This is an optimization exercise on Yosys and OpenROAD, whose aim is small area, not a production implementation.
Where RTL was checked, it was by simulation tests only, not by an equivalence proof against the original.
Some runs may be left out. An edit can pass the tests and still lose a function that they never use.
The RTL of run 1 was laid out without a check of its function.

==> run_1/clocks.png <==
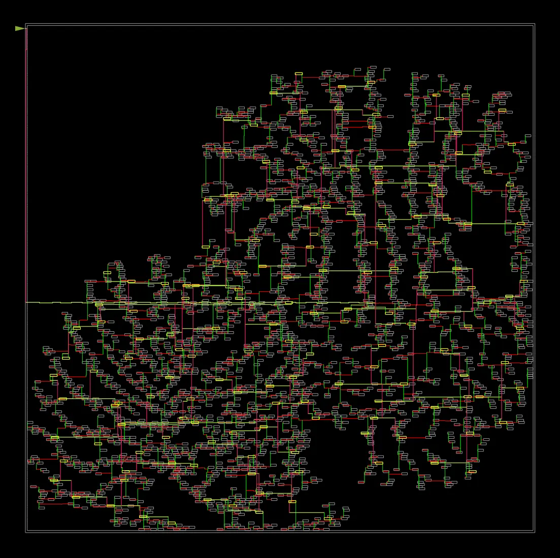
==> run_1/layout.png <==
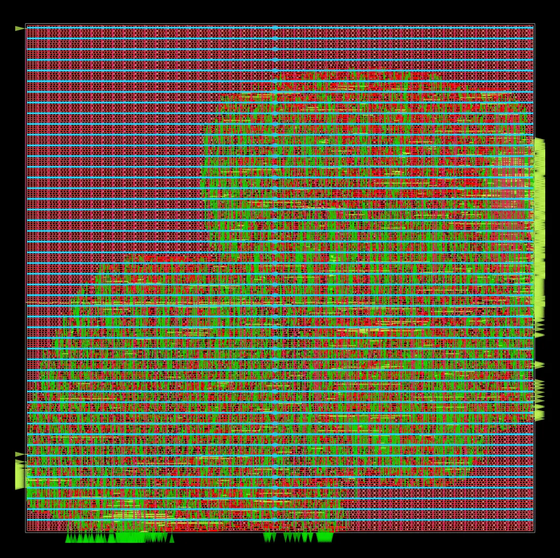
==> run_1/detail.png <==
Region (314, 314) to (334, 334) um. Cells in grey, sequential cells in the stronger grey; small squares are vias.
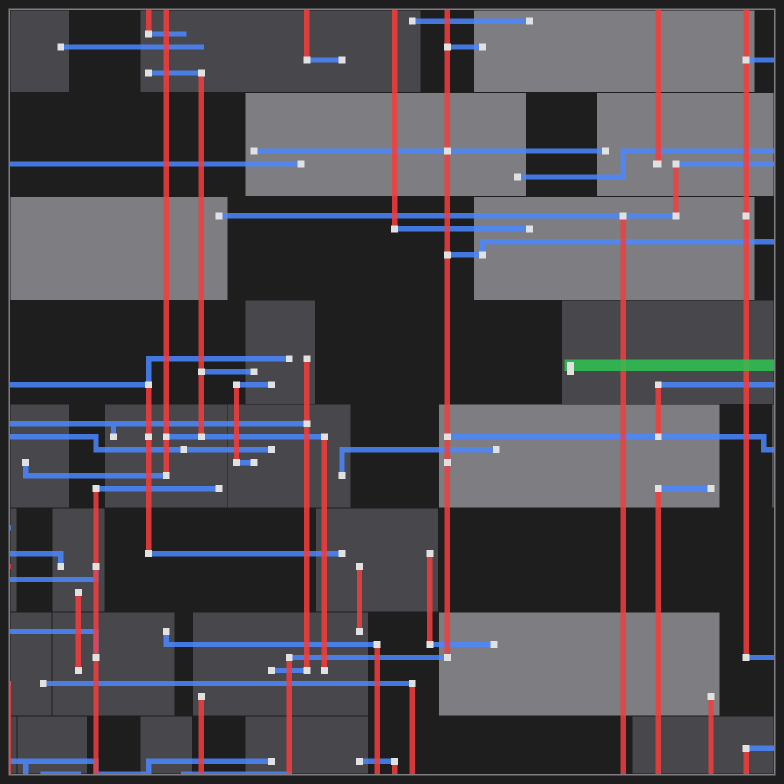
==> flow/design.v, too long to show whole: its modules and the start of the top module <==
// module fadd: 4 lines
// module top_module: 11188 lines
module top_module #(parameter N = 31, M = 31) (
  input signed [N:0] a, input signed [N:0] b, input signed [N:0] p, input signed [N:0] q,
  input clk, input rst, rst1,
  output signed [N:0] af, output signed [N:0] bf, output signed [N:0] pf, output signed [N:0] qf,
  output [M:0] output_angle_vec, output [M:0] output_angle_rot);
  // ...
==> flow/flow/run.sh <==
#!/bin/bash
# Own flow: the standard layout (standard.sh, unchanged synthesis and steps), with
#  - port buffers made from the smallest buffer cell instead of clkdlybuf4s50_1, and
#  - the clock tree built without dummy loads and with larger leaf clusters.
# Every ORFS step writes its full log under orfs/logs/; this script's own output goes to
# run_flow.log in the work folder.
set -euo pipefail
exec > >(tee -a run_flow.log) 2>&1
export BUFFER_PORTS_ARGS="-buffer_cell sky130_fd_sc_hd__buf_1"
export CTS_ARGS="-sink_clustering_enable -repair_clock_nets -dont_use_dummy_load -buf_list sky130_fd_sc_hd__clkbuf_16 -sink_clustering_size 24 -sink_clustering_max_diameter 80"
bash standard.sh
==> flow/standard.sh <==
#!/bin/bash
# synth_recipe.tcl (not shown) runs the flow's synth.tcl, then flattens the netlist and writes it again
# the make line also repeats each setting of config.mk as NAME=value (left out here)
make -C /OpenROAD-flow-scripts/flow DESIGN_CONFIG=/design/flow/config.mk WORK_HOME=/design/flow/orfs CLKGATE_MAP_FILE= SYNTH_SCRIPT=/design/flow/synth_recipe.tcl "${@:-finish}"
==> flow/config.mk <==
export PLATFORM = sky130hd
export DESIGN_NAME = top_module
export DESIGN_NICKNAME = top_module
export VERILOG_FILES = /design/flow/design.v
export SDC_FILE = /design/flow/constraint.sdc
export NUM_CORES = 4
export LEC_CHECK = 0
export CAP_MARGIN = 20
export CORE_MARGIN = 2
export CORE_UTILIZATION = 40
export PLACE_DENSITY = 0.6
export SLEW_MARGIN = 20
export SYNTH_HIERARCHICAL = 1
==> flow/constraint.sdc <==
create_clock -name core_clock -period 8.0 [get_ports {clk}]
set_input_delay 1.6000 -clock core_clock [delete_from_list [all_inputs] [get_ports {clk}]]
set_output_delay 1.6000 -clock core_clock [all_outputs]
set_load 0.01 [all_outputs]
==> summary.txt, run 1 <==
Worst path slowest cell fa_1; final hold violation count 0; area of the multi-input gates 0.107 mm2; CP delay by family, top adder cells; I/O pin total 323; Cell Area, Synth 0.165 mm2; Setup crit end kind flop; Max Fclk 129 MHz; multi-input gates 9569; starting density of the core 0.401; most frequent cells in the layout 2701 x dfxtp_1, 2559 x fa_1, 1673 x xnor2_1; fin crit period 7.77 ns; final setup violating endpoints 0; CP Data Required Time 8.70 ns; top-count cell post-synth dfxtp_1; status timing/DRC/antenna clean; vias in the first global route 98.5k; Max-slew headroom 0.349; first-pass GRT wire length 566000 um; layout cells sized above 1 0.0519; CP cell instances fa_1 -> fa_1 -> fa_1 -> fa_2 -> fa_2 -> fa_2 -> fa_1 -> fa_2 -> fa_1 -> fa_1 -> fa_1 -> fa_2 -> fa_2 -> fa_2 -> fa_2 -> and4_1 -> a41o_1 -> and4_1 -> and2_2 -> nand4_1 -> xor2_1 -> a211oi_1; Num Clock Sinks 2725; initial drt markers 4632; nature of the critical path startpoint flop; final wirelength 353000 um; list of most frequent post-synthesis cells 2725 x dfxtp_1, 2583 x fa_1, 1687 x xnor2_1, 1327 x xor2_1, 899 x ha_1; core area 0.413 mm2; Non-clk invs 697; grt total ovfl 0; routability cong. 0.891; WL/cell 18.3 um; Seq area share 0.304; Max-area cell class multi-input combinational cells; post-route ant nets 0; Worst Max-Slew Pin Slew 0.977 ns; largest net degree at the start of global routing 92; register clock-pin slew on the reported worst setup and hold paths 0.09 ns
Notes on clocks.png above:
seq_cells: 2725
clk_skew: 0.106 ns

Notes on layout.png above:
die height: 647 um
final instance area: 0.180 mm2
final core utilization: 0.436
non-filler instance count after layout: 19.3k
Die ar.: 0.419 mm2

Notes on detail.png above:
blue -> metal 1
green -> metal 3
red -> metal 2
most frequent = dfxtp_1 (7)
sequential cells in the window = 7
cells with their middle in the window = 21

[run 1: kinds of logic after synthesis]
kind of cell | synth area share
AOI/OAI and AO/OA | 0.0295
xor gates and xnor gates | 0.160
adders and majority gates | 0.380
buffers and inverters | 0.0261
DFF | 0.330
other | 0.0000454
muxes | 0.00488
and+or+nand+nor | 0.0700
[run 1: per-stage QoR]
stage	hold slack [ns]	instances	TNS, ns	util
2_1_floorplan	0.310	13400	0	-
3_3_place_gp	0.310	19200	-0.461	0.425
3_5_place_dp	0.312	19200	-1.10	0.426
4_1_cts	0.276	19300	0	0.435
5_1_grt	0.281	19300	-0.115	0.436
6_report	0.290	19300	0	0.436
[run 1: metal layers]
metal  GRT usage  up-vias  wire length [um]
li1            -    44000                 -
met1       0.237    45400            164000
met2       0.289     1239            167000
met3      0.0203      390             12100
met4      0.0434        0              9950
met5           0        -                 0
## Run 2: large edit since run 1, in outline
flow/design.v: 11194 -> 11349 lines; modules unchanged: 1
  top_module: edited, 11188 -> 11343 lines
==> flow/run.sh (new file) <==
#!/bin/bash
# synth_recipe.tcl (not shown) runs the flow's synth.tcl, then flattens the netlist and writes it again
# the make line also repeats each setting of config.mk as NAME=value (left out here)
make -C /OpenROAD-flow-scripts/flow DESIGN_CONFIG=/design/flow/config.mk WORK_HOME=/design/flow/orfs CLKGATE_MAP_FILE= SYNTH_SCRIPT=/design/flow/synth_recipe.tcl finish
removed: flow/flow/run.sh
removed: flow/standard.sh
==> summary.txt, run 2 <==
status timing/DRC/antenna clean; TNS Setup 0 ns; list of most frequent post-synthesis cells 2737 x dfxtp_1, 2679 x fa_1, 1827 x xnor2_1, 1259 x xor2_1, 868 x ha_1; top-count cell post-synth dfxtp_1; nature of the critical path startpoint flop; GR peak layer met2; fin crit period 7.71 ns; dpl cells 19.2k; Num Clock Sinks 2737; final setup violating endpoints 0; most frequent cells in the layout 2712 x dfxtp_1, 2667 x fa_1, 1816 x xnor2_1; first-pass GRT wire length 581000 um; Die ar. 0.423 mm2; vias in the first global route 102k; grt total ovfl 0; DR WL met3 12600 um; global-route met1 utilization 0.238; I/O pin total 323; Hold Slack 0.262 ns; final core utilization 0.454; WL/cell 18.3 um; DR top layer met4; final instance area 0.189 mm2; Worst Max-Slew Pin Slew 1.01 ns; final hold violation count 0; final wirelength 361000 um; Max-slew headroom 0.323; routability cong. 0.862; CP Data Required Time 8.80 ns; met2 WL 172000 um; Max Fclk 130 MHz; M3 GR Usage 0.0217; register clock-pin slew on the reported worst setup and hold paths 0.06 ns; number of buffers added for setup after CTS 0; M2 GR Usage 0.293
[run 2: cell families after synthesis]
| logic type | synth area share |
|---|---|
| compound gates | 0.0251 |
| mux | 0.000958 |
| flops | 0.328 |
| fa+ha+maj | 0.386 |
| simple gates | 0.0734 |
| other cells | 0.0000449 |
| buf+inv | 0.0251 |
| xor+xnor | 0.162 |
[run 2: critical path, cell delays in order (launching register included)]
cell	delay (ns)
dfxtp_1	0.34
fa_1	0.56
fa_1	0.43
fa_1	0.48
fa_1	0.46
fa_2	0.37
fa_1	0.40
fa_1	0.39
fa_1	0.40
fa_1	0.39
fa_1	0.39
fa_2	0.35
fa_2	0.34
fa_1	0.38
fa_1	0.38
fa_1	0.38
and4_1	0.24
a41oi_2	0.28
inv_1	0.09
ha_1	0.21
xnor2_1	0.12
a211oi_1	0.21
[run 2: area by class of cell]
class / count / area [um2] / area share
clock inverters: 160 / 2060 / 0.0109
well taps: 5497 / 6880 / 0.0364
multi-input cells: 9667 / 109000 / 0.575
clock buffers: 391 / 8510 / 0.0450
inverters: 672 / 2530 / 0.0134
repair buffers: 604 / 5620 / 0.0297
flip-flops and latches: 2737 / 54800 / 0.290
diodes: 1 / 2.50 / 0.0000132
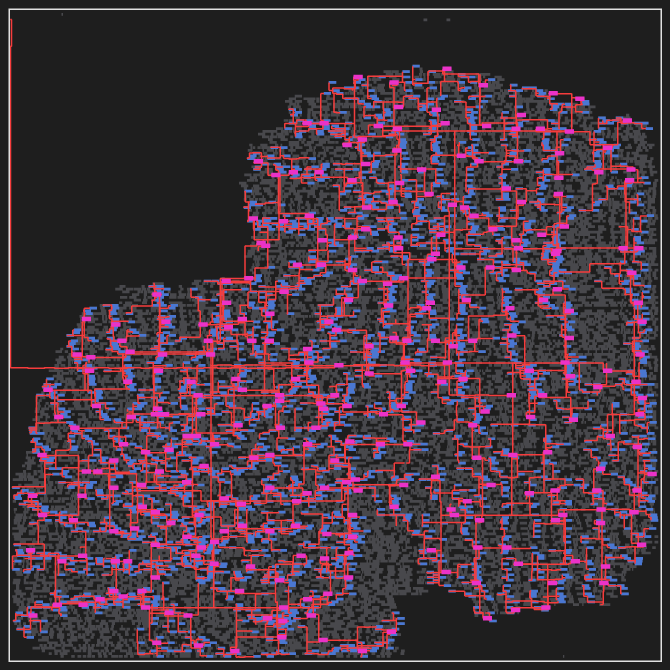
(run_2/clk_routes.png)
Scale: 1 px per um.
blue -> flip-flops  # count 2737
red -> clock wires  # length 35.6 mm
magenta -> clock drivers  # count 304
flops lie = widely spread
clk_skew: 0.0795 ns

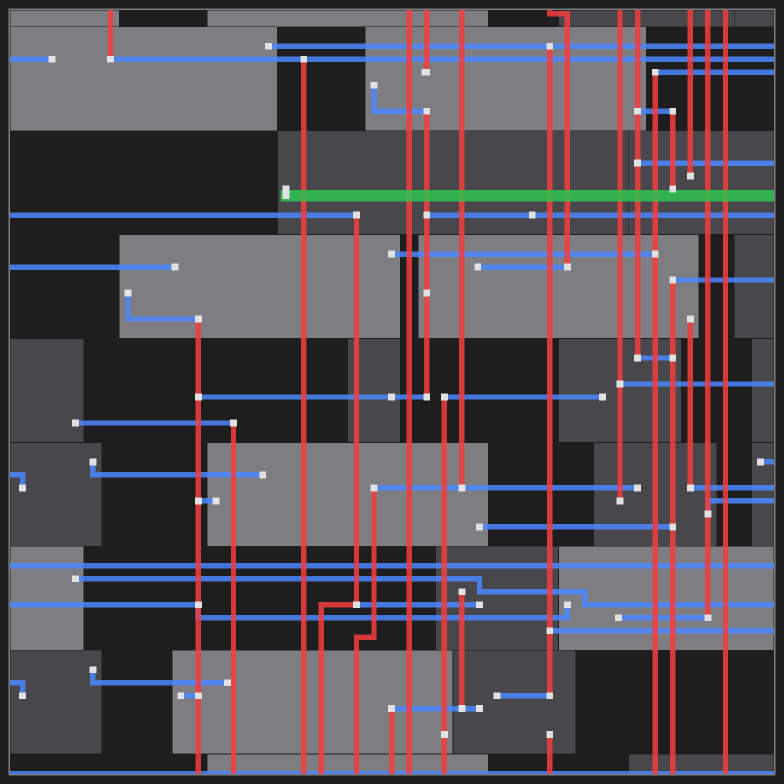
(run_2/detail.png)
Region (315, 315) to (335, 335) um. Cells in grey, sequential cells in the stronger grey; small squares are vias.
red -> metal 2
blue -> metal 1
green -> metal 3
sequential cells in the window = 7
most frequent = dfxtp_1 (7), xnor2_1 (6)
cells with their middle in the window = 17

==> run 3: too many edits to list; what changed since run 2 <==
flow/design.v: 11349 -> 11050 lines; modules unchanged: 1
  incb: new, 3 lines
  cgen: new, 3 lines
  top_module: edited, 11343 -> 11038 lines
==> module incb as of run 3 <==
module incb (input a, input b, input c, output y);
  assign y = a ^ (b & c);
endmodule
==> module cgen as of run 3 <==
module cgen (input a, input b, input c, output y);
  assign y = a | (b & c);
endmodule
==> flow/flow/run.sh (new file) <==
#!/bin/bash
# Own flow: the standard layout (standard.sh, unchanged synthesis and steps), with
#  - port buffers made from the smallest buffer cell instead of clkdlybuf4s50_1, and
#  - the clock tree built without dummy loads and with larger leaf clusters.
# Every ORFS step writes its full log under orfs/logs/; this script's own output goes to
# run_flow.log in the work folder.
set -euo pipefail
exec > >(tee -a run_flow.log) 2>&1
export BUFFER_PORTS_ARGS="-buffer_cell sky130_fd_sc_hd__buf_1"
export CTS_ARGS="-sink_clustering_enable -repair_clock_nets -dont_use_dummy_load -buf_list sky130_fd_sc_hd__clkbuf_16 -sink_clustering_size 24 -sink_clustering_max_diameter 80"
bash standard.sh
==> flow/standard.sh (new file) <==
#!/bin/bash
# synth_recipe.tcl (not shown) runs the flow's synth.tcl, then flattens the netlist and writes it again
# the make line also repeats each setting of config.mk as NAME=value (left out here)
make -C /OpenROAD-flow-scripts/flow DESIGN_CONFIG=/design/flow/config.mk WORK_HOME=/design/flow/orfs CLKGATE_MAP_FILE= SYNTH_SCRIPT=/design/flow/synth_recipe.tcl "${@:-finish}"
--- a/flow/config.mk
+++ b/flow/config.mk
@@ -9,4 +9,5 @@
 export CORE_MARGIN = 2
 export CORE_UTILIZATION = 40
+export GPL_TIMING_DRIVEN = 0
 export PLACE_DENSITY = 0.6
 export SLEW_MARGIN = 20
removed: flow/run.sh
==> summary.txt, run 3 <==
Worst path slowest cell fa_1; M3 GR Usage 0.0216; clk tree area frac 0.0220; Plain + repair buffers 718; most frequent cells in the layout 2661 x dfxtp_1, 2558 x fa_1, 1715 x xnor2_1; Layout non-clock buf frac 0.0252; GR peak layer met2; Non-clk invs 725; register area 0.0547 mm2; CP cell instances fa_1 -> fa_1 -> fa_1 -> fa_1 -> fa_2 -> fa_1 -> fa_2 -> fa_2 -> fa_1 -> fa_2 -> fa_2 -> fa_1 -> fa_2 -> fa_2 -> fa_2 -> and4_4 -> a41oi_4 -> nor4_2 -> or2_2 -> a211oi_4; non-filler instance count after layout 19.1k; initial drt markers 4255; Setup crit end kind flop; Worst Max-Slew Pin Slew 1.01 ns; Inserted Diodes 4; register clock-pin slew on the reported worst setup and hold paths 0.09 ns; final wirelength 364000 um; Cell Area, Synth 0.163 mm2; layout cells sized above 1 0.0542; global-route met1 utilization 0.246; met2 WL 172000 um; Hold Slack 0.293 ns; Max-area cell class multi-input combinational cells; grt total ovfl 0; vias in the first global route 97.9k; final instance area 0.179 mm2; post-route ant nets 0; nature of the critical path startpoint flop; Clock Buffer Count 157; first-pass GRT wire length 575000 um; status timing/DRC/antenna clean; Seq area share 0.306; CP Data Required Time 8.77 ns; area of the multi-input gates 0.106 mm2; Num Clock Sinks 2725; fin crit period 7.83 ns; TNS Setup 0 ns; routability cong. 0.987; final hold violation count 0; seq_cells 2725; core area 0.406 mm2; list of most frequent post-synthesis cells 2725 x dfxtp_1, 2585 x fa_1, 1741 x xnor2_1, 1269 x xor2_1, 899 x ha_1
==> run 3: changes by cell type in the layout (fill, tap and decap cells not counted), moves of 102 or more <==
cell / before / now
clkbuf_16: 311 / 157
fa_1: 2667 / 2558
buf_4: 262 / 134
nor2_1: 233 / 335
buf_1: 0 / 350
clkdlybuf4s50_1: 319 / 0
==> run 3: timing repair <==
item,CTS,global route
setup endpoints to repair,870,456
hold buffers,0,0
resized for setup,217,222
endpoints found under the hold margin,0,0
pin swaps,13,43
setup buffers,40,59
gates cloned,4,0
==> run 3: logic make-up (layout without fill, tap and decap cells) <==
logic type                 after synthesis  in the layout  synth area share
DFF                                   2725           2725             0.334
and+or+nand+nor                       2173           2173            0.0666
muxes                                   19             19           0.00116
buffers and inverters                  995           1600            0.0246
AOI/OAI and AO/OA                      588            588            0.0243
adders and majority gates             3484           3484             0.386
other                                    2             20         0.0000460
xor gates and xnor gates              3028           3028             0.163
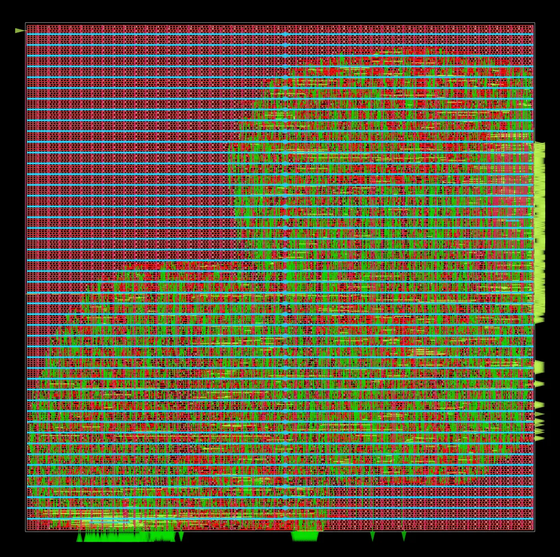
(run_3/layout.png)
I/O pin total: 323
die height: 643 um
Die X: 643 um
final core utilization: 0.439
Die ar.: 0.413 mm2

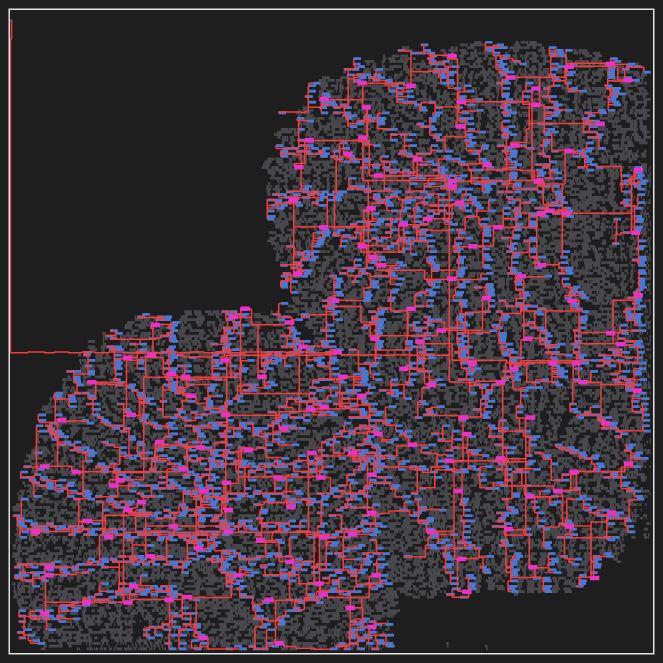
(run_3/clk_routes.png)
Scale: 1 px per um.
blue -> flip-flops  # count 2725
magenta -> clock drivers  # count 157
red -> clock wires  # length 31.3 mm
flops lie = widely spread
routed clock nets = 158
clk_skew: 0.133 ns
worst skew pair latency: 0.89 ns

==> inputs of run 4 (changes only) <==
--- a/flow/config.mk
+++ b/flow/config.mk
@@ -10,3 +10,2 @@
 export CORE_UTILIZATION = 40
-export GPL_TIMING_DRIVEN = 0
 export PLACE_DENSITY = 0.6
==> summary.txt, run 4 <==
status timing/DRC/antenna clean; M2 GR Usage 0.291; clk_skew 0.105 ns; WL/cell 18.5 um; vias in the first global route 97.4k; final hold violation count 0; nature of the critical path startpoint flop; Die X 643 um; most frequent cells in the layout 2697 x dfxtp_1, 2572 x fa_1, 1729 x xnor2_1; Max-area cell class multi-input combinational cells; first-pass GRT wire length 563000 um; initial drt markers 4389; fin crit period 7.73 ns; clk tree area frac 0.0221; area of the multi-input gates 0.105 mm2; multi-input gate share of total cell area 0.593; global-route met1 utilization 0.239; core area 0.406 mm2; grt total ovfl 0; seq_cells 2725; Non-clk invs 724; CP Data Required Time 8.77 ns; Layout non-clock buf frac 0.0236; register clock-pin slew on the reported worst setup and hold paths 0.09 ns; top-count cell post-synth dfxtp_1; Seq area share 0.308; Hold Slack 0.255 ns; multi-input gates 9308; I/O pin total 323; Clock Buffer Count 157; DR WL met3 12900 um; Max Fclk 129 MHz; Setup crit end kind flop; met2 WL 167000 um; post-route ant nets 0; Cell Area, Synth 0.163 mm2; Max-slew headroom 0.275; Plain + repair buffers 686; Metal-1 WL 162000 um; starting density of the core 0.402; final wirelength 352000 um; DR top layer met5; routability cong. 0.928; die height 643 um; TNS Setup 0 ns
-- run 4: cell counts after synthesis --
Identical to the previous run, type by type.
-- run 4: cell families (layout without fill, tap and decap cells) --
logic type,after synthesis,in the layout,synth area share
adder cells (fa/ha/maj),3484,3484,0.386
XOR/XNOR,3028,3028,0.163
flip-flops,2725,2725,0.334
AND/OR/NAND/NOR,2173,2173,0.0666
buffers and inverters,995,1567,0.0246
AO/OA/AOI/OAI,588,588,0.0243
multiplexers,19,19,0.00116
other,2,21,0.0000460
-- run 4: worst max-delay path: stages, from the launching register on --
cell and delay, ns:
dfxtp_1 0.35, fa_1 0.57, fa_1 0.43, fa_1 0.47, fa_1 0.45, fa_2 0.37
fa_2 0.35, fa_1 0.39, fa_1 0.39, fa_2 0.36, fa_1 0.38, fa_1 0.39
fa_1 0.40, fa_2 0.36, fa_2 0.35, fa_2 0.38, and4_1 0.24, a41oi_1 0.22
buf_4 0.16, nor3_1 0.08, or2_2 0.30, a211oi_1 0.22
-- run 4: timing repair --
action,4_1_cts,5_1_grt
hold buffers,0,0
endpoints found under the setup margin,4,104
buffers inserted,0,5
resized for setup,3,38
pin swaps,0,7
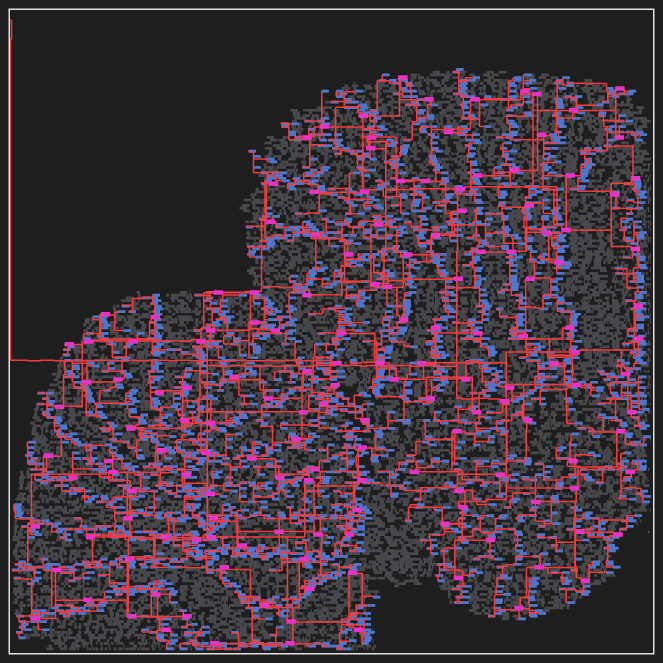
(run_4/clk_routes.png)
Scale: 1 px per um.
red -> clock wires  # length 31.5 mm
blue -> flip-flops  # count 2725
magenta -> clock drivers  # count 157
flops lie = widely spread

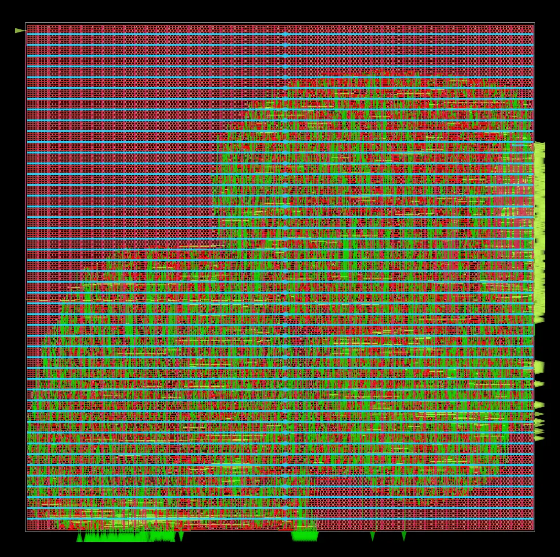
(run_4/layout.png)
final core utilization: 0.437
final instance area: 0.177 mm2

==> inputs of run 5 (changes only) <==
--- a/flow/flow/run.sh
+++ b/flow/flow/run.sh
@@ -9,3 +9,4 @@
 export BUFFER_PORTS_ARGS="-buffer_cell sky130_fd_sc_hd__buf_1"
-export CTS_ARGS="-sink_clustering_enable -repair_clock_nets -dont_use_dummy_load -buf_list sky130_fd_sc_hd__clkbuf_16 -sink_clustering_size 24 -sink_clustering_max_diameter 80"
+export CTS_ARGS="-sink_clustering_enable -repair_clock_nets -dont_use_dummy_load -buf_list sky130_fd_sc_hd__clkbuf_16 -sink_clustering_size 30 -sink_clustering_max_diameter 100"
+export RECOVER_POWER=100
 bash standard.sh
==> summary.txt, run 5 <==
CP cell instances fa_1 -> fa_1 -> fa_1 -> fa_1 -> fa_2 -> fa_2 -> fa_1 -> fa_1 -> fa_2 -> fa_1 -> fa_1 -> fa_1 -> fa_1 -> fa_2 -> fa_2 -> and4_1 -> a41oi_1 -> buf_4 -> nor3_1 -> or2_2 -> a211oi_1; CP Data Required Time 8.81 ns; Setup crit end kind flop; most frequent cells in the layout 2707 x dfxtp_1, 2573 x fa_1, 1729 x xnor2_1; Adder-Cell Fraction of Synth Area 0.386; complex-gate fraction of the synthesized area 0.0243; post-synthesis xor/xnor area fraction 0.163; routability cong. 0.928; Max Fclk 129 MHz; max_cap viols 2; Fail Reasons max-capacitance violations, max-slew violations; most used cell, CP fa_1; top-count cell post-synth dfxtp_1; fin crit period 7.74 ns; final setup violating endpoints 0; Max-slew headroom -0.0929; starting density of the core 0.402; status complete, but fails checks; vias in the first global route 97.0k; final core utilization 0.434; CP Depth 21; register clock-pin slew on the reported worst setup and hold paths 0.11 ns; non-filler instance count after layout 19.0k; largest family of logic cells by synthesized area adder cells; post-route ant nets 0; fin. max-slew vios 40; Die X 643 um; nature of the critical path startpoint flop; Worst path slowest cell fa_1; initial drt markers 4413; list of most frequent post-synthesis cells 2725 x dfxtp_1, 2585 x fa_1, 1741 x xnor2_1, 1269 x xor2_1, 899 x ha_1; layout cells sized above 1 0.0449; crit-path max cell delay 0.57 ns
-- run 5: cell counts after synthesis --
No cell type changed its count.
-- run 5: cell type report --
type                    count  area (um2)
fillers                 37900      230000
clock buffers             121        3030
well taps                5428        6790
diodes                      8        20.0
repair buffers            688        4160
inverters                 724        2720
multi-input cells        9308      105000
flip-flops and latches   2725       54600
-- run 5: layer usage --
layer / global-route usage / vias up / wire (um)
met3: 0.0184 / 406 / 11500
li1: - / 42700 / -
met2: 0.291 / 1226 / 167000
met1: 0.239 / 44500 / 163000
met5: 0 / - / 0
met4: 0.0423 / 0 / 9440
-- run 5: cell families after synthesis --
family	count (synthesis)
and+or+nand+nor	2173
xor gates and xnor gates	3028
muxes	19
adders and majority gates	3484
DFF	2725
other	2
AOI/OAI and AO/OA	588
buffers and inverters	995
-- run 5: per-stage QoR --
stage,hold WS [ns],cell area [um2]
floorplan,0.310,163000
global placement,0.310,173000
detailed placement,0.312,173000
CTS,0.285,176000
global route,0.288,176000
finish,0.288,176000
-- run 5: timing repair --
action                                  CTS  global route
pin swaps                                 0             5
setup buffers                             0             7
endpoints found under the setup margin    6            84
resized for setup                         4            38
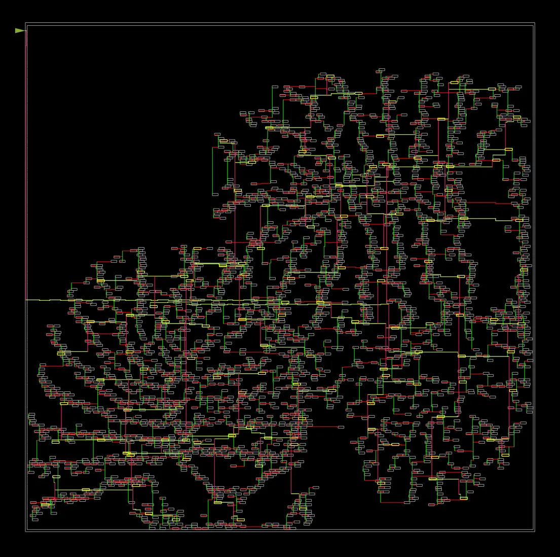
(run_5/clocks.png)
Clock Buffer Count: 121
clk_skew: 0.171 ns
worst skew pair latency: 0.98 ns
CTS Buf Count: 121

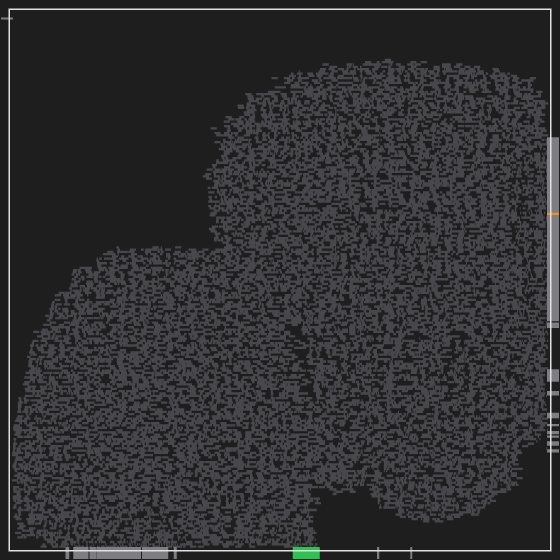
(run_5/io_placement.png)
Pins as bars across the die edge, other pins in grey.
orange -> `rst1`  # pins 1, direction input, edge right
green -> `bf`  # pins 32, direction output, edge bottom
PortBufs: 320

==> run 6: too many edits to list; what changed since run 5 <==
flow/design.v: 11050 -> 11988 lines; modules unchanged: 3
  pgp: new, 4 lines
  xnr: new, 3 lines
  nnd: new, 3 lines
  caoi: new, 3 lines
  coai: new, 3 lines
  top_module: edited, 11038 -> 11960 lines
==> module caoi as of run 6 <==
module caoi (input p, input c, input g, output y);
  assign y = ~(g | (p & c));
endmodule
==> module coai as of run 6 <==
module coai (input pn, input cn, input gn, output y);
  assign y = ~(gn & (pn | cn));
endmodule
==> module xnr as of run 6 <==
module xnr (input a, input b, output y);
  assign y = ~(a ^ b);
endmodule
==> module pgp as of run 6 <==
module pgp (input a, input b, output p, output g);
  assign p = a ^ b;
  assign g = a & b;
endmodule
==> module nnd as of run 6 <==
module nnd (input a, input b, output y);
  assign y = ~(a & b);
endmodule
--- a/flow/flow/run.sh
+++ b/flow/flow/run.sh
@@ -8,5 +8,4 @@
 exec > >(tee -a run_flow.log) 2>&1
 export BUFFER_PORTS_ARGS="-buffer_cell sky130_fd_sc_hd__buf_1"
-export CTS_ARGS="-sink_clustering_enable -repair_clock_nets -dont_use_dummy_load -buf_list sky130_fd_sc_hd__clkbuf_16 -sink_clustering_size 30 -sink_clustering_max_diameter 100"
-export RECOVER_POWER=100
+export CTS_ARGS="-sink_clustering_enable -repair_clock_nets -dont_use_dummy_load -buf_list sky130_fd_sc_hd__clkbuf_16 -sink_clustering_size 24 -sink_clustering_max_diameter 80"
 bash standard.sh
--- a/flow/config.mk
+++ b/flow/config.mk
@@ -8,6 +8,6 @@
 export CAP_MARGIN = 20
 export CORE_MARGIN = 2
-export CORE_UTILIZATION = 40
-export PLACE_DENSITY = 0.6
+export CORE_UTILIZATION = 55
+export PLACE_DENSITY = 0.7
 export SLEW_MARGIN = 20
 export SYNTH_HIERARCHICAL = 1
==> summary.txt, run 6 <==
status timing/DRC/antenna clean; Max-slew headroom 0.348; post_cts resized 2; core area 0.294 mm2; PortBufs 320; fill cell count 23.9k; Cell Area, Synth 0.162 mm2; most used cell, CP fa_1; Hold Buf Count CTS 0; largest net degree at the start of global routing 92; register area 0.0546 mm2; final core utilization 0.592; fin. max-slew vios 0; final hold violation count 0; non-filler instance count after layout 17.8k; layout cells sized above 1 0.0569; most frequent cells in the layout 2707 x dfxtp_1, 2177 x fa_1, 1845 x xnor2_1; CP Data Required Time 8.71 ns; Num Clock Sinks 2725; Hold Slack 0.300 ns; Setup crit end kind flop; routability cong. 0.961; fin crit period 7.83 ns; final setup violating endpoints 0; CP Depth 24; Worst Max-Slew Pin Slew 0.974 ns; clk_skew 0.102 ns; Post-DP Area 0.170 mm2; final wirelength 342000 um; I/O pin total 323; initial drt markers 4537; post-route ant nets 0; CP delay by family, top adder cells; nature of the critical path startpoint flop; grt total ovfl 0; max_cap viols 0; crit-path max cell delay 0.44 ns; WL/cell 19.2 um; number of buffers and inverters on the critical path 2
run 6: cell count changes after synthesis, sizes merged, moves of 89 or more:
| cell | delta |
|---|---|
| nand3 | -89 |
| a21oi | +229 |
| xor2 | +288 |
| fa | -408 |
| ha | +144 |
| o21ai | +199 |
| xnor2 | +98 |
run 6: per-layer routing:
metal  part of all wire  wire, um  vias up  global-route usage
met2               0.50    173000     1397               0.413
met1               0.43    147000    45100               0.303
met3              0.036     12200      437              0.0263
met5                  0         0        -                   0
met4              0.029     10100        0              0.0594
li1                   -         -    44200                   -
run 6: cell families (layout without fill, tap and decap cells):
group           count (synthesis)  count (layout)  share of synthesized area
simple gates                 2024            2024                     0.0619
other cells                     2              24                  0.0000463
flops                        2725            2725                      0.337
xor+xnor                     3414            3414                      0.184
mux                             9               9                   0.000556
fa+ha+maj                    3220            3220                      0.349
buf+inv                      1018            1485                     0.0249
compound gates                997             997                     0.0423
run 6: cell type report:
cell class,count,share of cell area
Sequential cell,2725,0.314
Antenna cell,7,0.000101
Tap cell,3919,0.0282
Clock buffer,158,0.0227
Inverter,717,0.0155
Timing Repair Buffer,610,0.0211
Multi-Input combinational cell,9681,0.598
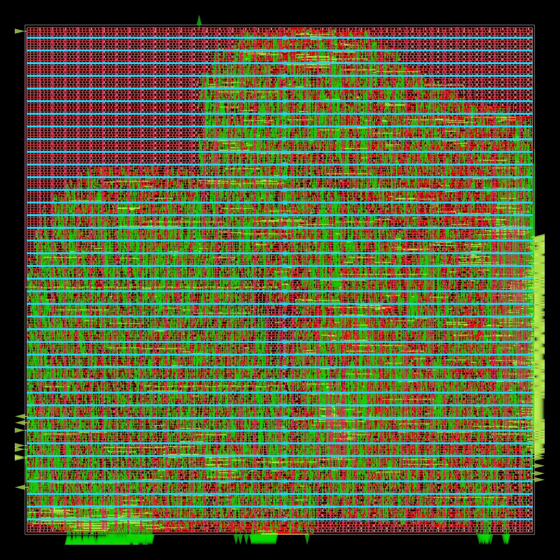
(run_6/layout.png)
row cnt: 199
final instance area: 0.174 mm2
Die X: 547 um

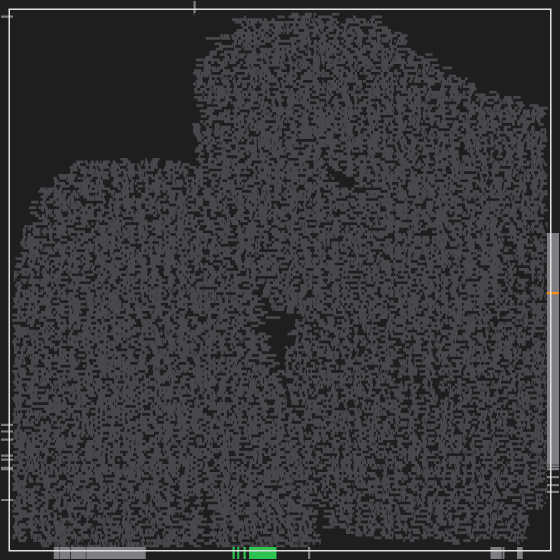
(run_6/io_placement.png)
Pins as bars across the die edge, other pins in grey.
green -> `bf`  # pins 32, direction output, edge bottom
orange -> `rst1`  # pins 1, direction input, edge right
die height: 547 um

==> inputs of run 7 (changes only) <==
--- a/flow/config.mk
+++ b/flow/config.mk
@@ -9,4 +9,4 @@
 export CORE_MARGIN = 2
-export CORE_UTILIZATION = 55
-export PLACE_DENSITY = 0.7
+export CORE_UTILIZATION = 40
+export PLACE_DENSITY = 0.6
 export SLEW_MARGIN = 20
==> summary.txt, run 7 <==
final core utilization 0.437; dpl cells 19.2k; Hold Buf Count CTS 0; Adder-Cell Fraction of Synth Area 0.349; final hold violation count 0; post-synthesis xor/xnor area fraction 0.184; most frequent cells in the layout 2706 x dfxtp_1, 2177 x fa_1, 1845 x xnor2_1; fin crit period 7.64 ns; fin. max-slew vios 0; post-route ant nets 0; PortBufs 320; final instance area 0.176 mm2; Num Clock Sinks 2725; worst skew pair latency 0.88 ns; fill cell count 37.6k; TNS Setup 0 ns; mux cell area share after synthesis 0.000556; status timing/DRC/antenna clean; Worst path slowest cell fa_1; routability cong. 0.887; initial drt markers 3857; CP delay by family, top adder cells; complex-gate fraction of the synthesized area 0.0423; clk_skew 0.120 ns; area of the multi-input gates 0.104 mm2; number of buffers added for setup after CTS 0; max_cap viols 0; Max-slew headroom 0.347; list of most frequent post-synthesis cells 2725 x dfxtp_1, 2177 x fa_1, 1857 x xnor2_1, 1557 x xor2_1, 1043 x ha_1; CTS Buf Count 159; Die ar. 0.410 mm2
## run 7: cell types whose count changed in the layout (fill, tap and decap cells not counted), moves of 2 or more
cell / previous run / this run
buf_4: 264 / 350
a31oi_1: 13 / 18
o21ai_2: 13 / 3
o21ai_1: 201 / 211
o41ai_1: 1 / 3
buf_12: 21 / 18
a31oi_2: 4 / 0
o41ai_2: 3 / 1
## run 7: layout make-up
type / instances / area share
sequential: 2725 / 0.310
timing repair buffer: 694 / 0.0242
clock buffer: 159 / 0.0226
multi-input combinational: 9681 / 0.590
antenna: 8 / 0.000114
tap: 5405 / 0.0384
inverter: 717 / 0.0153
## run 7: metal layers
metal	vias to the layer above	GRT usage	wire length, um
li1	44400	-	-
met1	44200	0.226	156000
met2	1100	0.293	165000
met3	400	0.0179	10400
met4	0	0.0391	8490
met5	-	0	0
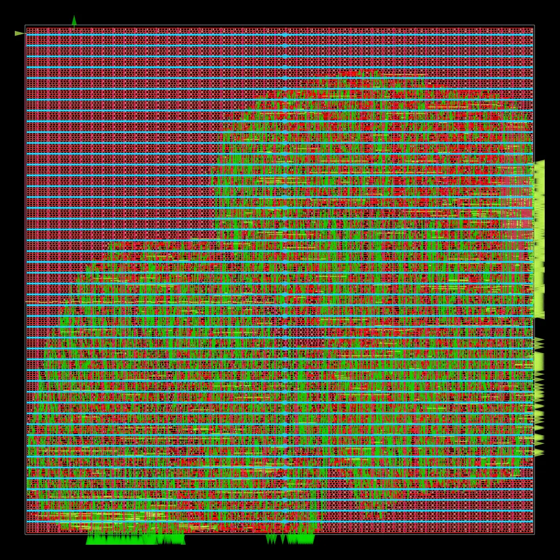
(run_7/layout.png)
die height: 641 um
row cnt: 233
non-filler instance count after layout: 19.4k

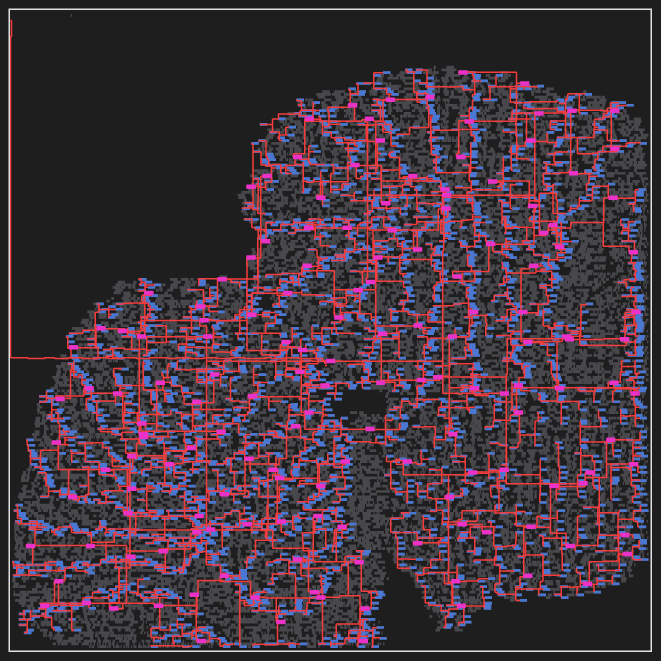
(run_7/clk_routes.png)
Scale: 1 px per um.
blue -> flip-flops  # count 2725
red -> clock wires  # length 32.1 mm
magenta -> clock drivers  # count 159
flops lie = widely spread
routed clock nets = 160

==> inputs of run 8 (changes only) <==
--- a/flow/flow/run.sh
+++ b/flow/flow/run.sh
@@ -9,3 +9,3 @@
 export BUFFER_PORTS_ARGS="-buffer_cell sky130_fd_sc_hd__buf_1"
-export CTS_ARGS="-sink_clustering_enable -repair_clock_nets -dont_use_dummy_load -buf_list sky130_fd_sc_hd__clkbuf_16 -sink_clustering_size 24 -sink_clustering_max_diameter 80"
+export CTS_ARGS="-sink_clustering_enable -repair_clock_nets -dont_use_dummy_load -buf_list sky130_fd_sc_hd__clkbuf_8 -sink_clustering_size 16 -sink_clustering_max_diameter 60"
 bash standard.sh
==> summary.txt, run 8 <==
largest net degree at the start of global routing 133; vias in the first global route 97.8k; global-route met1 utilization 0.226; fin crit period 7.67 ns; first-pass GRT wire length 547000 um; WL/cell 17.5 um; dpl hpwl 282000 um; list of most frequent post-synthesis cells 2725 x dfxtp_1, 2177 x fa_1, 1857 x xnor2_1, 1557 x xor2_1, 1043 x ha_1; area of the multi-input gates 0.104 mm2; status timing/DRC/antenna clean; M3 GR Usage 0.0192; fill cell count 37.7k; Cell Area, Synth 0.162 mm2; M2 GR Usage 0.293; max_cap viols 0; crit-path max cell delay 0.49 ns; most used cell, CP fa_1; layout cells sized above 1 0.0664; Metal-1 WL 156000 um; Max-slew headroom 0.369; dpl cells 19.2k; GR peak layer met2; most frequent cells in the layout 2708 x dfxtp_1, 2177 x fa_1, 1845 x xnor2_1; final setup violating endpoints 0; met2 WL 165000 um; I/O pin total 323; CP Depth 26; DR top layer met5; register area 0.0546 mm2; post-route ant nets 0; Worst path slowest cell a2111oi_0; non-filler instance count after layout 19.5k; TNS Setup 0 ns; Num Clock Sinks 2725; final hold violation count 0; Worst Max-Slew Pin Slew 0.940 ns; nature of the critical path startpoint flop; Post-DP Area 0.172 mm2; CP delay by family, top adder cells; CP Data Required Time 8.86 ns; fin. max-slew vios 0; top-count cell post-synth dfxtp_1; register clock-pin slew on the reported worst setup and hold paths 0.08 ns; grt total ovfl 0; Max Fclk 130 MHz; Setup crit end kind flop; number of buffers and inverters on the critical path 4; DR WL met3 11100 um; row cnt 233; PortBufs 320
## run 8: cell counts after synthesis
No cell type changed its count.
## run 8: kinds of logic after synthesis
group / synth area share
other cells: 0.0000463
simple gates: 0.0619
mux: 0.000556
xor+xnor: 0.184
buf+inv: 0.0249
flops: 0.337
fa+ha+maj: 0.349
compound gates: 0.0423
## run 8: timing repair
item | in CTS | in global routing
pin swaps | 1 | 7
endpoints found under the hold margin | 0 | 0
hold buffers | 0 | 0
resized for setup | 2 | 13
endpoints found under the setup margin | 9 | 65
buffers inserted | 0 | 6
## run 8: layout make-up
type                    count  area share
multi-input cells        9681       0.592
flip-flops and latches   2725       0.311
well taps                5405      0.0385
repair buffers            689      0.0241
clock buffers             244      0.0191
inverters                 717      0.0154
diodes                      8    0.000114
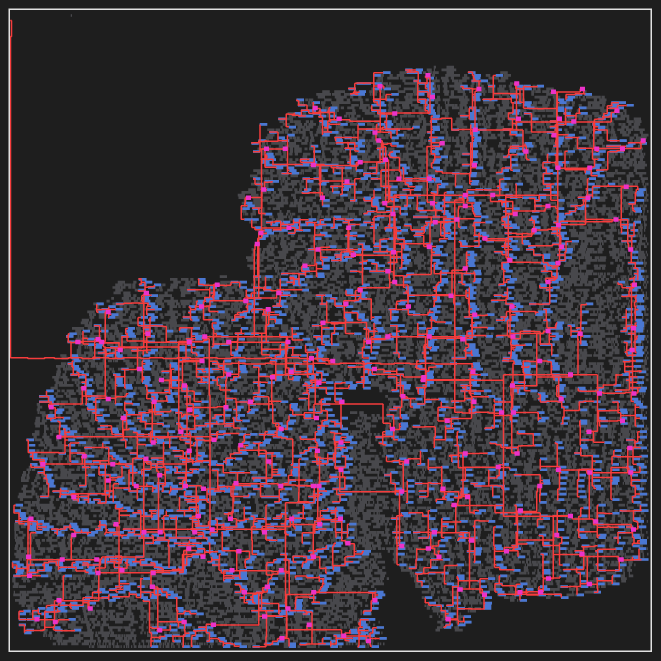
(run_8/clk_routes.png)
Scale: 1 px per um.
magenta -> clock drivers  # count 244
red -> clock wires  # length 33.5 mm
blue -> flip-flops  # count 2725
routed clock nets = 245
worst skew pair latency: 1.12 ns
clk_skew: 0.169 ns

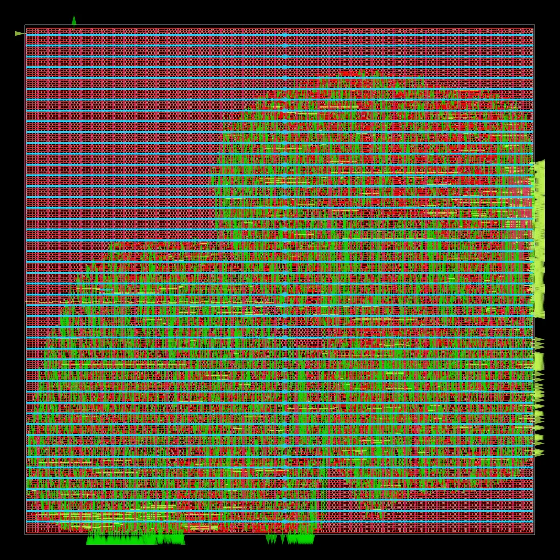
(run_8/layout.png)
Die X: 641 um
final instance area: 0.176 mm2
final core utilization: 0.436
Die ar.: 0.410 mm2
final wirelength: 340000 um

==> inputs of run 9 (changes only) <==
--- a/flow/config.mk
+++ b/flow/config.mk
@@ -9,4 +9,4 @@
 export CORE_MARGIN = 2
-export CORE_UTILIZATION = 40
-export PLACE_DENSITY = 0.6
+export CORE_UTILIZATION = 55
+export PLACE_DENSITY = 0.7
 export SLEW_MARGIN = 20
==> summary.txt, run 9 <==
status timing/DRC/antenna clean; row cnt 199; Cell Area, Synth 0.162 mm2; Hold Slack 0.276 ns; WL/cell 19.1 um; area of the multi-input gates 0.104 mm2; grt total ovfl 0; PortBufs 320; register area 0.0546 mm2; Max-slew headroom 0.346; dpl hpwl 282000 um; Setup crit end kind flop; crit-path max cell delay 0.43 ns; register clock-pin slew on the reported worst setup and hold paths 0.09 ns; fin crit period 7.75 ns; initial drt markers 4628; max_cap viols 0; M2 GR Usage 0.411; core area 0.294 mm2; number of buffers and inverters on the critical path 3; fin. max-slew vios 0; Layout non-clock buf frac 0.0211; vias in the first global route 97.8k; global-route met1 utilization 0.302; tap cells 3919; seq_cells 2725; dpl cells 17.6k; Plain + repair buffers 608; Worst path slowest cell fa_1; multi-input gates 9681; routability cong. 0.961; final wirelength 342000 um; Num Clock Sinks 2725; Max-area cell class multi-input combinational cells; I/O pin total 323; TNS Setup 0 ns; Non-clk invs 717; Post-DP Area 0.170 mm2; clk tree area frac 0.0184; Max Fclk 129 MHz; largest net degree at the start of global routing 92
[run 9: repair_timing]
action | 4_1_cts | 5_1_grt
buffers inserted | 0 | 15
resized for setup | 2 | 34
hold buffers | 0 | 0
setup endpoints to repair | 13 | 78
pin swaps | 1 | 7
[run 9: per-layer routing]
layer / vias up / share of wire
li1: 44300 / -
met1: 45200 / 0.43
met2: 1490 / 0.50
met3: 483 / 0.037
met4: 0 / 0.030
met5: - / 0
[run 9: cells by family after synthesis]
| family | after synthesis | synth area share |
|---|---|---|
| flip-flops | 2725 | 0.337 |
| other | 2 | 0.0000463 |
| buffers and inverters | 1018 | 0.0249 |
| AO/OA/AOI/OAI | 997 | 0.0423 |
| adder cells (fa/ha/maj) | 3220 | 0.349 |
| multiplexers | 9 | 0.000556 |
| XOR/XNOR | 3414 | 0.184 |
| AND/OR/NAND/NOR | 2024 | 0.0619 |
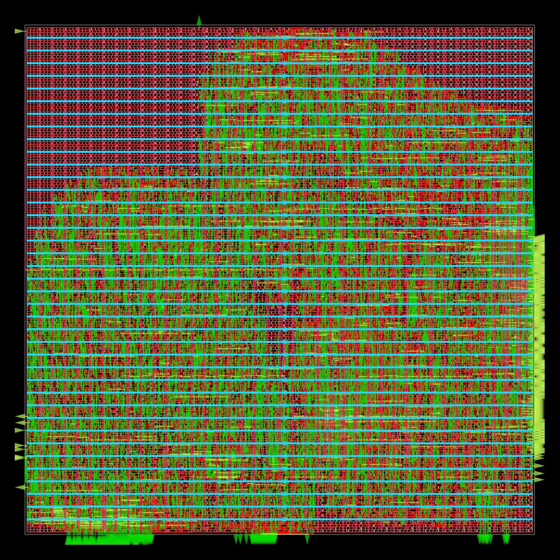
(run_9/layout.png)
final instance area: 0.173 mm2
non-filler instance count after layout: 17.9k
Die ar.: 0.299 mm2
die height: 547 um

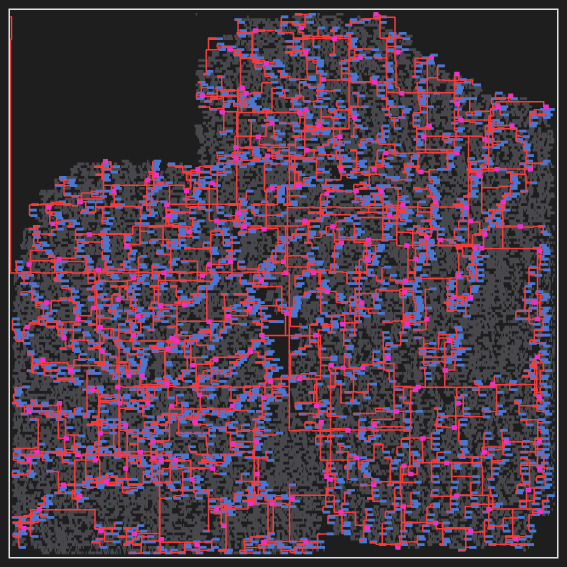
(run_9/clk_routes.png)
Scale: 1 px per um.
magenta -> clock drivers  # count 231
blue -> flip-flops  # count 2725
red -> clock wires  # length 30.9 mm
flops lie = widely spread
worst skew pair latency: 1.10 ns
clk_skew: 0.203 ns

==> inputs of run 10 (changes only) <==
--- a/flow/config.mk
+++ b/flow/config.mk
@@ -7,3 +7,3 @@
 export LEC_CHECK = 0
-export CAP_MARGIN = 20
+export CAP_MARGIN = 10
 export CORE_MARGIN = 2
@@ -11,3 +11,3 @@
 export PLACE_DENSITY = 0.7
-export SLEW_MARGIN = 20
+export SLEW_MARGIN = 10
 export SYNTH_HIERARCHICAL = 1
==> summary.txt, run 10 <==
fill cell count 24.1k; top-count cell post-synth dfxtp_1; final wirelength 342000 um; most used cell, CP fa_1; max_cap viols 0; Hold Buf Count CTS 0; dpl hpwl 282000 um; Worst Max-Slew Pin Slew 1.14 ns; dpl cells 17.6k; grt total ovfl 0; most frequent cells in the layout 2705 x dfxtp_1, 2177 x fa_1, 1847 x xnor2_1; vias in the first global route 98.0k; list of most frequent post-synthesis cells 2725 x dfxtp_1, 2177 x fa_1, 1857 x xnor2_1, 1557 x xor2_1, 1043 x ha_1; initial drt markers 4374; fin crit period 7.76 ns; Cell Area, Synth 0.162 mm2; layout cells sized above 1 0.0606; Post-DP Area 0.170 mm2; CTS Buf Count 228; status timing/DRC/antenna clean; CP cell instances buf_4 -> ha_1 -> and3_1 -> a221o_1 -> a221oi_1 -> nand2_1 -> a21oi_4 -> buf_12 -> xnor2_1 -> fa_1 -> fa_1 -> fa_1 -> fa_1 -> fa_1 -> fa_1 -> fa_1 -> fa_1 -> fa_1 -> and4_1 -> a31oi_1 -> nor4b_2 -> o211ai_1 -> nor3_1 -> xor2_1; I/O pin total 323; routability cong. 0.961; fin. max-slew vios 0; Max-slew headroom 0.231; Worst path slowest cell fa_1; first-pass GRT wire length 547000 um; TNS Setup 0 ns; CP Depth 24; CP Data Required Time 8.83 ns; starting density of the core 0.552; PortBufs 320; number of buffers and inverters on the critical path 2; Num Clock Sinks 2725; nature of the critical path startpoint flop; WL/cell 19.2 um; Hold Slack 0.278 ns; non-filler instance count after layout 17.9k; Max Fclk 129 MHz
-- run 10: cell counts after synthesis --
Identical to the previous run, type by type.
-- run 10: timing repair --
item                                    CTS  global route
buffers inserted                          0            10
gates resized for setup                   3            34
cloned                                    0             0
pin swaps                                 1             6
endpoints found under the setup margin   21            82
-- run 10: logic make-up after synthesis --
logic type | after synthesis | share of synthesized area
DFF | 2725 | 0.337
adders and majority gates | 3220 | 0.349
and+or+nand+nor | 2024 | 0.0619
buffers and inverters | 1018 | 0.0249
other | 2 | 0.0000463
xor gates and xnor gates | 3414 | 0.184
muxes | 9 | 0.000556
AOI/OAI and AO/OA | 997 | 0.0423
-- run 10: final cells by class --
class,count,area (um2),share of cell area
Multi-Input combinational cell,9681,104000,0.601
Sequential cell,2725,54600,0.316
Tap cell,3919,4900,0.0284
Timing Repair Buffer,602,3600,0.0208
Clock buffer,228,3140,0.0181
Inverter,717,2690,0.0156
Antenna cell,3,7.51,0.0000434
-- run 10: layer usage --
metal / up-vias / track usage / part of all wire
li1: 44300 / - / -
met1: 45000 / 0.303 / 0.43
met2: 1474 / 0.412 / 0.50
met3: 500 / 0.0272 / 0.037
met4: 0 / 0.0629 / 0.031
met5: - / 0 / 0
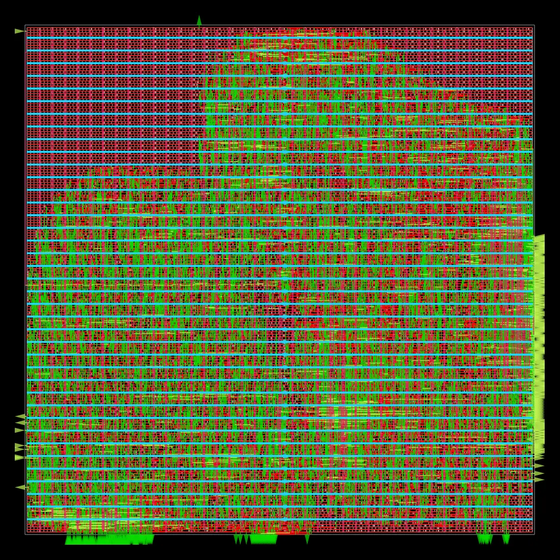
(run_10/layout.png)
final core utilization: 0.589
row cnt: 199
Die X: 547 um

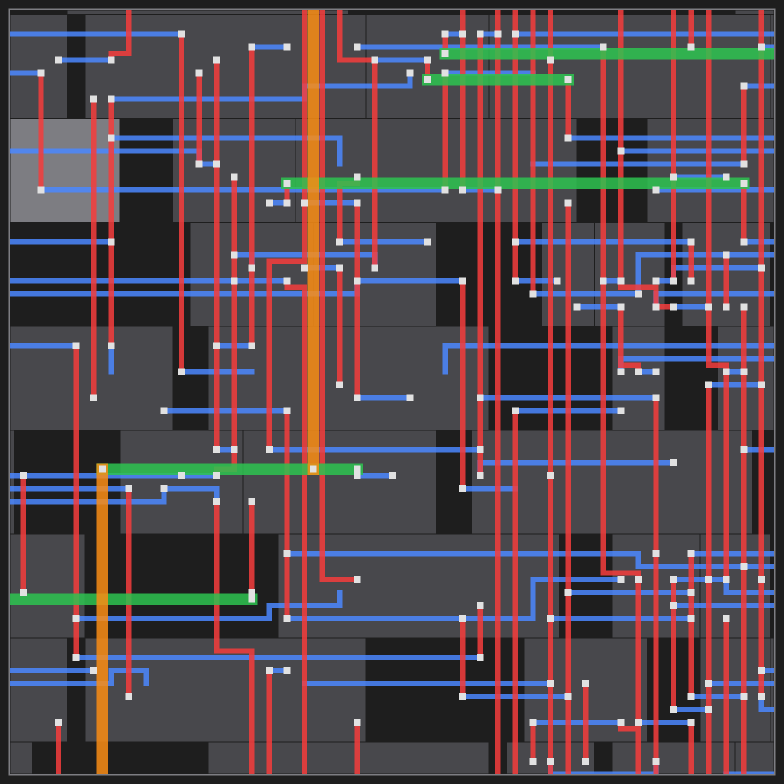
(run_10/detail.png)
Region (263, 263) to (283, 283) um. Cells in grey, sequential cells in the stronger grey; small squares are vias.
orange -> metal 4
blue -> metal 1
green -> metal 3
red -> metal 2
most frequent = fa_1 (8), xor2_1 (4)
cells with their middle in the window = 25
sequential cells in the window = 0

--- run 11: outline of the changes from run 10 ---
flow/design.v: 11988 -> 11766 lines; modules unchanged: 8
  top_module: edited, 11960 -> 11738 lines
--- a/flow/config.mk
+++ b/flow/config.mk
@@ -6,8 +6,8 @@
 export NUM_CORES = 4
 export LEC_CHECK = 0
-export CAP_MARGIN = 10
+export CAP_MARGIN = 20
 export CORE_MARGIN = 2
 export CORE_UTILIZATION = 55
 export PLACE_DENSITY = 0.7
-export SLEW_MARGIN = 10
+export SLEW_MARGIN = 20
 export SYNTH_HIERARCHICAL = 1
==> summary.txt, run 11 <==
Worst Max-Slew Pin Slew 1.04 ns; Post-DP Area 0.169 mm2; status timing/DRC/antenna clean; final instance area 0.172 mm2; CP delay by family, top adder cells; TNS Setup 0 ns; Hold Buf Count CTS 0; layout cells sized above 1 0.0618; fill cell count 23.9k; Num Clock Sinks 2715; core area 0.291 mm2; I/O pin total 323; dpl hpwl 298000 um; starting density of the core 0.554; Cell Area, Synth 0.161 mm2; crit-path max cell delay 0.42 ns; post-route ant nets 0; list of most frequent post-synthesis cells 2715 x dfxtp_1, 2177 x fa_1, 1858 x xnor2_1, 1455 x xor2_1, 1045 x ha_1; vias in the first global route 99.1k; PortBufs 320; Die X 546 um; Hold Slack 0.283 ns; dpl cells 17.5k; first-pass GRT wire length 565000 um; grt total ovfl 0; non-filler instance count after layout 17.8k; initial drt markers 4481; final setup violating endpoints 0; final hold violation count 0; Setup crit end kind flop; max_cap viols 0; Max-slew headroom 0.300; routability cong. 0.933; WL/cell 20.1 um; number of buffers and inverters on the critical path 4; CP Depth 27; largest net degree at the start of global routing 159
run 11: cell count changes in the layout (fill, tap and decap cells not counted), moves of 24 or more:
cell     delta
inv_1      +63
nor3b_2    +38
xor2_1    -103
nand4_1    -52
nand2_1    -74
a21oi_1    +70
and4_1     -25
buf_4      -34
a21oi_2    -24
nor2_1     +38
run 11: logic make-up after synthesis:
logic type	count (synthesis)	synth area share
other cells	2	0.0000465
mux	20	0.00150
fa+ha+maj	3223	0.351
compound gates	987	0.0405
simple gates	1993	0.0629
flops	2715	0.337
xor+xnor	3315	0.180
buf+inv	1070	0.0270
run 11: area by class of cell:
cell class,count,area (um2),share of cell area
tap,3900,4880,0.0283
sequential,2715,54400,0.316
timing repair buffer,582,3610,0.0210
inverter,781,2940,0.0170
antenna,11,27.5,0.000160
clock buffer,237,3260,0.0189
multi-input combinational,9549,103000,0.599
run 11: repair_timing:
action / in CTS / in global routing
endpoints found under the setup margin: 0 / 112
buffers inserted: 0 / 12
gates resized for setup: 0 / 38
run 11: layer usage:
metal,vias up,wire [um],GRT usage
li1,43800,-,-
met1,45400,153000,0.317
met2,1615,176000,0.426
met3,563,15500,0.0322
met4,14,13200,0.0807
met5,-,89,0
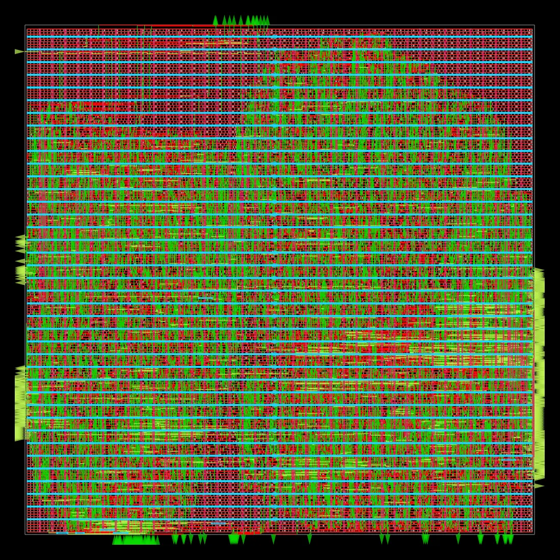
(run_11/layout.png)
final core utilization: 0.591
final wirelength: 358000 um

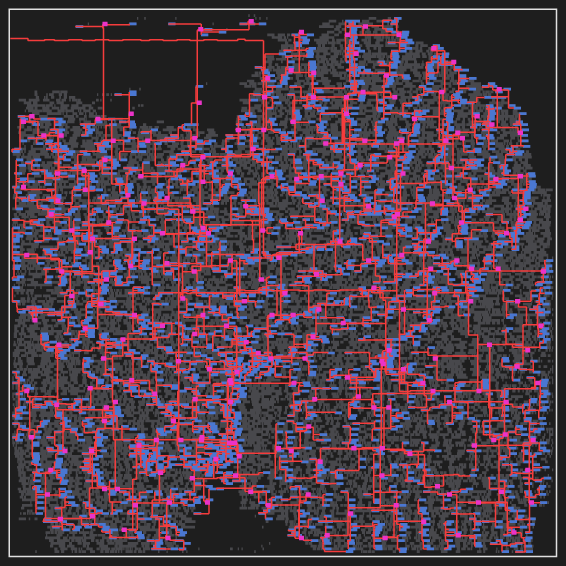
(run_11/clk_routes.png)
Scale: 1 px per um.
blue -> flip-flops  # count 2715
red -> clock wires  # length 31.9 mm
magenta -> clock drivers  # count 237
flops lie = widely spread
routed clock nets = 238
clk_skew: 0.135 ns
worst skew pair latency: 1.09 ns

## Run 12: large edit since run 11, in outline
flow/design.v: 11766 -> 16088 lines; modules unchanged: 8
  top_module: edited, 11738 -> 16060 lines
--- a/flow/flow/run.sh
+++ b/flow/flow/run.sh
@@ -8,4 +8,4 @@
 exec > >(tee -a run_flow.log) 2>&1
 export BUFFER_PORTS_ARGS="-buffer_cell sky130_fd_sc_hd__buf_1"
-export CTS_ARGS="-sink_clustering_enable -repair_clock_nets -dont_use_dummy_load -buf_list sky130_fd_sc_hd__clkbuf_8 -sink_clustering_size 16 -sink_clustering_max_diameter 60"
+export CTS_ARGS="-sink_clustering_enable -repair_clock_nets -dont_use_dummy_load -buf_list sky130_fd_sc_hd__clkbuf_16 -sink_clustering_size 24 -sink_clustering_max_diameter 80"
 bash standard.sh
--- a/flow/config.mk
+++ b/flow/config.mk
@@ -8,6 +8,7 @@
 export CAP_MARGIN = 20
 export CORE_MARGIN = 2
-export CORE_UTILIZATION = 55
-export PLACE_DENSITY = 0.7
+export CORE_UTILIZATION = 40
+export GPL_TIMING_DRIVEN = 0
+export PLACE_DENSITY = 0.6
 export SLEW_MARGIN = 20
 export SYNTH_HIERARCHICAL = 1
==> summary.txt, run 12 <==
status timing/DRC/antenna clean; final setup violating endpoints 0; register area 0.0547 mm2; most frequent cells in the layout 2941 x xor2_1, 2678 x dfxtp_1, 2085 x xnor2_1; non-filler instance count after layout 21.7k; post-synthesis simple-gate area fraction 0.0413; final hold violation count 0; Layout non-clock buf frac 0.0544; initial drt markers 3974; seq_cells 2725; Die ar. 0.402 mm2; Max Fclk 129 MHz; Worst path slowest cell nor3_4; Hold Slack 0.282 ns; post-synthesis xor/xnor area fraction 0.282; fin crit period 7.77 ns; vias in the first global route 101k; first-pass GRT wire length 582000 um; multi-input gate share of total cell area 0.573; multi-input gates 11.7k; CP Data Required Time 8.83 ns; fin. max-slew vios 0; PortBufs 320; register clock-pin slew on the reported worst setup and hold paths 0.09 ns; max_cap viols 0
==> run 12: cell types whose count changed after synthesis, moves of 251 or more <==
cell     before   now
a21oi_2     207  1191
xnor2_1    1858  2109
nand2_1     650  1282
xor2_1     1455  2965
o21ai_1     195  1119
fa_1       2177   419
ha_1       1045  1758
nand3_1     336    34
==> run 12: cell families after synthesis <==
logic type / count (synthesis)
muxes: 9
xor gates and xnor gates: 5094
DFF: 2725
and+or+nand+nor: 1628
other: 2
adders and majority gates: 2177
AOI/OAI and AO/OA: 2732
buffers and inverters: 884
==> run 12: worst max-delay path: cells and delay by family, from the launching register on <==
family | cells | cell delay [ns]
flops | 1 | 0.36
xor+xnor | 2 | 0.32
fa+ha+maj | 3 | 0.71
buf+inv | 7 | 0.95
compound gates | 33 | 4.52
simple gates | 4 | 0.87
==> run 12: per-layer routing <==
metal	GRT usage	vias up	routed length, um
li1	-	52700	-
met1	0.237	48100	174000
met2	0.328	1130	186000
met3	0.0176	495	10800
met4	0.0649	0	15600
met5	0	-	0
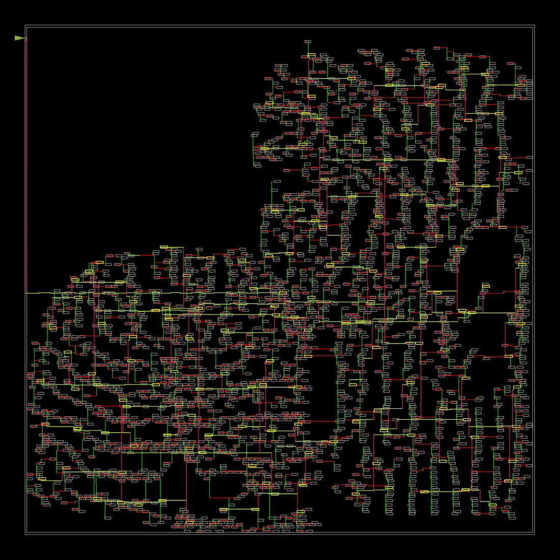
(run_12/clocks.png)
Num Clock Sinks: 2725
worst skew pair latency: 0.93 ns
clk_skew: 0.104 ns
CTS Buf Count: 161

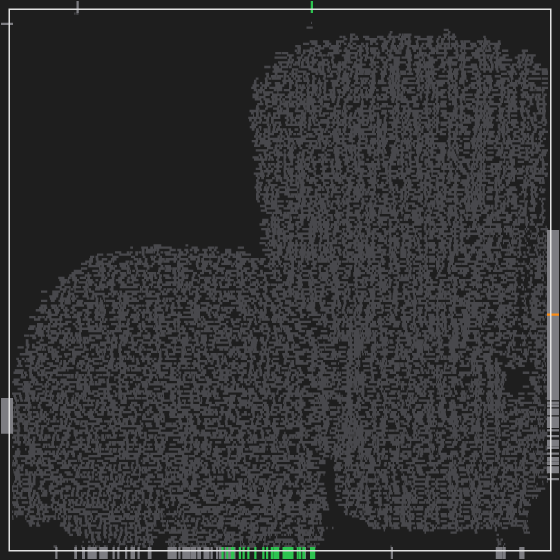
(run_12/io_placement.png)
Pins as bars across the die edge, other pins in grey.
green -> `bf`  # pins 32, direction output, edge 31 bottom, 1 top
orange -> `rst1`  # pins 1, direction input, edge right
all pins by edge = 177 right, 113 bottom, 31 left, 2 top

==> inputs of run 13 (changes only) <==
--- a/flow/config.mk
+++ b/flow/config.mk
@@ -10,3 +10,2 @@
 export CORE_UTILIZATION = 40
-export GPL_TIMING_DRIVEN = 0
 export PLACE_DENSITY = 0.6
==> summary.txt, run 13 <==
status timing/DRC/antenna clean; largest net degree at the start of global routing 92; Max-slew headroom 0.316; fin. max-slew vios 0; starting density of the core 0.402; nature of the critical path startpoint flop; list of most frequent post-synthesis cells 2965 x xor2_1, 2725 x dfxtp_1, 2109 x xnor2_1, 1758 x ha_1, 1282 x nand2_1; CP Data Required Time 8.74 ns; Max Fclk 132 MHz; Cell Area, Synth 0.159 mm2; Max-area cell class multi-input combinational cells; post-route ant nets 0; clk tree area frac 0.0229; final setup violating endpoints 0; Die ar. 0.402 mm2; Setup crit end kind flop; routability cong. 0.855; layout cells sized above 1 0.173; crit-path max cell delay 0.54 ns; final hold violation count 0; multi-input gates 11.7k; Worst path slowest cell dfxtp_1; seq_cells 2725; grt total ovfl 0; mux cell area share after synthesis 0.000567; multi-input gate share of total cell area 0.568; worst skew pair latency 0.92 ns; vias in the first global route 102k; CP Depth 32; Hold Buf Count CTS 0; dpl hpwl 293000 um; Plain + repair buffers 1430; clk_skew 0.0851 ns; initial drt markers 3545; non-filler instance count after layout 21.9k; Clock Buffer Count 165; Layout non-clock buf frac 0.0555; register area 0.0546 mm2; first-pass GRT wire length 563000 um; CTS Buf Count 165; row cnt 231; Seq area share 0.303; Non-clk invs 620; largest family of logic cells by synthesized area XOR/XNOR gates; final wirelength 361000 um; area of the multi-input gates 0.102 mm2; I/O pin total 323; WL/cell 16.5 um; post-synthesis xor/xnor area fraction 0.282
run 13: cell types whose count changed in the layout (fill, tap and decap cells not counted), sizes merged:
| cell | change |
|---|---|
| buf | +228 |
| clkbuf | -82 |
| bufbuf | -15 |
| clkinvlp | -12 |
| clkinv | +1 |
| diode | +21 |
| inv | +11 |
run 13: what timing repair did:
item                                    in CTS  in global routing
gates resized for setup                     19                355
gates cloned                                 0                  1
endpoints found under the setup margin      11                160
setup buffers                                1                 58
pin swaps                                    1                130
hold endpoints to repair                     0                  0
run 13: stage by stage:
stage	setup TNS [ns]	util	hold WS (ns)	cell area, um2
after floorplan	0	-	0.310	159000
after global placement	-1.30	0.440	0.310	174000
after detailed placement	-1.19	0.440	0.312	174000
after CTS	0	0.450	0.238	178000
after global routing	-0.864	0.455	0.244	180000
final	0	0.455	0.268	180000
run 13: metal layers:
metal,part of all wire,vias up,GRT usage
met5,0,-,0
met1,0.46,47200,0.225
met3,0.026,393,0.0162
met2,0.49,941,0.318
li1,-,53000,-
met4,0.028,0,0.0486
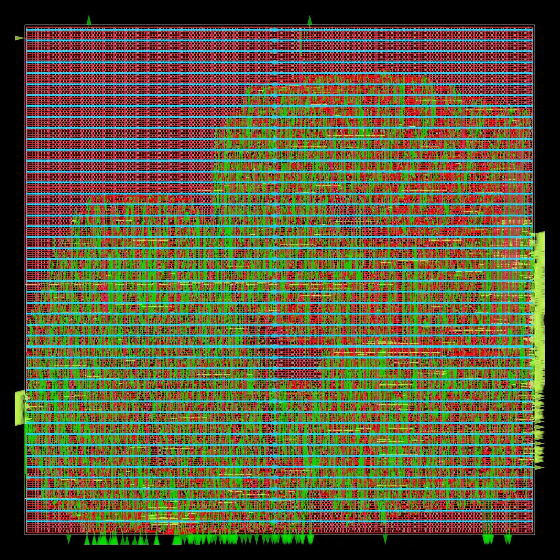
(run_13/layout.png)
final core utilization: 0.455
die height: 634 um

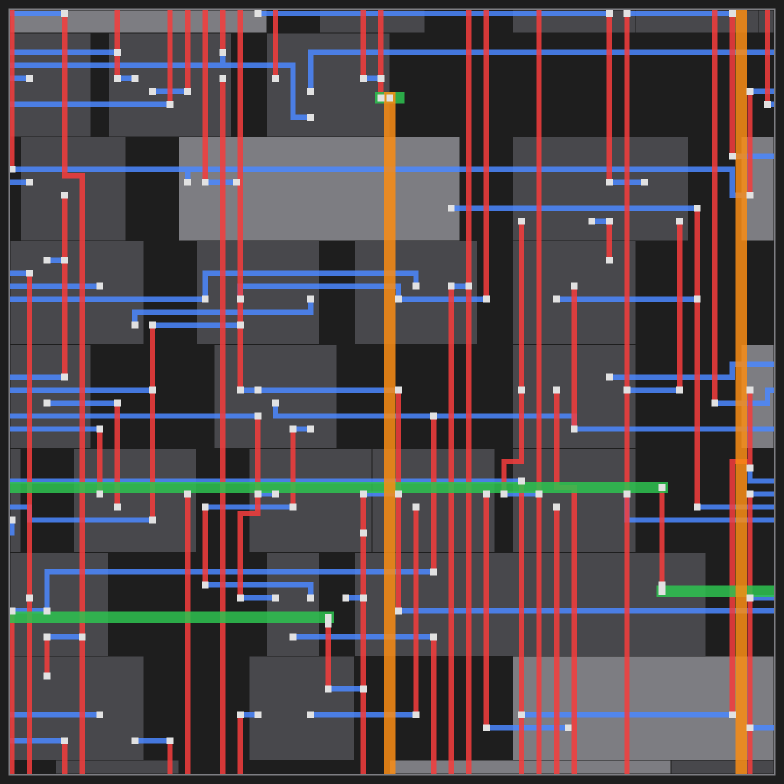
(run_13/detail.png)
Region (307, 307) to (327, 327) um. Cells in grey, sequential cells in the stronger grey; small squares are vias.
green -> metal 3
red -> metal 2
blue -> metal 1
orange -> metal 4
sequential cells in the window = 2
cells with their middle in the window = 23
most frequent = xor2_1 (5), xnor2_1 (4), buf_4 (4)


==> screenshots <==
Clock network drawn from the DEF.
Scale: 1 px per um.
image #1
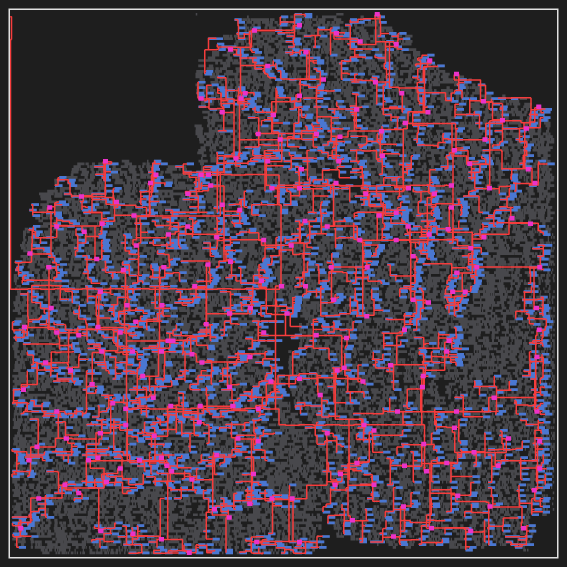
image #2
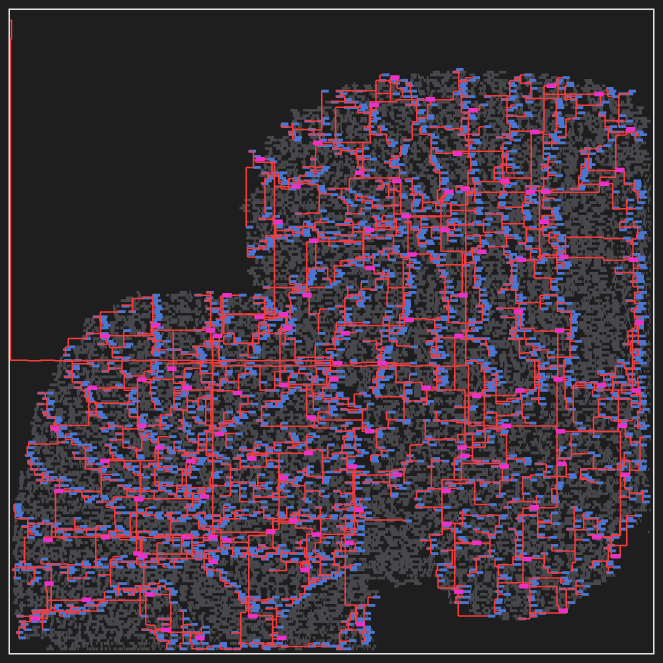
The one with the largest die is image #2.
Image #2 is run 5.
Image #1 is run 10.

what the ideal ports hide:
No port has a modelled driver above. Below, the same layouts with a new extraction and two added sets of constraints.
Step 1 (the two cells are an assumption about what drives the block):
set clk [get_ports {clk}]
set_driving_cell -lib_cell sky130_fd_sc_hd__clkbuf_16 $clk
set_driving_cell -lib_cell sky130_fd_sc_hd__buf_2 [delete_from_list [all_inputs] $clk]
Step 2 adds t to the input delays and takes it off the output delays; t is the mean of the earliest and latest rising clock arrival at the registers after step 1. Input paths then give back, and output paths get back, about the clock's delay inside the block.
a / b / c = no drivers / after step 1 / after step 2; a / b = the first two.
| run | t, ns | slack for setup (ns) | worst setup path after step 2 | cell pins on the clock port's net |
|---|---|---|---|---|
| run 1 | 0.948 | 0.225 / 0.225 / 0.222 | input to register | 1 |
| run 2 | 0.988 | 0.292 / 0.292 / 0.156 | input to register | 1 |
| run 3 | 0.941 | 0.172 / 0.172 / -0.383 | input to register | 1 |
| run 4 | 0.957 | 0.268 / 0.268 / 0.268 | register to register | 1 |
| run 5 | 1.000 | 0.259 / 0.259 / -0.176 | input to register | 1 |
| run 6 | 0.923 | 0.174 / 0.174 / 0.174 | register to register | 1 |
| run 7 | 0.944 | 0.362 / 0.362 / 0.362 | register to register | 1 |
| run 8 | 1.150 | 0.332 / 0.332 / 0.332 | register to register | 1 |
| run 9 | 1.098 | 0.246 / 0.246 / 0.246 | register to register | 1 |
| run 10 | 1.081 | 0.241 / 0.241 / 0.241 | register to register | 1 |
| run 11 | 1.117 | 0.305 / 0.305 / 0.129 | input to register | 1 |
| run 12 | 0.968 | 0.227 / 0.227 / -0.527 | input to register | 1 |
| run 13 | 0.972 | 0.416 / 0.416 / -0.169 | input to register | 1 |
The setup slack of run 12, which loses most, moves by 0.000 ns with the drivers and by -0.754 ns with both steps.
